This is an optimization exercise on Yosys and OpenROAD, whose aim is small area, not a production implementation.
RTL that was checked went through simulation tests only; none was proved equivalent to the original.
Some runs may be left out. An edit can pass the tests and still lose a function that they never use.
Only the layout flow was run in run 5; the RTL was not checked for function there.

## flow/design.v in outline (module list and top-level ports)
// module rv_regf: 28 lines
// module rv_muldiv: 109 lines
// module rv_mul33: 1451 lines
// module rv_lzc32: 16 lines
// module rv_fpu: 334 lines
// module rv_add: 16 lines
// module rv_addcs: 15 lines
// module rv_inc: 15 lines
// module rv_cneg: 13 lines
// module rv_pcadd: 10 lines
// module rv_alu: 98 lines
// module rv_core: 636 lines
module rv_core #(parameter Nregs = 16,
                 parameter debug = 0,
                 parameter fpuen = 1 ) (
  input  logic clk,
  input  logic xreset,
  output u32_t i_adr,	 
  input  u32_t i_dr,	 
  output logic i_re,	 
  input  logic i_rdy,	 
  output u32_t d_adr,	 
  input  u32_t d_dr,	 
  output logic d_re,	 
  output u32_t d_dw,	 
  output u4_t  d_we,	 
  input  logic d_rdy,	 
  input  logic d_be,	 
  input  logic irq   
  );
  // ...
==> flow/flow/run.sh <==
#!/bin/bash
# Own layout flow = the standard ORFS flow with a re-mapped synthesis netlist.
#  2. fapol.py: choose the polarity of each full adder so that fewer inverters are needed
#  3. resynthesis: all combinational cells except full/half adders are dissolved into logic
#     and mapped again by ABC with an area-oriented script (flow/abc.script); registers,
#     adders and tie cells are kept as they are
#  5. the standard layout flow (bash standard.sh finish) on the chosen netlist, with the make
#     settings listed in flow/extra.txt (clock tree options, port buffer cell, buf_4 left out of timing repair)
# Each tool writes its full output to a log file of its own in this folder (log_*.txt).
set -uo pipefail
W=$(pwd)
F=$W/flow
R=orfs/results/${FLOW_PLATFORM}/rv_core/base
export PATH="$FLOW_HOME/../tools/install/yosys/bin:$FLOW_HOME/../tools/install/OpenROAD/bin:$PATH"

echo "== reference synthesis"
bash standard.sh synth > log_synth_reference.txt 2>&1 || { echo "reference synthesis failed"; exit 1; }
cp "$R/1_2_yosys.v" ref.v

LIB=$(make -s -C "$FLOW_HOME" DESIGN_CONFIG="$W/config.mk" WORK_HOME="$W/orfs" print-LIB_FILES 2>/dev/null | sed -n 's/^LIB_FILES: *//p' | awk '{print $1}')
DU=$(make -s -C "$FLOW_HOME" DESIGN_CONFIG="$W/config.mk" WORK_HOME="$W/orfs" print-DONT_USE_CELLS 2>/dev/null | sed -n 's/^DONT_USE_CELLS: *//p')
DUA=""; for c in $DU; do DUA="$DUA -dont_use $c"; done
printf 'set_driving_cell sky130_fd_sc_hd__buf_1\nset_load 5\n' > abc.constr

resyn() {  # $1 in.v  $2 out.v  $3 tag
  python3 "$F/fapol.py" "$1" "pol_$3.v" > "log_fapol_$3.txt" 2>&1 || return 1
  cat > "resyn_$3.ys" <<EOY
read_liberty -ignore_miss_func $LIB
read_verilog pol_$3.v
hierarchy -top ${FLOW_TOP}
setattr -mod -set keep_hierarchy 1 sky130_fd_sc_hd__fa_* sky130_fd_sc_hd__ha_* sky130_fd_sc_hd__*df* sky130_fd_sc_hd__conb_*
flatten
delete t:\$scopeinfo
opt_clean -purge
abc -script $F/abc.script -liberty $LIB $DUA -constr $W/abc.constr -D $(awk "BEGIN{print ${FLOW_PERIOD_NS}*1000}")
opt_clean -purge
setundef -zero
hilomap -singleton -hicell sky130_fd_sc_hd__conb_1 HI -locell sky130_fd_sc_hd__conb_1 LO
splitnets
opt_clean -purge
insbuf -buf sky130_fd_sc_hd__buf_4 A X
select ${FLOW_TOP}
tee -o stat_$3.txt stat -liberty $LIB
write_verilog -noattr -nohex -nodec -selected $2
EOY
  yosys -s "resyn_$3.ys" > "log_resyn_$3.txt" 2>&1 || return 1
}

use=ref.v
echo "== resynthesis"
if resyn ref.v mine1.v 1 && resyn mine1.v mine2.v 2 && resyn mine2.v mine3.v 3; then
  # candidates from the smallest area to the largest
  cands=$(for i in 1 2 3; do echo "$(sed -n "s/.*Chip area for module .*: //p" stat_$i.txt) mine$i.v"; done | sort -g | awk '{print $2}')
  for cand in $cands; do
    if python3 "$F/regcheck.py" ref.v $cand > log_regcheck_$cand.txt 2>&1 && \
       bash "$F/cec.sh" "$LIB" ref.v $cand > log_cec_$cand.txt 2>&1 && \
       grep -q "Networks are equivalent" log_cec_$cand.txt; then
      use=$cand; break
    fi
  done
fi
echo "netlist used: $use"
grep -i "chip area" orfs/reports/${FLOW_PLATFORM}/rv_core/base/synth_stat.txt stat_*.txt 2>/dev/null
if [[ $use != ref.v ]]; then
  cp $use "$R/1_2_yosys.v"
fi

echo "== layout"
# extra make variables for the layout steps (one assignment per line), e.g. CTS options
EXTRA=()
if [[ -f "$F/extra.txt" ]]; then
  while IFS= read -r line; do [[ -n "$line" && "$line" != \#* ]] && EXTRA+=("$line"); done < "$F/extra.txt"
fi
echo "extra layout settings: ${EXTRA[*]:-none}"
bash standard.sh "${EXTRA[@]}" finish > log_layout.txt 2>&1 || { echo "layout failed"; tail -20 log_layout.txt; exit 1; }
ls -la out/
==> flow/flow/abc.script <==
strash
ifraig
dch -f
amap
strash
dch -f
amap
strash
dch -f
amap
topo
stime -c
==> flow/flow/cec.sh <==
#!/bin/bash
# usage: cec.sh LIB a.v b.v  -- combinational equivalence of two flat netlists, registers cut by name
LIB=$1; A=$2; B=$3; D=cec_work; rm -rf $D; mkdir -p $D
H=$(dirname $0)
for x in a b; do
  f=$A; [[ $x == b ]] && f=$B
  python3 $H/cutflops.py $f $D/$x.v || exit 2
  yosys -q -p "read_liberty -ignore_miss_func $LIB; read_verilog $D/$x.v; hierarchy -top ${FLOW_TOP:-rv_core}; flatten; opt_clean; setundef -zero; aigmap; write_aiger $D/$x.aig" > $D/$x.log 2>&1 || { tail $D/$x.log; exit 2; }
done
yosys-abc -c "cec $D/a.aig $D/b.aig" 2>&1 | tail -2
==> flow/flow/cutflops.py <==
#!/usr/bin/env python3
"""Turn a flat sky130hd netlist into a purely combinational one for equivalence checking:
every flip-flop instance is removed; its Q net becomes an input port and its D/DE nets output
ports, named after the instance.  Ports are listed in sorted order so that two netlists with the
same registers get the same port order.   usage: cutflops.py IN.v OUT.v"""
import re, sys
src = open(sys.argv[1]).read()
m = re.search(r"^module\s+(\S+)\s*\((.*?)\);", src, re.M | re.S)
top = m.group(1)
body = src[m.end():src.rindex("endmodule")]
SEQ = re.compile(r"^sky130_fd_sc_hd__(e?dfx|df[rsb]|sdf|sedf)")
decls, cells = [], []
ins, outs = {}, {}
for part in re.finditer(r".*?;", body, re.S):
    t = part.group(0)
    c = re.match(r"^\s*(sky130_fd_sc_hd__\w+)\s+(\S+)\s*\((.*?)\);\s*$", t, re.S)
    if c and SEQ.match(c.group(1)):
        name = re.sub(r"[^A-Za-z0-9_]", "_", c.group(2))
        pins = dict((p, n.strip()) for p, n in re.findall(r"\.(\w+)\(\s*(.*?)\s*\)\s*(?:,|$)", c.group(3), re.S))
        def fmt(n): return n + " " if n.startswith("\\") else n
        if pins.get("Q"):
            ins[f"cut_q_{name}"] = fmt(pins["Q"])
        for p in ("D", "DE", "SCD", "SCE", "RESET_B", "SET_B"):
            if p in pins and pins[p]:
                outs[f"cut_{p.lower()}_{name}"] = fmt(pins[p])
        continue
    d = re.match(r"^\s*(input|output)\s+(?:\[(\d+):(\d+)\]\s*)?(\S+?)\s*;", t)
    if d:
        kind, hi, lo, nm = d.groups()
        if hi:
            for i in range(int(lo), int(hi) + 1):
                (ins if kind == "input" else outs)[f"port_{nm}_{i}"] = f"{nm}[{i}]"
        else:
            (ins if kind == "input" else outs)[f"port_{nm}"] = nm
        decls.append(t.replace(kind, "wire", 1))
        continue
    decls.append(t)
names = sorted(ins) + sorted(outs)
o = [f"module {top}({', '.join(names)});"]
for n in sorted(ins): o.append(f"  input {n};")
for n in sorted(outs): o.append(f"  output {n};")
o.extend(decls)
for n in sorted(ins): o.append(f"  assign {ins[n]} = {n};")
for n in sorted(outs): o.append(f"  assign {n} = {outs[n]};")
o.append("endmodule")
open(sys.argv[2], "w").write("\n".join(o) + "\n")
==> flow/flow/extra.txt <==
CTS_ARGS=-sink_clustering_enable -repair_clock_nets -dont_use_dummy_load -sink_clustering_size 15 -sink_clustering_max_diameter 100
BUFFER_PORTS_ARGS=-buffer_cell sky130_fd_sc_hd__buf_1
DONT_USE_CELLS=sky130_fd_sc_hd__probe_p_8 sky130_fd_sc_hd__probec_p_8 sky130_fd_sc_hd__lpflow_bleeder_1 sky130_fd_sc_hd__lpflow_clkbufkapwr_1 sky130_fd_sc_hd__lpflow_clkbufkapwr_16 sky130_fd_sc_hd__lpflow_clkbufkapwr_2 sky130_fd_sc_hd__lpflow_clkbufkapwr_4 sky130_fd_sc_hd__lpflow_clkbufkapwr_8 sky130_fd_sc_hd__lpflow_clkinvkapwr_1 sky130_fd_sc_hd__lpflow_clkinvkapwr_16 sky130_fd_sc_hd__lpflow_clkinvkapwr_2 sky130_fd_sc_hd__lpflow_clkinvkapwr_4 sky130_fd_sc_hd__lpflow_clkinvkapwr_8 sky130_fd_sc_hd__lpflow_decapkapwr_12 sky130_fd_sc_hd__lpflow_decapkapwr_3 sky130_fd_sc_hd__lpflow_decapkapwr_4 sky130_fd_sc_hd__lpflow_decapkapwr_6 sky130_fd_sc_hd__lpflow_decapkapwr_8 sky130_fd_sc_hd__lpflow_inputiso0n_1 sky130_fd_sc_hd__lpflow_inputiso0p_1 sky130_fd_sc_hd__lpflow_inputiso1n_1 sky130_fd_sc_hd__lpflow_inputiso1p_1 sky130_fd_sc_hd__lpflow_inputisolatch_1 sky130_fd_sc_hd__lpflow_isobufsrc_1 sky130_fd_sc_hd__lpflow_isobufsrc_16 sky130_fd_sc_hd__lpflow_isobufsrc_2 sky130_fd_sc_hd__lpflow_isobufsrc_4 sky130_fd_sc_hd__lpflow_isobufsrc_8 sky130_fd_sc_hd__lpflow_isobufsrckapwr_16 sky130_fd_sc_hd__lpflow_lsbuf_lh_hl_isowell_tap_1 sky130_fd_sc_hd__lpflow_lsbuf_lh_hl_isowell_tap_2 sky130_fd_sc_hd__lpflow_lsbuf_lh_hl_isowell_tap_4 sky130_fd_sc_hd__lpflow_lsbuf_lh_isowell_4 sky130_fd_sc_hd__lpflow_lsbuf_lh_isowell_tap_1 sky130_fd_sc_hd__lpflow_lsbuf_lh_isowell_tap_2 sky130_fd_sc_hd__lpflow_lsbuf_lh_isowell_tap_4 sky130_fd_sc_hd__buf_4
==> flow/flow/fapol.py <==
#!/usr/bin/env python3
"""Inverter clean-up around full adders in a flat sky130hd netlist written by Yosys.

A full adder is self-dual: FA(~a,~b,~c) = (~sum, ~cout).  Synthesis leaves many inverters between
full adders (sum/carry of one adder inverted into the next).  This script chooses for every
fa_* cell whether to use it 'flipped' (inputs and outputs complemented), so that as few inverters
as possible remain.  All inverters are first dissolved into (net, polarity) pairs and then
re-created: at most one per net whose complement is needed (reusing an original inverter's cell
type and instance name where there was one).  The logic function of every register input and
output port is unchanged; registers are untouched.

usage: fapol.py IN.v OUT.v
"""
import re
import sys
from collections import defaultdict

OUT_PINS = {"X", "Y", "Q", "Q_N", "SUM", "COUT", "HI", "LO", "GCLK"}
INV = re.compile(r"^sky130_fd_sc_hd__(clk)?inv_\d+$")
FA = re.compile(r"^sky130_fd_sc_hd__fa_\d+$")

src = open(sys.argv[1]).read()
m = re.search(r"^module\s+(\S+)\s*\((.*?)\);", src, re.M | re.S)
mod_start = m.start()
body_start = m.end()
end = src.rindex("endmodule")

# ---- parse statements of the module body
stmts = []  # ('text', str) or ('cell', type, name, [(pin, net)])
cell_re = re.compile(r"^\s*(sky130_fd_sc_hd__\w+)\s+(\S+)\s*\((.*?)\);\s*$", re.S)
pin_re = re.compile(r"\.(\w+)\(\s*(.*?)\s*\)\s*(?:,|$)", re.S)
pos = body_start
for part in re.finditer(r".*?;", src[body_start:end], re.S):
    text = part.group(0)
    c = cell_re.match(text)
    if c:
        pins = [(p, n.strip()) for p, n in pin_re.findall(c.group(3))]
        stmts.append(("cell", c.group(1), c.group(2), pins))
    else:
        stmts.append(("text", text))
tail = src[body_start:end][sum(len(s[1]) if s[0] == "text" else 0 for s in stmts):]  # unused

cells = [s for s in stmts if s[0] == "cell"]
for s in stmts:
    if s[0] == "text" and re.search(r"\bassign\b", s[1]):
        sys.exit("assign statements are not handled")

def fmt(n):
    return n + " " if n.startswith("\\") else n

def is_const(n):
    return re.fullmatch(r"\d+'[hbd][0-9a-fA-FxzXZ]+", n) is not None

# driver of each net
driver = {}
for _, typ, name, pins in cells:
    for p, n in pins:
        if p in OUT_PINS and n:
            driver[n] = (typ, name, p)

# inverter map: output net -> input net
inv_of = {}
inv_cells = {}
for _, typ, name, pins in cells:
    if INV.match(typ):
        d = dict(pins)
        if d.get("Y") and d.get("A") is not None:
            inv_of[d["Y"]] = d["A"]
            inv_cells[name] = (typ, d["A"], d["Y"])

def base(n):
    """(base net, polarity): n == base ^ pol, following inverter chains."""
    pol = 0
    seen = 0
    while n in inv_of and seen < 100:
        n = inv_of[n]
        pol ^= 1
        seen += 1
    return n, pol

# loads: every non-inverter cell input pin, on its base net
# ports (outputs) are loads too: find output port nets
port_decl = re.findall(r"^\s*output\s+(?:\[(\d+):(\d+)\]\s*)?(\S+?)\s*;", src[body_start:end], re.M)
out_port_nets = set()
for hi, lo, nm in port_decl:
    if hi:
        for i in range(int(lo), int(hi) + 1):
            out_port_nets.add(f"{nm}[{i}]")
        out_port_nets.add(nm)
    else:
        out_port_nets.add(nm)

fa_names = [name for _, typ, name, _ in cells if FA.match(typ)]
fa_index = {n: i for i, n in enumerate(fa_names)}
flip = [0] * len(fa_names)

# load list per base net: (fa index or -1, need_pol)   need_pol relative to base signal
loads = defaultdict(list)
fa_inputs = {}   # fa index -> list of base nets (for delta evaluation)
for _, typ, name, pins in cells:
    if INV.match(typ):
        continue
    fi = fa_index.get(name, -1)
    ins = []
    for p, n in pins:
        if p in OUT_PINS or not n:
            continue
        if is_const(n):
            continue
        b, pol = base(n)
        loads[b].append((fi, pol))
        ins.append(b)
    if fi >= 0:
        fa_inputs[fi] = ins
# output ports read nets
port_loads = 0
for n in out_port_nets:
    if n in driver and INV.match(driver[n][0]):
        # port driven by an inverter: keep that inverter as it is (treat as load of base with pol)
        pass
fa_out = defaultdict(list)  # fa index -> its output base nets
net_fa = {}                 # base net -> fa index driving it
for _, typ, name, pins in cells:
    if FA.match(typ):
        fi = fa_index[name]
        for p, n in pins:
            if p in OUT_PINS and n:
                fa_out[fi].append(n)
                net_fa[n] = fi
locked = set()
inv_driven_ports = set()
for n in out_port_nets:
    b, pol = base(n) if n in inv_of else (n, 0)
    if b in net_fa:
        locked.add(net_fa[b])
    if n in inv_of:
        inv_driven_ports.add(n)

def net_cost(b):
    f = flip[net_fa[b]] if b in net_fa else 0
    for fi, pol in loads.get(b, ()):
        if pol ^ (flip[fi] if fi >= 0 else 0) ^ f:
            return 1
    return 0

def fa_nets(fi):
    return set(fa_out[fi]) | set(fa_inputs.get(fi, []))

initial = sum(net_cost(b) for b in loads)
changed = True
rounds = 0
while changed and rounds < 50:
    changed = False
    rounds += 1
    for fi in range(len(fa_names)):
        if fi in locked:
            continue
        nets = fa_nets(fi)
        before = sum(net_cost(b) for b in nets)
        flip[fi] ^= 1
        after = sum(net_cost(b) for b in nets)
        if after < before:
            changed = True
        else:
            flip[fi] ^= 1
final = sum(net_cost(b) for b in loads)

# ---- rebuild
# inverter to use for base net b (its complement)
inv_name_for = {}
orig_inv_for_base = {}
for name, (typ, a, y) in inv_cells.items():
    b, pol = base(a)
    if y in inv_driven_ports or y in out_port_nets:
        continue
    if pol == 0 and b not in orig_inv_for_base:
        orig_inv_for_base[b] = (typ, name)
new_cells = []
new_wires = []
used_names = set(n for _, _, n, _ in cells)
cnt = [0]

def complement_net(b):
    if b not in inv_name_for:
        typ, name = orig_inv_for_base.get(b, ("sky130_fd_sc_hd__inv_1", None))
        if name is None or name in inv_name_for.values():
            cnt[0] += 1
            name = f"_fapol_inv_{cnt[0]}_"
        out = f"_fapol_n_{len(new_wires)}_"
        new_wires.append(out)
        new_cells.append((typ, name, [("A", b), ("Y", out)]))
        inv_name_for[b] = name
        inv_out[b] = out
    return inv_out[b]

inv_out = {}

def phys(b):
    return flip[net_fa[b]] if b in net_fa else 0

out = []
for s in stmts:
    if s[0] == "text":
        out.append(s[1])
        continue
    _, typ, name, pins = s
    if INV.match(typ):
        a, y = inv_cells[name][1], inv_cells[name][2]
        if y in inv_driven_ports or y in out_port_nets:
            # keep inverters that drive ports as they are, fed with the right polarity
            b, pol = base(a)
            want = pol  # port net = ~a = ~(b^pol); input needed = b^pol
            net = b if (want ^ phys(b)) == 0 else complement_net(b)
            out.append(f"  {typ} {name} (\n    .A({fmt(net)}),\n    .Y({y})\n  );")
        continue
    fi = fa_index.get(name, -1)
    f = flip[fi] if fi >= 0 else 0
    newpins = []
    for p, n in pins:
        if p in OUT_PINS or not n:
            newpins.append((p, n))
            continue
        if is_const(n):
            if f:
                n = {"1'h0": "1'h1", "1'h1": "1'h0"}.get(n, n)
            newpins.append((p, n))
            continue
        b, pol = base(n)
        need = pol ^ f
        newpins.append((p, b if (need ^ phys(b)) == 0 else complement_net(b)))
    out.append(f"  {typ} {name} (\n" + ",\n".join(f"    .{p}({n})" for p, n in newpins) + "\n  );")

out = [re.sub(r"\.(\w+)\((\\[^()]*?)\)", lambda mm: f".{mm.group(1)}({fmt(mm.group(2).strip())})", o) for o in out]
wires = "".join(f"  wire {w};\n" for w in new_wires)
invs = "".join(f"  {t} {n} (\n    .A({fmt(a[0][1])}),\n    .Y({a[1][1]})\n  );\n" for t, n, a in new_cells)
result = src[:body_start] + "\n" + wires + "\n".join(out) + "\n" + invs + src[end:]
open(sys.argv[2], "w").write(result)
sys.stderr.write(
    f"fapol: {len(fa_names)} full adders, {sum(flip)} flipped, {len(locked)} locked; "
    f"inverters {len(inv_cells)} -> {len(new_cells) + len(inv_driven_ports)} "
    f"(needed complements {initial} -> {final})\n"
)
==> flow/flow/regcheck.py <==
#!/usr/bin/env python3
"""Exit 0 if two flat netlists hold the same registers: same instance names, same cell family."""
import re, sys
SEQ = re.compile(r'^sky130_fd_sc_hd__(e?dfx|df[rsb]|sdf|sedf|dl[xrc]|sdl|lpflow_inputiso)')
def regs(fn):
    out = {}
    for m in re.finditer(r'^\s*(sky130_fd_sc_hd__\w+)\s+(\S+)\s*\(', open(fn).read(), re.M):
        if SEQ.match(m.group(1)):
            out[m.group(2).lstrip('\\')] = re.sub(r'_\d+$', '', m.group(1))
    return out
a, b = regs(sys.argv[1]), regs(sys.argv[2])
diff = sorted(k for k in set(a) | set(b) if a.get(k) != b.get(k))
print(f"reference {len(a)} registers, area netlist {len(b)}, differing {len(diff)}")
for k in diff[:20]:
    print(" ", k, a.get(k), b.get(k))
sys.exit(0 if a and not diff else 1)
==> flow/standard.sh <==
#!/bin/bash
# synth_recipe.tcl (not shown) runs the flow's synth.tcl, then flattens the netlist and writes it again
# the make line also repeats each setting of config.mk as NAME=value (left out here)
make -C /OpenROAD-flow-scripts/flow DESIGN_CONFIG=/design/flow/config.mk WORK_HOME=/design/flow/orfs CLKGATE_MAP_FILE= SYNTH_SCRIPT=/design/flow/synth_recipe.tcl "${@:-finish}"
==> flow/config.mk <==
export PLATFORM = sky130hd
export DESIGN_NAME = rv_core
export DESIGN_NICKNAME = rv_core
export VERILOG_FILES = /design/flow/design.v
export SDC_FILE = /design/flow/constraint.sdc
export NUM_CORES = 8
export LEC_CHECK = 0
export ABC_AREA = 1
export CAP_MARGIN = 30
export CORE_MARGIN = 2
export CORE_UTILIZATION = 40
export CTS_CLUSTER_DIAMETER = 100
export CTS_CLUSTER_SIZE = 15
export SETUP_SLACK_MARGIN = 0.1
export SLEW_MARGIN = 20
==> flow/constraint.sdc <==
create_clock -name core_clock -period 36.0 [get_ports {clk}]
set_input_delay 7.2000 -clock core_clock [delete_from_list [all_inputs] [get_ports {clk}]]
set_output_delay 7.2000 -clock core_clock [all_outputs]
set_load 0.01 [all_outputs]
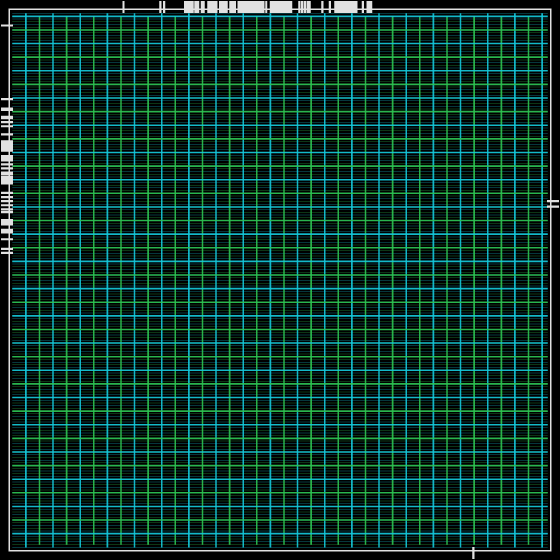
*Floorplan with the power grid, run 1*
Pins as bars on the die edge.
green -> VDD
cyan -> VSS
met4 straps = 39
met5 straps = 39
met1 rails = 197
signal pins = 172
Core Area: 0.285 mm2
Chip Width: 539 um

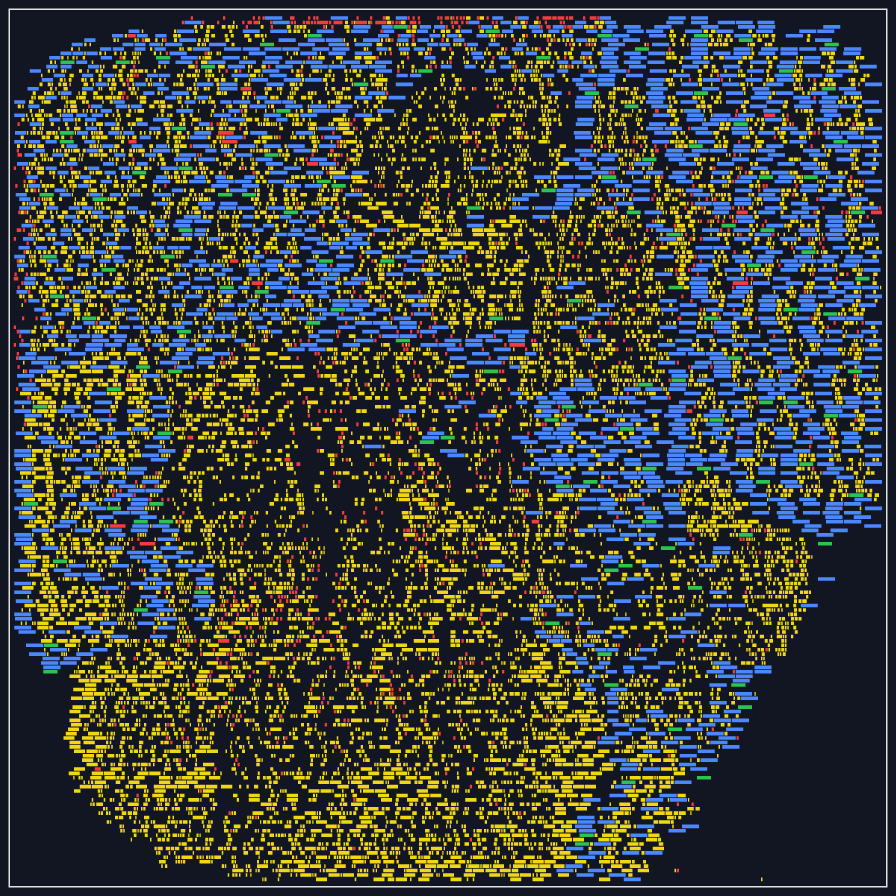
*Cells colored by class, run 1*
red -> remaining buffers and delay cells  # cells 995, share of their area 4.1%
yellow -> combinational and other logic  # cells 10,856, share of their area 58%
green -> clock drivers  # cells 125, share of their area 2.5%
blue -> sequential cells  # cells 1,574, share of their area 35%
Final Cell Area: 0.128 mm2
fraction of area in registers: 33.9%
Final Core Density: 45.0%
Rows: 196

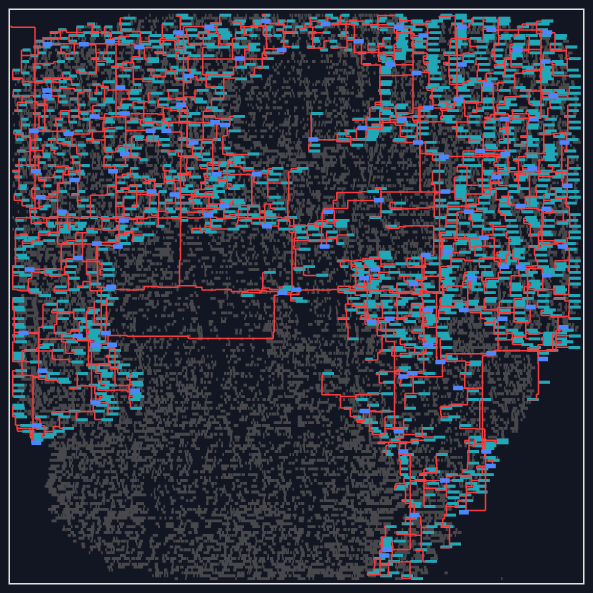
*Clock distribution, run 1*
blue -> clock drivers  # count 125
cyan -> flip-flops  # count 1,574
red -> clock wires  # length 21.3 mm
routed clock nets = 126
flops lie = spread over the die
worst-case clock skew: 0.146 ns
Worst-Skew Late Latency: 0.98 ns

==> impl_metrics.toml, run 1 <==
[synthesis]
yosys_warnings = 18
syn-instance-count = 12500
netlist_area_mm2 = 0.115

[placed_design]
dpl_cell_area_mm2 = 0.125
place_ws_ns = 0.491
dp_hpwl_um = 518000
place.gp.congestion = 1.16
portBuffers = 170

[critical_path]
r2r_slack_ns = 2.13
crit_fanout = 5
critPathSlowestCell = "fa_1"
cp_common_cell = "fa_1"
r2r_cells = 163
critPathCaptureType = "output pin"
crit_arrival_ns = 27.63
crit_path_max_incr_delay_ns = 0.50
path_class = "reg2out"

[clocking]
numCtsBuffers = 125
htreeDepth = 3
cts-root-buf = "clkbuf_16"
cts.sinks = 1574
clk_pin_slew_ns = 0.08
cts_buffer_depth = 4

[drt]
via_per_inst = 7.31
ant_nets = 0
post_drt_wl_per_cell_um = 40.1
drtIter0Drc = 25000

[cells_and_area]
fill_cells = 28100
final_cell_mix = "nor2_1 (1,955), o22ai_1 (1,434), edfxtp_1 (1,199), clkinv_1 (1,158), o21ai_0 (856)"
fin_nets = 14700
largest_reg_flops = 480
area_growth_pct = 12.0

[worst_hold_path]
holdCritPathClass = "reg2reg"
hold_depth = 0

[global_route]
grt_overflow = 0
track_usage_pct = 46.0
grt_start_max_net_pins = 109

[timing]
rsz0062_at_grt = "yes"
layout_setup_ws_ns = 1.17
hold_viol_final = 0
period_share_pct = 96.7
max_clock_freq_mhz = 28.7
max_slew_margin_pct = 15.1

[die]
ioPinCount = 172

[status]
status = "no timing/DRC/antenna violations"

[flow_run]
timing.max_cap.violations = 0
==> run 1: layer usage <==
layer	global-route usage, %	vias up	part of all wire (%)
li1	-	51100	-
met1	59.0	61300	36
met2	62.1	11700	38
met3	21.0	2809	17
met4	28.6	58	8.1
met5	2.42	-	0.18
==> run 1: critical path, delay by kind of cell, from the launching register on <==
kind            cells  cell delay (ns)
simple gates       36             4.15
fa+ha+maj          46            18.44
flops               1             0.46
compound gates     16             2.95
buf+inv             5             0.78
==> run 1: final cells by class <==
type	count	area [um2]	share of cell area (%)
diodes	67	168	0.130
multi-input cells	9668	67400	52.4
flip-flops and latches	1574	43500	33.9
inverters	1188	4480	3.49
repair buffers	995	5100	3.97
clock buffers	125	3130	2.43
well taps	3762	4710	3.66
==> run 1: metrics by stage <==
stage	util (%)	hold slack [ns]	instances
CTS	44.8	0.423	17300
global route	45.0	0.435	17300
floorplan	-	0.400	12500
finish	45.0	0.425	17400
global placement	43.6	0.403	17100
detailed placement	43.7	0.407	17200
==> run 1: what timing repair did <==
action / CTS / global route
endpoints found under the setup margin: 2 / 16
gates cloned: 0 / 0
resized for setup: 5 / 42
setup buffers: 0 / 13
pin swaps: 0 / 9
### Routed metal, one color a layer, run 1

The bar under the picture is 200 um long.
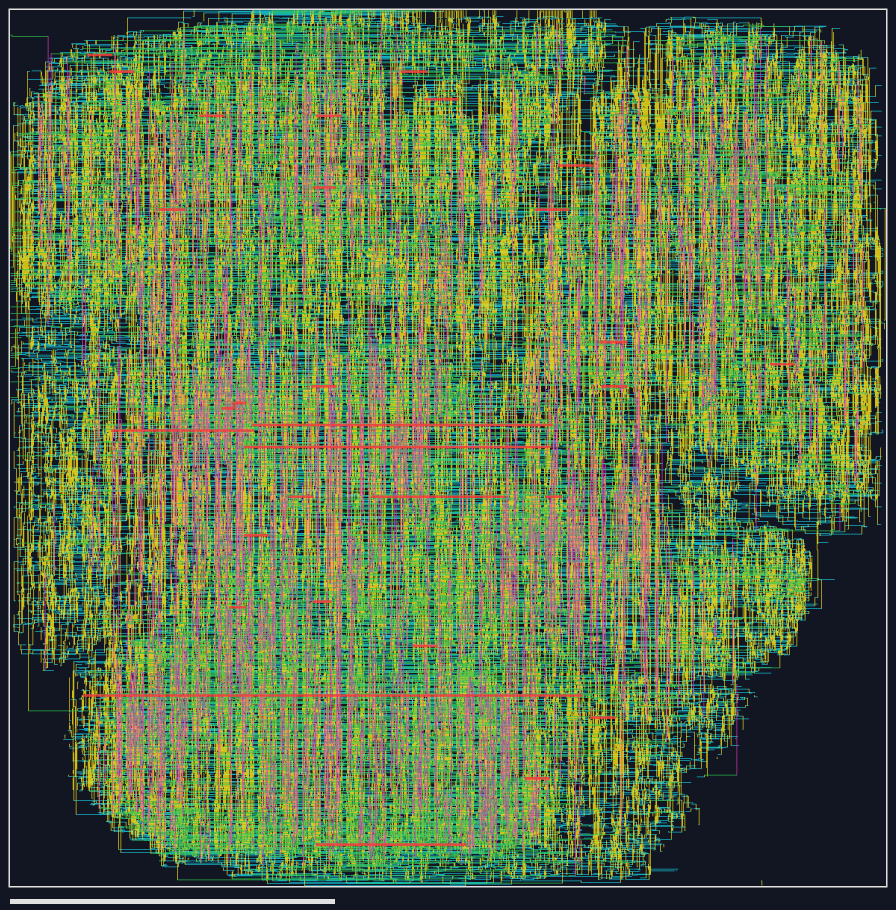

--- run 2 (diff from run 1) ---
--- a/flow/flow/extra.txt
+++ b/flow/flow/extra.txt
@@ -1,2 +1,2 @@
-CTS_ARGS=-sink_clustering_enable -repair_clock_nets -dont_use_dummy_load -sink_clustering_size 15 -sink_clustering_max_diameter 100
+CTS_ARGS=-sink_clustering_enable -repair_clock_nets -dont_use_dummy_load -sink_clustering_size 20 -sink_clustering_max_diameter 100
 BUFFER_PORTS_ARGS=-buffer_cell sky130_fd_sc_hd__buf_1
--- a/flow/config.mk
+++ b/flow/config.mk
@@ -12,4 +12,3 @@
 export CTS_CLUSTER_DIAMETER = 100
-export CTS_CLUSTER_SIZE = 15
-export SETUP_SLACK_MARGIN = 0.1
+export CTS_CLUSTER_SIZE = 20
 export SLEW_MARGIN = 20
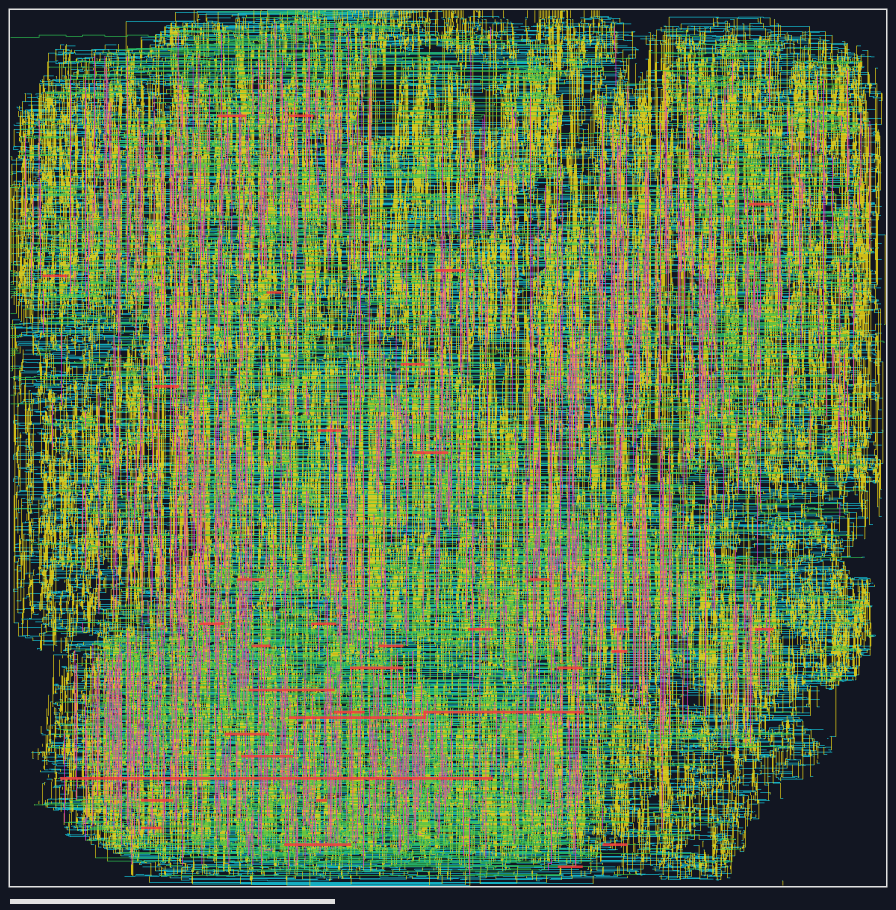
*Routed metal, one color a layer, run 2*
The bar under the picture is 200 um long.
red -> metal 5  # wire length 982 um
magenta -> metal 4  # wire length 52.8 mm
green -> metal 3  # wire length 122 mm
cyan -> metal 1  # wire length 273 mm
yellow -> metal 2  # wire length 276 mm
DR vias: 128,000
wire per inst: 41.6 um
gr usage total: 47.9%
final wirelength: 724,000 um

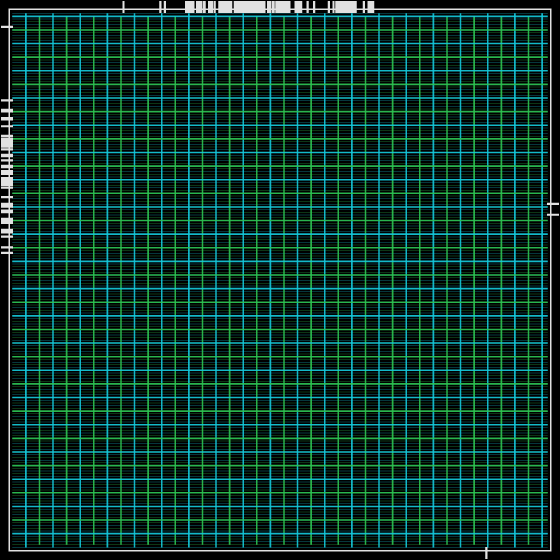
*Floorplan with the power grid, run 2*
Pins as bars on the die edge.
green -> VDD
cyan -> VSS
met5 straps = 39
met4 straps = 39
rows = 196

==> run 2 against run 1 <==
Synthesized cell count did not move. Sequential share of layout area rose by 0.060 points. Die area did not move. Non-clock buffer count rose by 42. Sequential cell count did not move. Critical path depth rose by 2. Via count rose by 0.41%. Hold slack improved by 0.0053 ns. Clock skew rose by 0.0081 ns. Maximum frequency barely moved. Critical path type unchanged. Critical endpoint is now i_adr[31]. Highest routed layer unchanged.
==> impl_metrics.toml, run 2 <==
[status]
status = "no timing/DRC/antenna violations"

[die]
ioPinCount = 172
core_area_mm2 = 0.285
rows = 196
die_x_um = 539

[cells_and_area]
area_growth_pct = 11.8
final_cells = 17400
final_cell_area_mm2 = 0.128

[timing]
max_clock_freq_mhz = 28.7
skew_ns = 0.154
max_slew_margin_pct = 17.5
hold_ws_ns = 0.431
period_share_pct = 96.6
hold_viol_final = 0

[critical_path]
r2r_slack_ns = 2.15
r2r_cells = 162
cp_common_cell = "fa_1"
crit_fanout = 8
crit_path_max_incr_delay_ns = 0.44
crit_arrival_ns = 27.59
critPathCaptureType = "output pin"

[worst_hold_path]
hold_depth = 0

[clocking]
cts.sinks = 1574
worstSkewPairLatency_ns = 0.94
numCtsBuffers = 102
cts_buffer_depth = 4
htreeDepth = 3
cts-root-buf = "clkbuf_16"

[global_route]
grt_start_max_net_pins = 85
grt_overflow = 0

[drt]
via_per_inst = 7.33
ant_nets = 0

[placed_design]
portBuffers = 170
place.gp.congestion = 1.13
place_inst = 17200

[synthesis]
yosys_warnings = 18
syn-instance-count = 12500
==> run 2: cell types whose count changed in the layout (fill, tap and decap cells not counted), moves of 4 or more <==
cell       previous run  this run
nor2_1             1955      1950
clkbuf_4              9        13
buf_6                 2         8
buf_2               794       821
clkbuf_16           125       102
o21ai_1               0         6
o21ai_0             856       850
==> run 2: what timing repair did <==
| item | in CTS | in global routing |
|---|---|---|
| buffers inserted | 1 | 13 |
| endpoints found under the setup margin | 2 | 14 |
| gates resized for setup | 6 | 45 |
| pin swaps | 1 | 8 |
| hold buffers | 0 | 0 |
==> run 2: metrics by stage <==
| step | setup slack, ns | TNS, ns | util (%) |
|---|---|---|---|
| 6_report | 1.21 | 0 | 45.0 |
| 5_1_grt | -0.0147 | -0.0147 | 44.9 |
| 4_1_cts | 0.0220 | 0 | 44.7 |
| 3_5_place_dp | 0.263 | 0 | 43.8 |
| 2_1_floorplan | -0.0753 | -0.0753 | - |
| 3_3_place_gp | 0.434 | 0 | 43.7 |
==> run 2: cell type report <==
type	instances	area [um2]
Multi-Input combinational cell	9668	67400
Timing Repair Buffer	1037	5390
Tap cell	3762	4710
Fill cell	28300	157000
Clock buffer	102	2550
Inverter	1188	4480
Antenna cell	68	170
Sequential cell	1574	43500
==> run 2: worst max-delay path, delay by kind of cell, from the launching register on <==
kind	cells	cell delay (ns)
AO/OA/AOI/OAI	16	2.88
buffers and inverters	6	0.82
AND/OR/NAND/NOR	37	4.21
adder cells (fa/ha/maj)	46	18.38
flip-flops	1	0.44
==> run 2: routing by layer <==
layer  wire, um  up-vias  global-route usage, %
li1           -    51100                      -
met4      52800       68                   27.6
met3     122000     2625                   22.8
met2     276000    11400                   63.1
met1     273000    62200                   63.0
met5        982        -                   1.78
### Congestion heat map, run 2

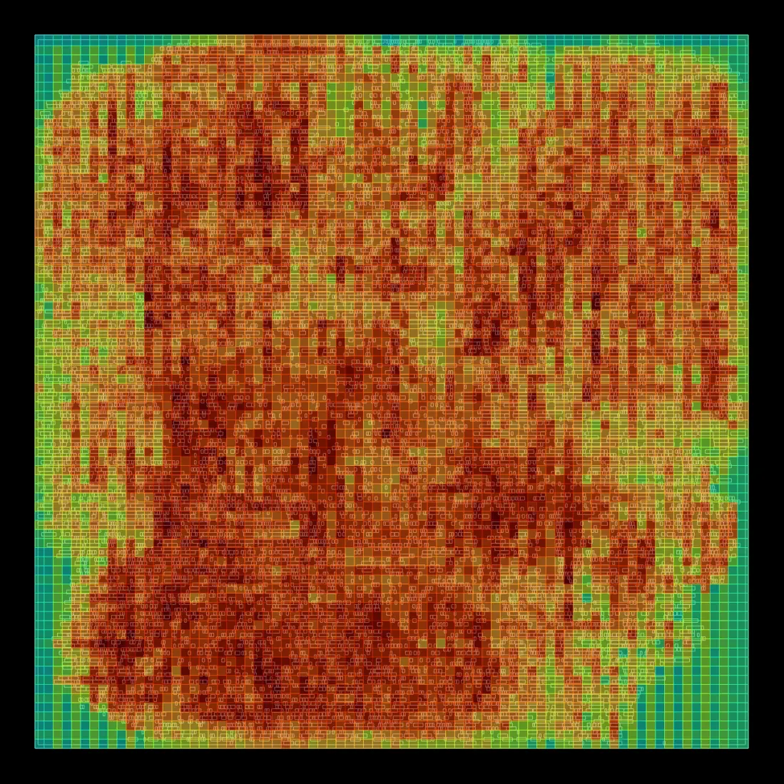

--- run 3 (diff from run 2) ---
--- a/flow/design.v
+++ b/flow/design.v
@@ -349,2 +349,19 @@
   u5_t exc;
+  logic dstart;
+  assign dstart = xreset && rdy && st == Idle;
+  always_ff@(posedge clk) begin
+    if(dstart && (alu == DIV || alu == REM)) begin
+      QR <= {xb, 31'd0};
+      QB <= xa;
+      QA <= 'd0;
+    end else if(dstart && (alu == DIVU || alu == REMU)) begin
+      QR <= {rrd2, 31'd0};
+      QB <= rrd1;
+      QA <= 'd0;
+    end else begin
+      QA <= va;
+      QB <= vb;
+      QR <= {2'b00, QR[63:3]};
+    end
+  end
   always_ff@(posedge clk) begin
@@ -362,5 +379,2 @@
             msgn <= rrd1[31];
-            QR <= {xb, 31'd0};
-            QB <= xa;
-            QA <= 'd0;
             st <= Calc;
@@ -370,5 +384,2 @@
             msgn <= 1'b0;
-            QR <= {rrd2, 31'd0};
-            QB <= rrd1;
-            QA <= 'd0;
             st <= Calc;
@@ -380,5 +391,2 @@
       end else if(st == Calc) begin
-        QA <= va;
-        QB <= vb;
-        QR <= {2'b00, QR[63:3]};
         case(alu)	 
@@ -2655,3 +2663,2 @@
   assign stall = bra_stall | d_stall | ex_stall;
-  logic   rdy1;
   u4_t    pcinc, pcinca;
@@ -2669,3 +2676,2 @@
     end
-    rdy1 <= rdy;
   end
@@ -2942,5 +2948,6 @@
   always_ff @ (posedge clk) begin
-    if(rdy1) begin
+    begin	 
       mdr1 <= d_dr | d_dr1;
     end
+    bdst <= bdsta;
     if(rdy || !xreset) begin
@@ -2978,3 +2985,2 @@
         end
-        bdst <= bdsta;
         mar    <= mara;
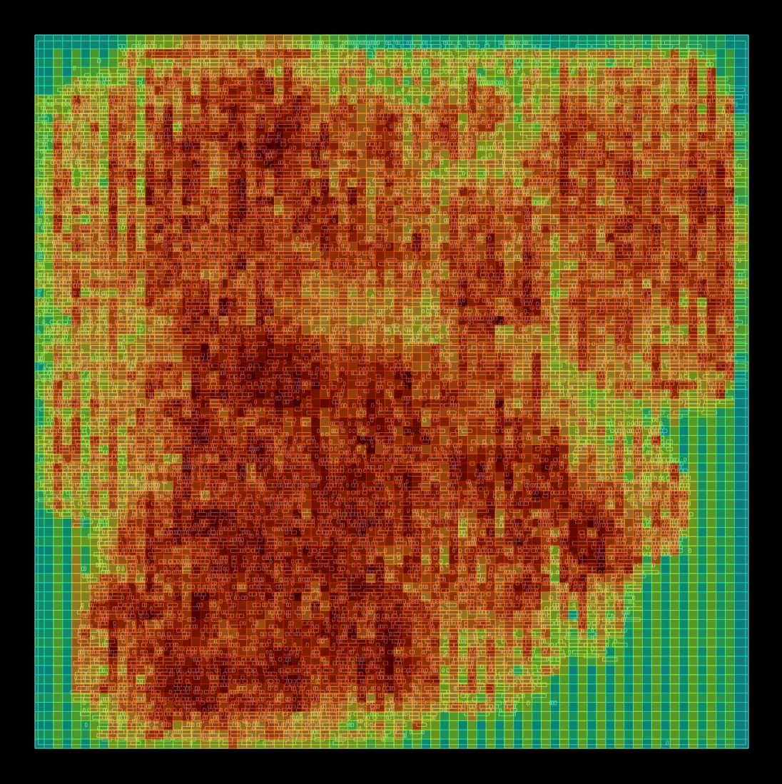
*Congestion heat map, run 3*
Final Core Density: 44.9%
GR Util met3: 22.2%

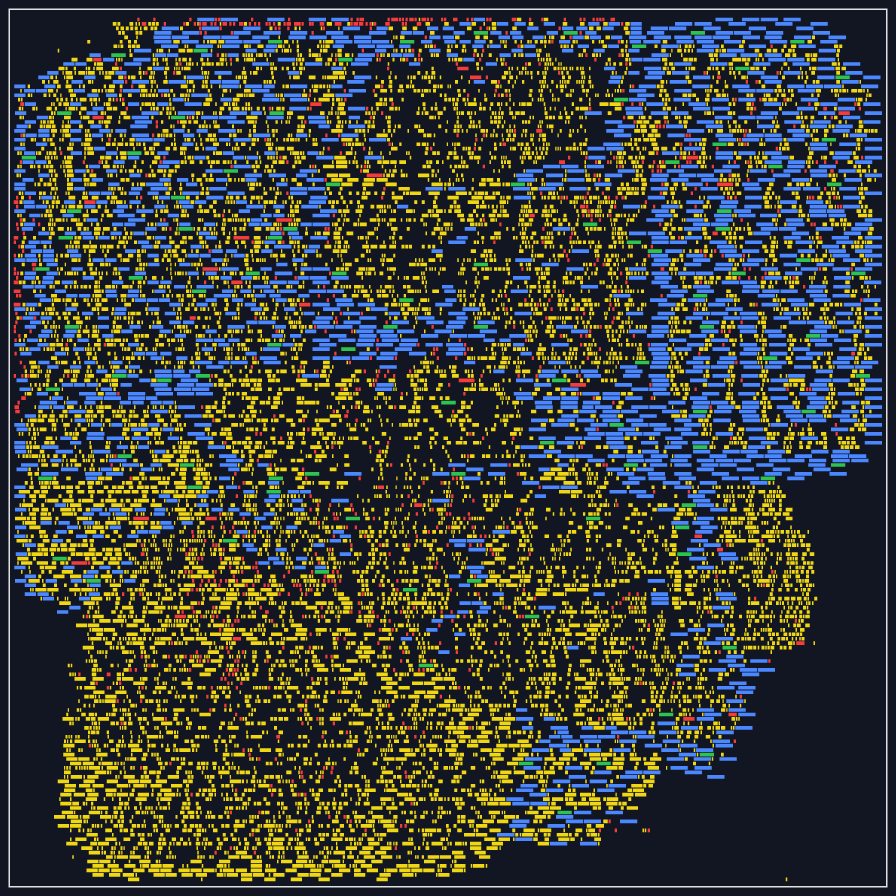
*Cells colored by class, run 3*
yellow -> combinational and other logic  # cells 10,819, share of their area 59%
green -> clock drivers  # cells 99, share of their area 2.0%
blue -> sequential cells  # cells 1,573, share of their area 34%
red -> remaining buffers and delay cells  # cells 965, share of their area 4.2%
Final Cell Area: 0.126 mm2
Rows: 194

==> run 3 against run 2 <==
Still clean. Sequential cell count fell by 1. Count of clock-buffer cells in the layout fell by 3. Register-to-register slack improved by 0.12 ns. Synthesized cell count fell by 0.31%. First-iteration DRC count rose by 3.6%. Utilization barely moved.
==> impl_metrics.toml, run 3 <==
[status]
status = "no timing/DRC/antenna violations"

[cells_and_area]
final_cells = 17300
fin_nets = 14600
final_cell_mix = "nor2_1 (2,040), o22ai_1 (1,320), clkinv_1 (1,125), edfxtp_1 (1,010), o21ai_0 (873)"
fill_cells = 27800

[synthesis]
syn-instance-count = 12400

[timing]
hold_viol_final = 0
max_slew_margin_pct = 9.00
layout_setup_ws_ns = 1.23
tns_ns = 0
skew_ns = 0.126

[flow_run]
timing.max_cap.violations = 0

[drt]
post_drt_wl_per_cell_um = 40.3
ant_nets = 0
via_per_inst = 7.37
dr_total_vias = 127000
wl_um = 696000

[placed_design]
dp_hpwl_um = 515000
place.gp.congestion = 1.15
place_ws_ns = 1.06
portBuffers = 170

[critical_path]
r2r_slack_ns = 2.27
path_class = "reg2out"
r2r_cells = 148
crit_arrival_ns = 27.57

[clocking]
cts_buffer_depth = 3
clk_pin_slew_ns = 0.08
cts.sinks = 1573
numCtsBuffers = 99
cts.hold.buffers_added = 0

[worst_hold_path]
hold_depth = 1

[die]
die_x_um = 535
-- run 3: final cells by class --
class	instances	area, um2	share of cell area, %
multi-input cells	9665	67400	53.5
flip-flops and latches	1573	41600	33.1
repair buffers	965	5130	4.08
well taps	3724	4660	3.70
inverters	1153	4360	3.46
clock buffers	99	2480	1.97
diodes	87	218	0.173
repair inverters	1	5.00	0.00398
-- run 3: layer usage --
layer / GRT usage (%) / up-vias / part of all wire, %
met5: 2.48 / - / 0.17
met4: 31.7 / 61 / 9.1
met3: 22.2 / 3288 / 17
met2: 61.2 / 12300 / 37
met1: 59.9 / 61100 / 36
li1: - / 50600 / -
-- run 3: stage by stage --
| stage | utilization [%] | cell area [um2] |
|---|---|---|
| after global routing | 44.9 | 126000 |
| after floorplan | - | 113000 |
| after CTS | 44.6 | 125000 |
| after global placement | 43.6 | 122000 |
| after detailed placement | 43.8 | 122000 |
| final | 44.9 | 126000 |
-- run 3: critical path: cells and delay by family, from the launching register on --
family / cells / cell delay [ns]
fa+ha+maj: 46 / 18.15
simple gates: 33 / 4.39
compound gates: 13 / 2.76
buf+inv: 5 / 0.99
flops: 1 / 0.47
-- run 3: timing repair --
| item | CTS | global route |
|---|---|---|
| setup endpoints to repair | 0 | 16 |
| buffers inserted | 0 | 1 |
| resized for setup | 0 | 20 |
### Routed metal, one color a layer, run 3

The bar under the picture is 200 um long.
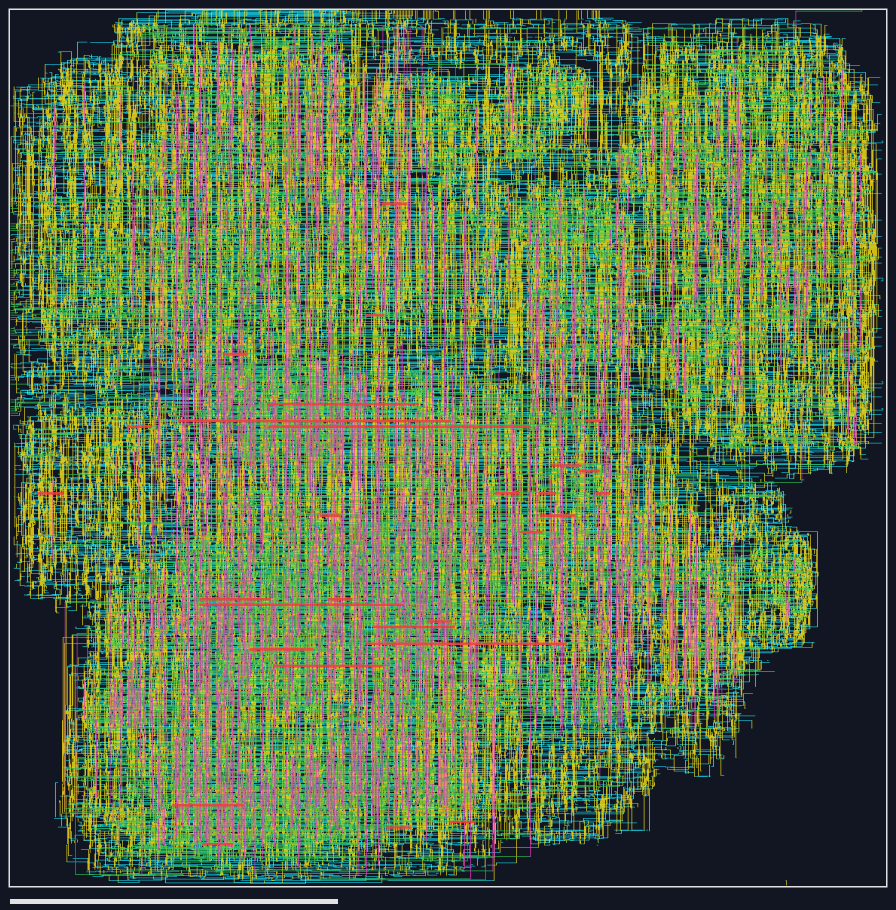

--- run 4 (diff from run 3) ---
--- a/flow/config.mk
+++ b/flow/config.mk
@@ -8,3 +8,3 @@
 export ABC_AREA = 1
-export CAP_MARGIN = 30
+export CAP_MARGIN = 20
 export CORE_MARGIN = 2
@@ -13,2 +13,2 @@
 export CTS_CLUSTER_SIZE = 20
-export SLEW_MARGIN = 20
+export SLEW_MARGIN = 10
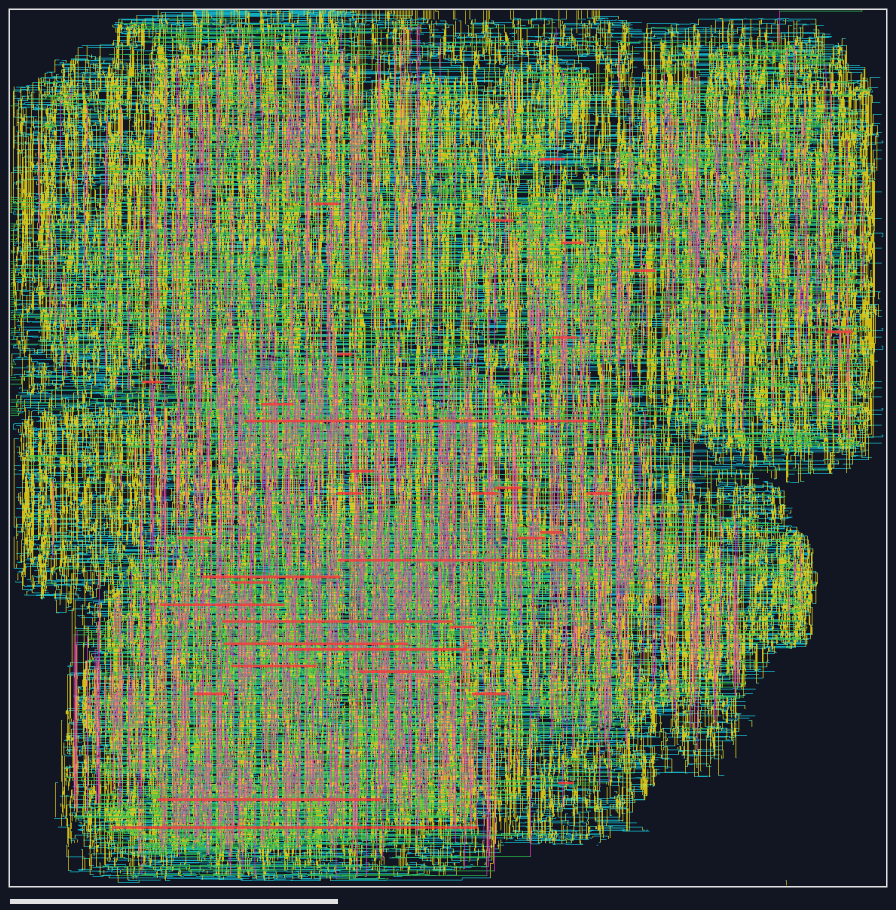
*Routed metal, one color a layer, run 4*
The bar under the picture is 200 um long.
cyan -> metal 1  # wire length 251 mm
red -> metal 5  # wire length 1,670 um
yellow -> metal 2  # wire length 260 mm
green -> metal 3  # wire length 120 mm
magenta -> metal 4  # wire length 62.5 mm

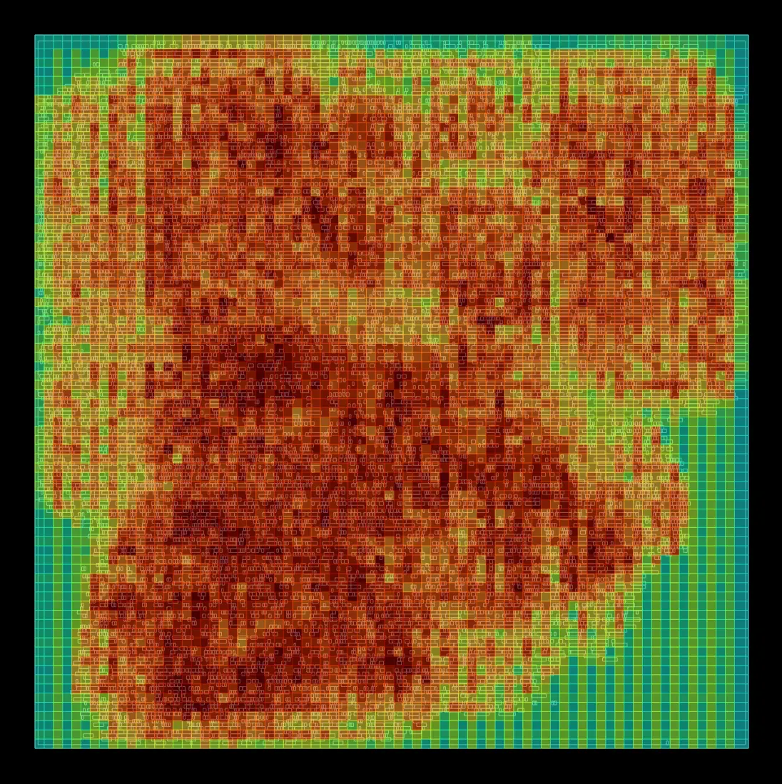
*Congestion heat map, run 4*
wire per inst: 40.4 um
busiest grt layer: met2
global routing usage on met2: 61.3%
gr usage total: 46.7%

==> run 4 against run 3 <==
Global-route usage about the same. Critical path type unchanged. Register-to-register slack lost 0.05 ns. Die area stayed put. Critical endpoint unchanged. Count of clock-buffer cells in the layout increased by 1.
==> impl_metrics.toml, run 4 <==
[status]
status = "no timing/DRC/antenna violations"

[timing]
max_clock_freq_mhz = 28.7
tns_ns = 0
period_share_pct = 97.0
skew_ns = 0.147

[synthesis]
yosys_warnings = 18
syn-instance-count = 12400

[clocking]
clk_pin_slew_ns = 0.08
htreeDepth = 3
cts-root-buf = "clkbuf_16"
cts_buffer_depth = 3

[cells_and_area]
area_growth_pct = 11.1
final_cell_area_mm2 = 0.125

[drt]
ant_nets = 0
drtIter0Drc = 24900
wl_um = 695000

[die]
die_x_um = 535
rows = 194
ioPinCount = 172

[placed_design]
dp_hpwl_um = 514000
place_inst = 17000

[worst_hold_path]
hold_depth = 0
## run 4: final cells by class
type | count | area (um2)
inverters | 1153 | 4360
well taps | 3724 | 4660
clock buffers | 100 | 2500
repair inverters | 1 | 5.00
multi-input cells | 9665 | 67300
diodes | 71 | 178
repair buffers | 921 | 4560
flip-flops and latches | 1573 | 41600
fillers | 27900 | 155000
## run 4: repair_timing
action,in CTS,in global routing
buffers inserted,0,2
gates resized for setup,0,19
setup endpoints to repair,0,16
## run 4: per-layer routing
layer,GRT usage (%),routed length (um),part of all wire (%)
met5,2.27,1670,0.24
met4,31.5,62500,9.0
met3,23.0,120000,17
met2,61.3,260000,37
met1,59.3,251000,36
## run 4: worst max-delay path, delay by kind of cell, from the launching register on
| family | cells | cell delay [ns] |
|---|---|---|
| adders and majority gates | 46 | 18.19 |
| and+or+nand+nor | 33 | 4.44 |
| DFF | 1 | 0.47 |
| AOI/OAI and AO/OA | 13 | 2.80 |
| buffers and inverters | 5 | 1.03 |
## run 4: metrics by stage
stage / worst slack [ns] / hold slack [ns]
finish: 1.10 / 0.384
global route: 0.00650 / 0.383
CTS: 0.332 / 0.362
detailed placement: 0.973 / 0.405
global placement: 1.27 / 0.402
floorplan: 0.182 / 0.400
### Clock distribution, run 4

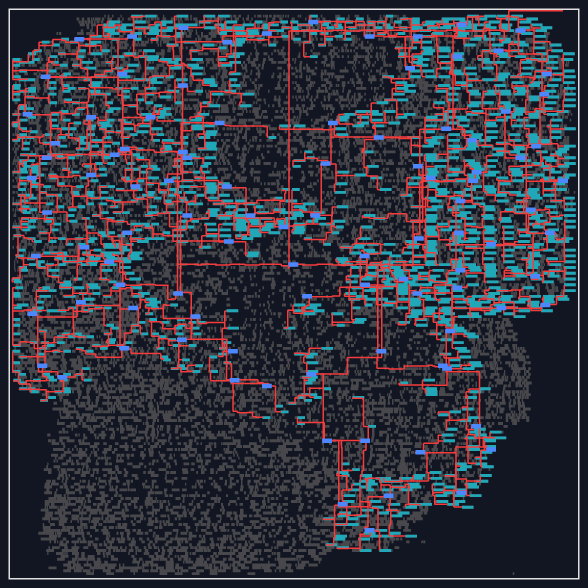

--- run 5 (diff from run 4) ---
--- a/flow/design.v
+++ b/flow/design.v
@@ -2339,3 +2339,3 @@
   assign flt30 = ~(asum[31] ^ rrd1[31] ^ ~rrd2[31]);
-  rv_addcs #(32, 16) u_add (.a(rrd1), .b(rrd2 ^ {32{isub}}), .ci(isub), .s(asum), .co(aco));
+  rv_add #(32) u_add (.a(rrd1), .b(rrd2 ^ {32{isub}}), .ci(isub), .s(asum), .co(aco));
   assign ltu = ~aco;
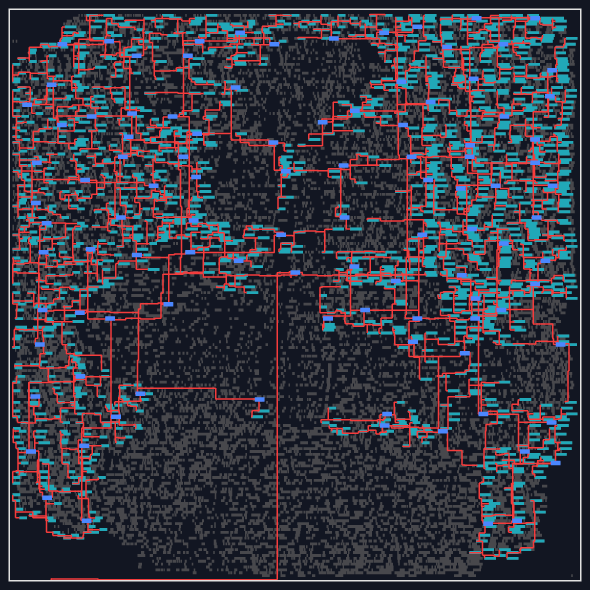
*Clock distribution, run 5*
blue -> clock drivers  # count 103
red -> clock wires  # length 21.1 mm
cyan -> flip-flops  # count 1,573
routed clock nets = 104
worst-case clock skew: 0.122 ns
Worst-Skew Late Latency: 0.84 ns

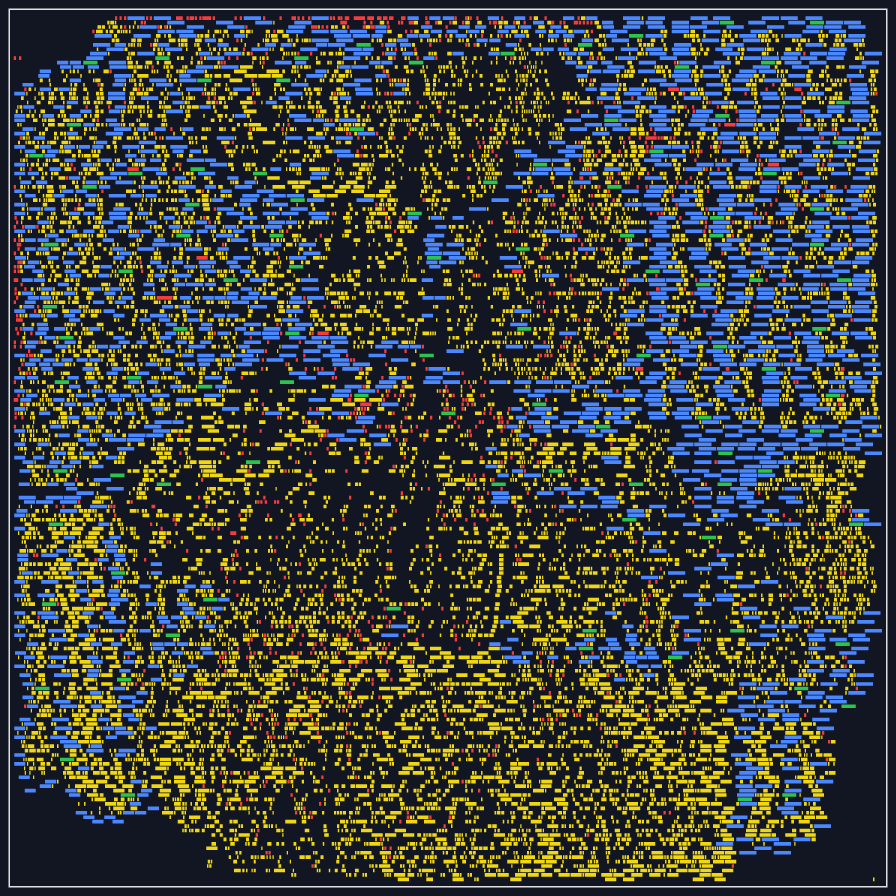
*Cells colored by class, run 5*
red -> remaining buffers and delay cells  # cells 1,045, share of their area 4.3%
yellow -> combinational and other logic  # cells 10,991, share of their area 60%
blue -> sequential cells  # cells 1,573, share of their area 34%
green -> clock drivers  # cells 103, share of their area 2.1%

==> run 5 against run 4 <==
Final cell count rose by 1.8%. Maximum frequency fell by 1.3%. Non-clock buffer count rose by 124. Design area rose by 1.5%. First-iteration DRC count fell by 1.9%. Hold slack improved by 0.035 ns. Largest cell class unchanged. Highest routed layer unchanged.
==> impl_metrics.toml, run 5 <==
[status]
status = "no timing/DRC/antenna violations"

[timing]
rsz0062_at_grt = "no"
max_slew_margin_pct = 6.04
tns_ns = 0

[drt]
wl_um = 720000
post_drt_wl_per_cell_um = 41.1
via_per_inst = 7.29
dr_total_vias = 128000
ant_nets = 0

[die]
die_x_um = 537
core_area_mm2 = 0.282
ioPinCount = 172

[cells_and_area]
fill_cells = 28200
final_cells = 17500
largest_reg_flops = 480
ff_latch_area_mm2 = 0.0416
fin_nets = 14800
final_core_util_pct = 45.0

[placed_design]
dp_hpwl_um = 540000
place_ws_ns = -0.928
place_inst = 17300

[flow_run]
timing.max_cap.violations = 0

[global_route]
grt_start_max_net_pins = 160
track_usage_pct = 48.2

[critical_path]
cp_common_cell = "fa_2"
crit_path_max_incr_delay_ns = 0.55

[clocking]
cts-root-buf = "clkbuf_16"
cts.sinks = 1573
numCtsBuffers = 103
clk_pin_slew_ns = 0.08

[synthesis]
netlist_area_mm2 = 0.114
syn-instance-count = 12600

[worst_hold_path]
hold_depth = 0
holdCritPathClass = "reg2reg"
-- run 5: stage by stage --
stage / area (um2) / hold WS (ns)
after global routing: 127000 / 0.425
after CTS: 127000 / 0.417
final: 127000 / 0.419
after detailed placement: 124000 / 0.405
after global placement: 124000 / 0.402
after floorplan: 114000 / 0.400
-- run 5: final cells by class --
class | count | share of cell area (%)
well taps | 3743 | 3.69
clock buffers | 103 | 2.03
inverters | 1203 | 3.58
diodes | 61 | 0.120
repair buffers | 1045 | 4.12
flip-flops and latches | 1573 | 32.7
multi-input cells | 9788 | 53.7
-- run 5: layer usage --
metal / part of all wire, % / GRT usage, % / up-vias
li1: - / - / 51300
met1: 38 / 62.9 / 62300
met3: 17 / 23.9 / 2670
met2: 38 / 63.4 / 11300
met5: 0.19 / 2.17 / -
met4: 7.4 / 27.0 / 72
-- run 5: critical path: cells and delay by family, from the launching register on --
kind	cells	cell delay, ns
adder cells (fa/ha/maj)	62	22.87
buffers and inverters	8	0.85
AO/OA/AOI/OAI	17	2.45
flip-flops	1	0.35
AND/OR/NAND/NOR	5	0.89
-- run 5: timing repair --
item | 4_1_cts | 5_1_grt
hold buffers | 0 | 0
setup endpoints to repair | 5 | 4
pin swaps | 16 | 11
buffers inserted | 5 | 2
gates resized for setup | 43 | 25
### Routed metal, one color a layer, run 5

The bar under the picture is 200 um long.
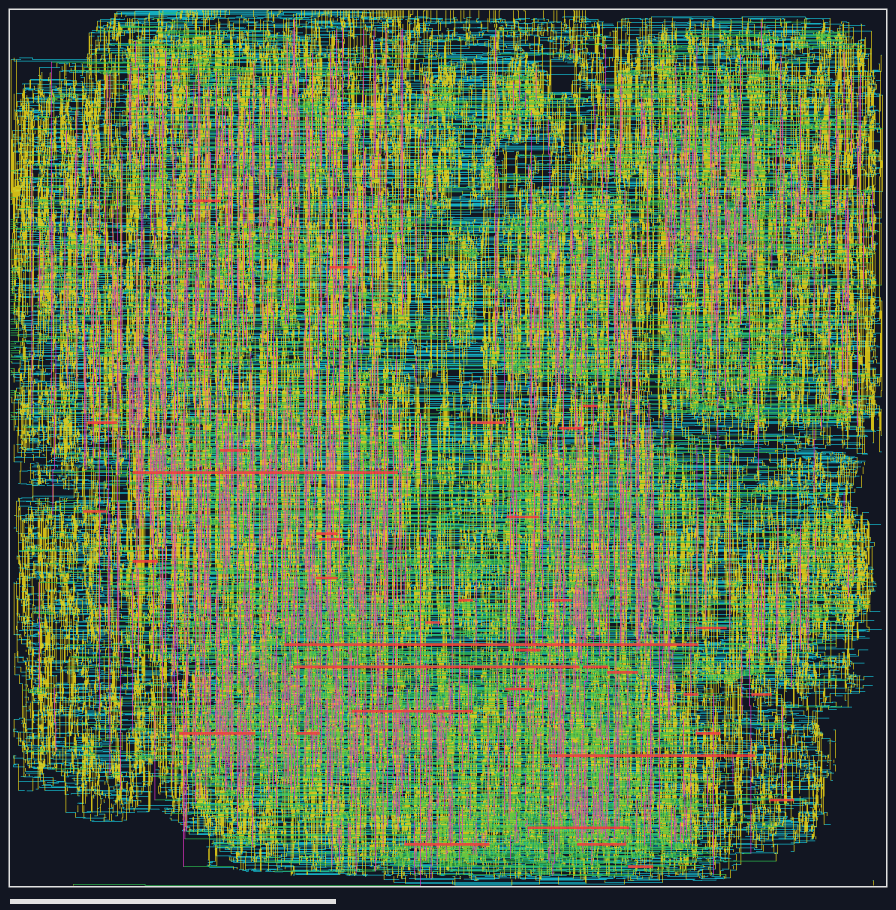

--- run 6 (diff from run 5) ---
--- a/flow/design.v
+++ b/flow/design.v
@@ -2339,3 +2339,3 @@
   assign flt30 = ~(asum[31] ^ rrd1[31] ^ ~rrd2[31]);
-  rv_add #(32) u_add (.a(rrd1), .b(rrd2 ^ {32{isub}}), .ci(isub), .s(asum), .co(aco));
+  rv_addcs #(32, 16) u_add (.a(rrd1), .b(rrd2 ^ {32{isub}}), .ci(isub), .s(asum), .co(aco));
   assign ltu = ~aco;
--- a/flow/flow/extra.txt
+++ b/flow/flow/extra.txt
@@ -1,2 +1,2 @@
-CTS_ARGS=-sink_clustering_enable -repair_clock_nets -dont_use_dummy_load -sink_clustering_size 20 -sink_clustering_max_diameter 100
+CTS_ARGS=-sink_clustering_enable -repair_clock_nets -dont_use_dummy_load -sink_clustering_size 12 -sink_clustering_max_diameter 80 -buf_list {sky130_fd_sc_hd__clkbuf_8}
 BUFFER_PORTS_ARGS=-buffer_cell sky130_fd_sc_hd__buf_1
--- a/flow/config.mk
+++ b/flow/config.mk
@@ -11,4 +11,5 @@
 export CORE_UTILIZATION = 40
-export CTS_CLUSTER_DIAMETER = 100
-export CTS_CLUSTER_SIZE = 20
+export CTS_BUF_LIST = sky130_fd_sc_hd__clkbuf_8
+export CTS_CLUSTER_DIAMETER = 80
+export CTS_CLUSTER_SIZE = 12
 export SLEW_MARGIN = 10
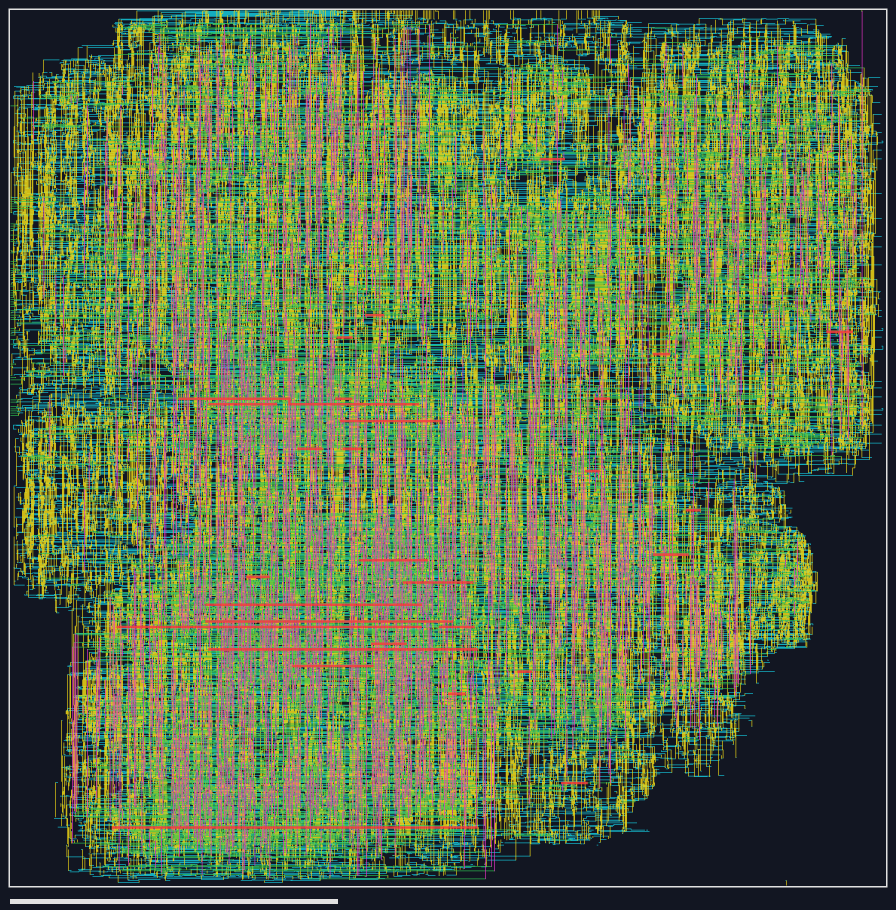
*Routed metal, one color a layer, run 6*
The bar under the picture is 200 um long.
cyan -> metal 1  # wire length 253 mm
green -> metal 3  # wire length 119 mm
red -> metal 5  # wire length 1,460 um
magenta -> metal 4  # wire length 62.9 mm
yellow -> metal 2  # wire length 261 mm

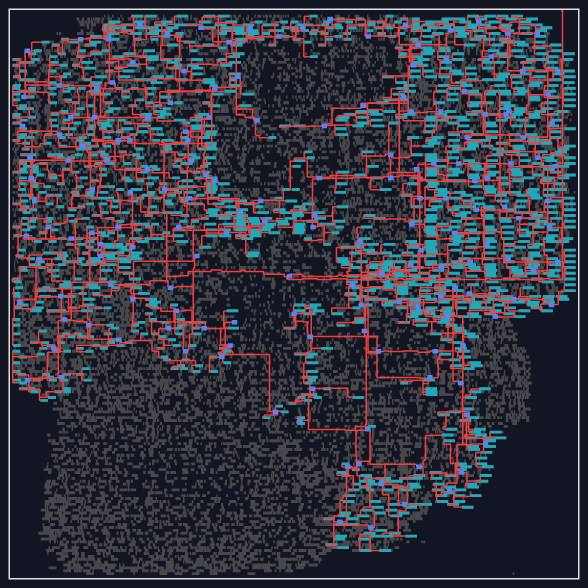
*Clock distribution, run 6*
blue -> clock drivers  # count 170
cyan -> flip-flops  # count 1,573
red -> clock wires  # length 22.5 mm
routed clock nets = 171
Worst-Skew Late Latency: 1.08 ns

==> run 6 against run 5 <==
Design area shrank 1.6%. First-iteration DRC count rose by 5.6%. Global-route usage decreased by 1.4 points. Via count grew 0.32%. Routed wire length shrank 3.2%. Die area is 0.72% lower. Highest routed layer unchanged.
==> impl_metrics.toml, run 6 <==
[status]
status = "no timing/DRC/antenna violations"

[timing]
period_share_pct = 97.0
hold_viol_final = 0
max_slew_margin_pct = 1.01

[synthesis]
netlist_area_mm2 = 0.113
yosys_warnings = 18
syn-instance-count = 12400

[global_route]
grt_overflow = 0
track_usage_pct = 46.8

[cells_and_area]
multiInputGateArea_mm2 = 0.0673
fill_cells = 27900

[die]
die_x_um = 535

[critical_path]
crit_arrival_ns = 27.71
cp_common_cell = "fa_1"
crit_cells = 98
r2r_cells = 147
crit_path_max_incr_delay_ns = 0.45
crit_fanout = 32
path_class = "reg2out"

[worst_hold_path]
hold_depth = 0

[clocking]
htreeDepth = 4
cts.sinks = 1573

[drt]
post_drt_wl_per_cell_um = 40.3
via_per_inst = 7.40

[placed_design]
dpl_cell_area_mm2 = 0.122
[run 6: cell types whose count changed in the layout (fill, tap and decap cells not counted), moves of 47 or more]
cell       change
buf_2        -122
clkbuf_8     +168
a22oi_1       -89
nor2_1       +105
or3_1         -81
a221oi_1     +130
o21ai_0       -80
clkbuf_16    -103
o221a_1       +54
clkinv_1      -47
[run 6: metrics by stage]
stage | worst slack, ns | utilization, % | instances | hold slack, ns
final | 1.09 | 44.7 | 17300 | 0.429
after global routing | 0.0312 | 44.6 | 17200 | 0.439
after CTS | 0.130 | 44.5 | 17200 | 0.423
after detailed placement | 0.973 | 43.7 | 17000 | 0.405
after global placement | 1.27 | 43.6 | 17000 | 0.402
after floorplan | 0.182 | - | 12400 | 0.400
[run 6: per-layer routing]
layer	GRT usage (%)	share of wire (%)
met1	59.6	36
met2	61.2	37
met3	22.7	17
met4	32.0	9.0
met5	2.50	0.21
[run 6: area by class of cell]
class | instances | area share, %
timing repair buffer | 919 | 3.62
multi-input combinational | 9665 | 53.8
timing repair inverter | 1 | 0.00400
inverter | 1153 | 3.49
tap | 3724 | 3.73
sequential | 1573 | 33.3
antenna | 94 | 0.188
clock buffer | 170 | 1.87
[run 6: repair_timing]
item,in CTS,in global routing
gates resized for setup,0,22
setup endpoints to repair,0,19
setup buffers,0,5
endpoints found under the hold margin,0,0
[run 6: worst register-to-register path, delay by kind of cell (launching register included)]
family / cells / cell delay (ns)
fa+ha+maj: 60 / 16.39
simple gates: 35 / 6.80
compound gates: 32 / 5.73
buf+inv: 20 / 4.13
flops: 1 / 0.50
### Floorplan with the power grid, run 6

Pins as bars on the die edge.
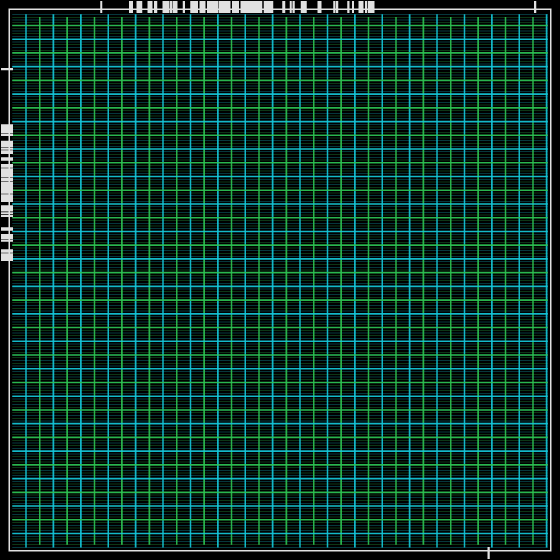

--- run 7 (diff from run 6) ---
--- a/flow/design.v
+++ b/flow/design.v
@@ -349,19 +349,2 @@
   u5_t exc;
-  logic dstart;
-  assign dstart = xreset && rdy && st == Idle;
-  always_ff@(posedge clk) begin
-    if(dstart && (alu == DIV || alu == REM)) begin
-      QR <= {xb, 31'd0};
-      QB <= xa;
-      QA <= 'd0;
-    end else if(dstart && (alu == DIVU || alu == REMU)) begin
-      QR <= {rrd2, 31'd0};
-      QB <= rrd1;
-      QA <= 'd0;
-    end else begin
-      QA <= va;
-      QB <= vb;
-      QR <= {2'b00, QR[63:3]};
-    end
-  end
   always_ff@(posedge clk) begin
@@ -379,2 +362,5 @@
             msgn <= rrd1[31];
+            QR <= {xb, 31'd0};
+            QB <= xa;
+            QA <= 'd0;
             st <= Calc;
@@ -384,2 +370,5 @@
             msgn <= 1'b0;
+            QR <= {rrd2, 31'd0};
+            QB <= rrd1;
+            QA <= 'd0;
             st <= Calc;
@@ -391,2 +380,5 @@
       end else if(st == Calc) begin
+        QA <= va;
+        QB <= vb;
+        QR <= {2'b00, QR[63:3]};
         case(alu)	 
@@ -1883,6 +1875,2 @@
     input logic [47:0] mprod,	 
-    output logic [31:0] nin,	 
-    output logic [5:0]  lz,
-    input  logic [31:0] nout,
-    input  logic        mlt_in,	 
     output u32_t rwdat,
@@ -1977,3 +1965,4 @@
   assign vsgns1 = sgn1 ^ (sub & ~gt & dco & (dsum != 27'd0));
-  logic [31:0] fsrc, fneg;
+  logic [31:0] fsrc, fneg, nin, nout;
+  logic [5:0]  lz;
   logic        fsgn;
@@ -1983,2 +1972,3 @@
   rv_lzc32 u_lzc (.a(nin), .n(lz));
+  assign nout = nin << lz[4:0];
   logic [8:0]  vexps2, exps_p1, exps_mlz;
@@ -2044,3 +2034,6 @@
   logic mlt, meq, mz1, mz2, clt, ceq;
-  assign mlt = mlt_in;				 
+  logic [30:0] mdiff;
+  logic cmco;
+  rv_add #(31) u_fcmp (.a(rrd1[30:0]), .b(~rrd2[30:0]), .ci(1'b1), .s(mdiff), .co(cmco));
+  assign mlt = ~cmco;				 
   assign meq = (rrd1[30:0] == rrd2[30:0]);
@@ -2310,5 +2303,2 @@
   u32_t rwdatf, rwdatxf;
-  logic [31:0] fnin, fnout;
-  logic [5:0]  flz;
-  logic        flt30;
   logic cmplf, mulopf;
@@ -2322,6 +2312,2 @@
     .mprod  (prod[47:0]),
-    .nin    (fnin),
-    .lz     (flz),
-    .nout   (fnout),
-    .mlt_in (flt30),
     .rwdat  (rwdatf),
@@ -2336,5 +2322,3 @@
   u32_t asum;
-  assign isub = (alu == SUB) || (alu == SLT) || (alu == SLTU) ||
-                (alu == FEQ) || (alu == FLT) || (alu == FLE) || (alu == FMIN) || (alu == FMAX);
-  assign flt30 = ~(asum[31] ^ rrd1[31] ^ ~rrd2[31]);
+  assign isub = (alu == SUB) || (alu == SLT) || (alu == SLTU);
   rv_addcs #(32, 16) u_add (.a(rrd1), .b(rrd2 ^ {32{isub}}), .ci(isub), .s(asum), .co(aco));
@@ -2353,3 +2337,2 @@
   end
-  assign fnout = fnin << flz[4:0];	 
   always_comb begin
@@ -2663,2 +2646,3 @@
   assign stall = bra_stall | d_stall | ex_stall;
+  logic   rdy1;
   u4_t    pcinc, pcinca;
@@ -2676,2 +2660,3 @@
     end
+    rdy1 <= rdy;
   end
@@ -2948,6 +2933,5 @@
   always_ff @ (posedge clk) begin
-    begin	 
+    if(rdy1) begin
       mdr1 <= d_dr | d_dr1;
     end
-    bdst <= bdsta;
     if(rdy || !xreset) begin
@@ -2985,2 +2969,3 @@
         end
+        bdst <= bdsta;
         mar    <= mara;
==> flow/run.sh (new file) <==
#!/bin/bash
# synth_recipe.tcl (not shown) runs the flow's synth.tcl, then flattens the netlist and writes it again
# the make line also repeats each setting of config.mk as NAME=value (left out here)
make -C /OpenROAD-flow-scripts/flow DESIGN_CONFIG=/design/flow/config.mk WORK_HOME=/design/flow/orfs CLKGATE_MAP_FILE= SYNTH_SCRIPT=/design/flow/synth_recipe.tcl finish
==> flow/config.mk (replaced) <==
export PLATFORM = sky130hd
export DESIGN_NAME = rv_core
export DESIGN_NICKNAME = rv_core
export VERILOG_FILES = /design/flow/design.v
export SDC_FILE = /design/flow/constraint.sdc
export NUM_CORES = 8
export LEC_CHECK = 0
export ABC_AREA = 1
export CAP_MARGIN = 25
export CORE_MARGIN = 2
export CORE_UTILIZATION = 45
export CTS_CLUSTER_DIAMETER = 100
export CTS_CLUSTER_SIZE = 15
export SLEW_MARGIN = 20
removed: flow/flow/run.sh
removed: flow/flow/abc.script
removed: flow/flow/cec.sh
removed: flow/flow/cutflops.py
removed: flow/flow/extra.txt
removed: flow/flow/fapol.py
removed: flow/flow/regcheck.py
removed: flow/standard.sh
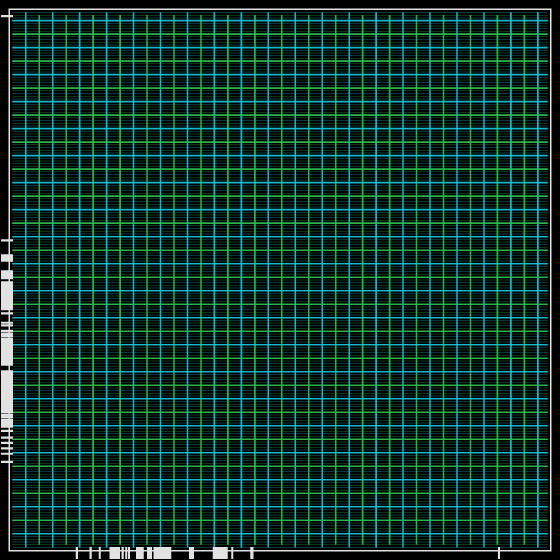
*Floorplan with the power grid, run 7*
Pins as bars on the die edge.
green -> VDD
cyan -> VSS
met1 rails = 199
met4 straps = 39
rows = 198
signal pins = 172
met5 straps = 39
Chip Width: 544 um
Core Area: 0.290 mm2
Die Span Y: 544 um

==> run 7 against run 6 <==
Setup slack gained 2.1 ns. Hold slack worse by 0.0087 ns. Utilization grew 4.3 points.
==> impl_metrics.toml, run 7 <==
[status]
status = "no timing/DRC/antenna violations"

[timing]
hold_viol_final = 0
hold_ws_ns = 0.421
max_slew_margin_pct = 13.6
period_share_pct = 91.0
max_clock_freq_mhz = 30.5

[drt]
dr_total_vias = 137000
post_drt_wl_per_cell_um = 33.7
drtIter0Drc = 25500
via_per_inst = 6.67
wl_um = 692000
ant_nets = 0

[placed_design]
place.gp.congestion = 1.14
place_ws_ns = 4.03
dpl_cell_area_mm2 = 0.138
portBuffers = 170
place_inst = 20300

[cells_and_area]
final_cell_mix = "nand2_1 (3,267), inv_1 (1,797), o21ai_0 (1,720), edfxtp_1 (1,199), nor2_1 (1,134)"
largest_reg_flops = 480
final_cells = 20500
multiInputGateArea_mm2 = 0.0761
fill_cells = 28700

[clocking]
worstSkewPairLatency_ns = 0.91
post_cts_buffers = 0
cts.hold.buffers_added = 0
ctsResizeCount = 0
htreeDepth = 4
clk_pin_slew_ns = 0.08
numCtsBuffers = 135
cts.sinks = 1574
cts-root-buf = "clkbuf_16"

[synthesis]
netlist_area_mm2 = 0.131
syn-instance-count = 16800

[critical_path]
path_buf_inv = 7
critPathSlowestCell = "fa_1"
r2r_cells = 82
crit_cells = 83
crit_arrival_ns = 25.57
cp_common_cell = "fa_1"
r2r_slack_ns = 4.10
crit_path_max_incr_delay_ns = 0.70
crit_fanout = 32
critical-path-top-delay-family = "adder cells"

[global_route]
grt_overflow = 0
grt_start_max_net_pins = 162

[worst_hold_path]
hold_depth = 0
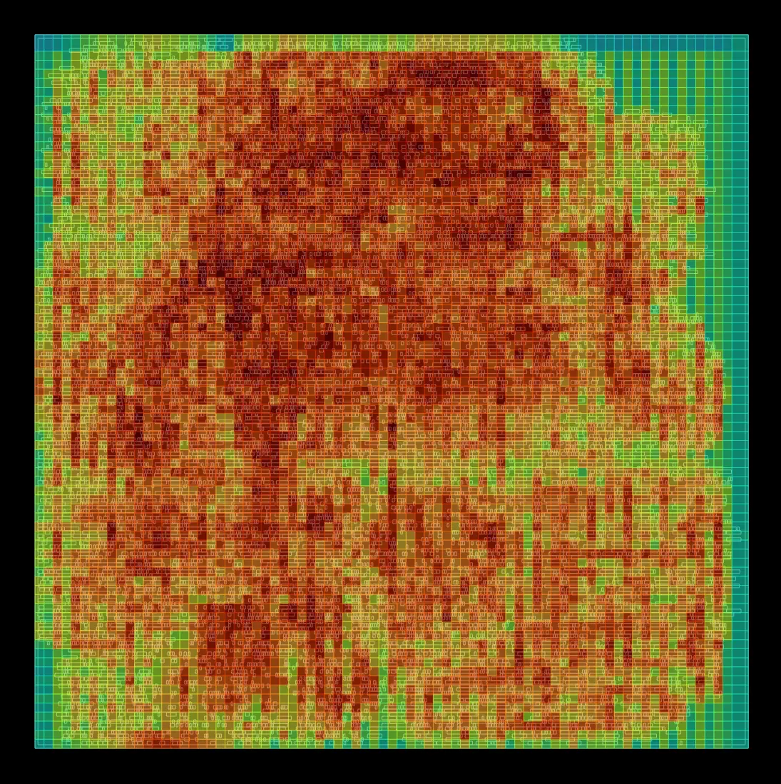
*Congestion heat map, run 7*
gr usage total: 45.2%
global routing usage on met2: 59.4%
busiest grt layer: met1
Final Core Density: 48.9%
met1 usage: 60.0%

run 7: layer usage:
layer  GRT usage [%]  part of all wire (%)  up-vias
met2            59.4                    38    11700
met3            20.5                    17     2638
met1            60.0                    38    65300
li1                -                     -    57300
met5            1.62                  0.14        -
met4            26.4                   7.6       58
run 7: cell type report:
cell class / instances / area share, %
multi-input cells: 12100 / 53.6
well taps: 3900 / 3.43
clock inverters: 24 / 0.218
flip-flops and latches: 1574 / 30.6
repair buffers: 746 / 4.31
inverters: 1941 / 5.14
clock buffers: 180 / 2.57
diodes: 73 / 0.129
run 7: kinds of logic after synthesis:
group / after synthesis
AO/OA/AOI/OAI: 4665
XOR/XNOR: 579
adder cells (fa/ha/maj): 1083
buffers and inverters: 3122
flip-flops: 1574
multiplexers: 51
other: 1
AND/OR/NAND/NOR: 5722

-- port drivers added, routing unchanged --
The results above use ideal ports. As a check the final layouts listed here were re-extracted and re-timed, cells and wires unchanged.
Step 1, drivers: a clkbuf_16 drives clk and a buf_2 each remaining input, both assumed.
Step 2 times the ports against the registers' clock, not the clock port: input delays grow and output delays shrink by t, the midpoint of the rising clock arrivals with the driver on.
Slacks: ideal ports / drivers / drivers and shift; pairs: ideal ports / drivers.
run	t, ns	setup WS [ns]	hold slack, ns	worst slew at a driven data input, ns
run 1	1.011	1.174 / 1.056 / 2.067	0.425 / 0.425 / 0.425	0.08
run 2	0.982	1.206 / 1.090 / 2.071	0.431 / 0.431 / 0.431	0.09
run 3	0.875	1.235 / 1.127 / 2.002	0.404 / 0.404 / 0.404	0.07
run 4	0.873	1.098 / 0.988 / 1.860	0.384 / 0.384 / 0.384	0.05
run 5	0.873	0.633 / 0.532 / 1.405	0.419 / 0.419 / 0.419	0.04
run 6	1.130	1.085 / 0.961 / 2.091	0.429 / 0.429 / 0.429	0.05
run 7	0.978	3.233 / 3.123 / 4.096	0.421 / 0.421 / 0.421	0.13
After both steps setup and hold are still met in every run listed.
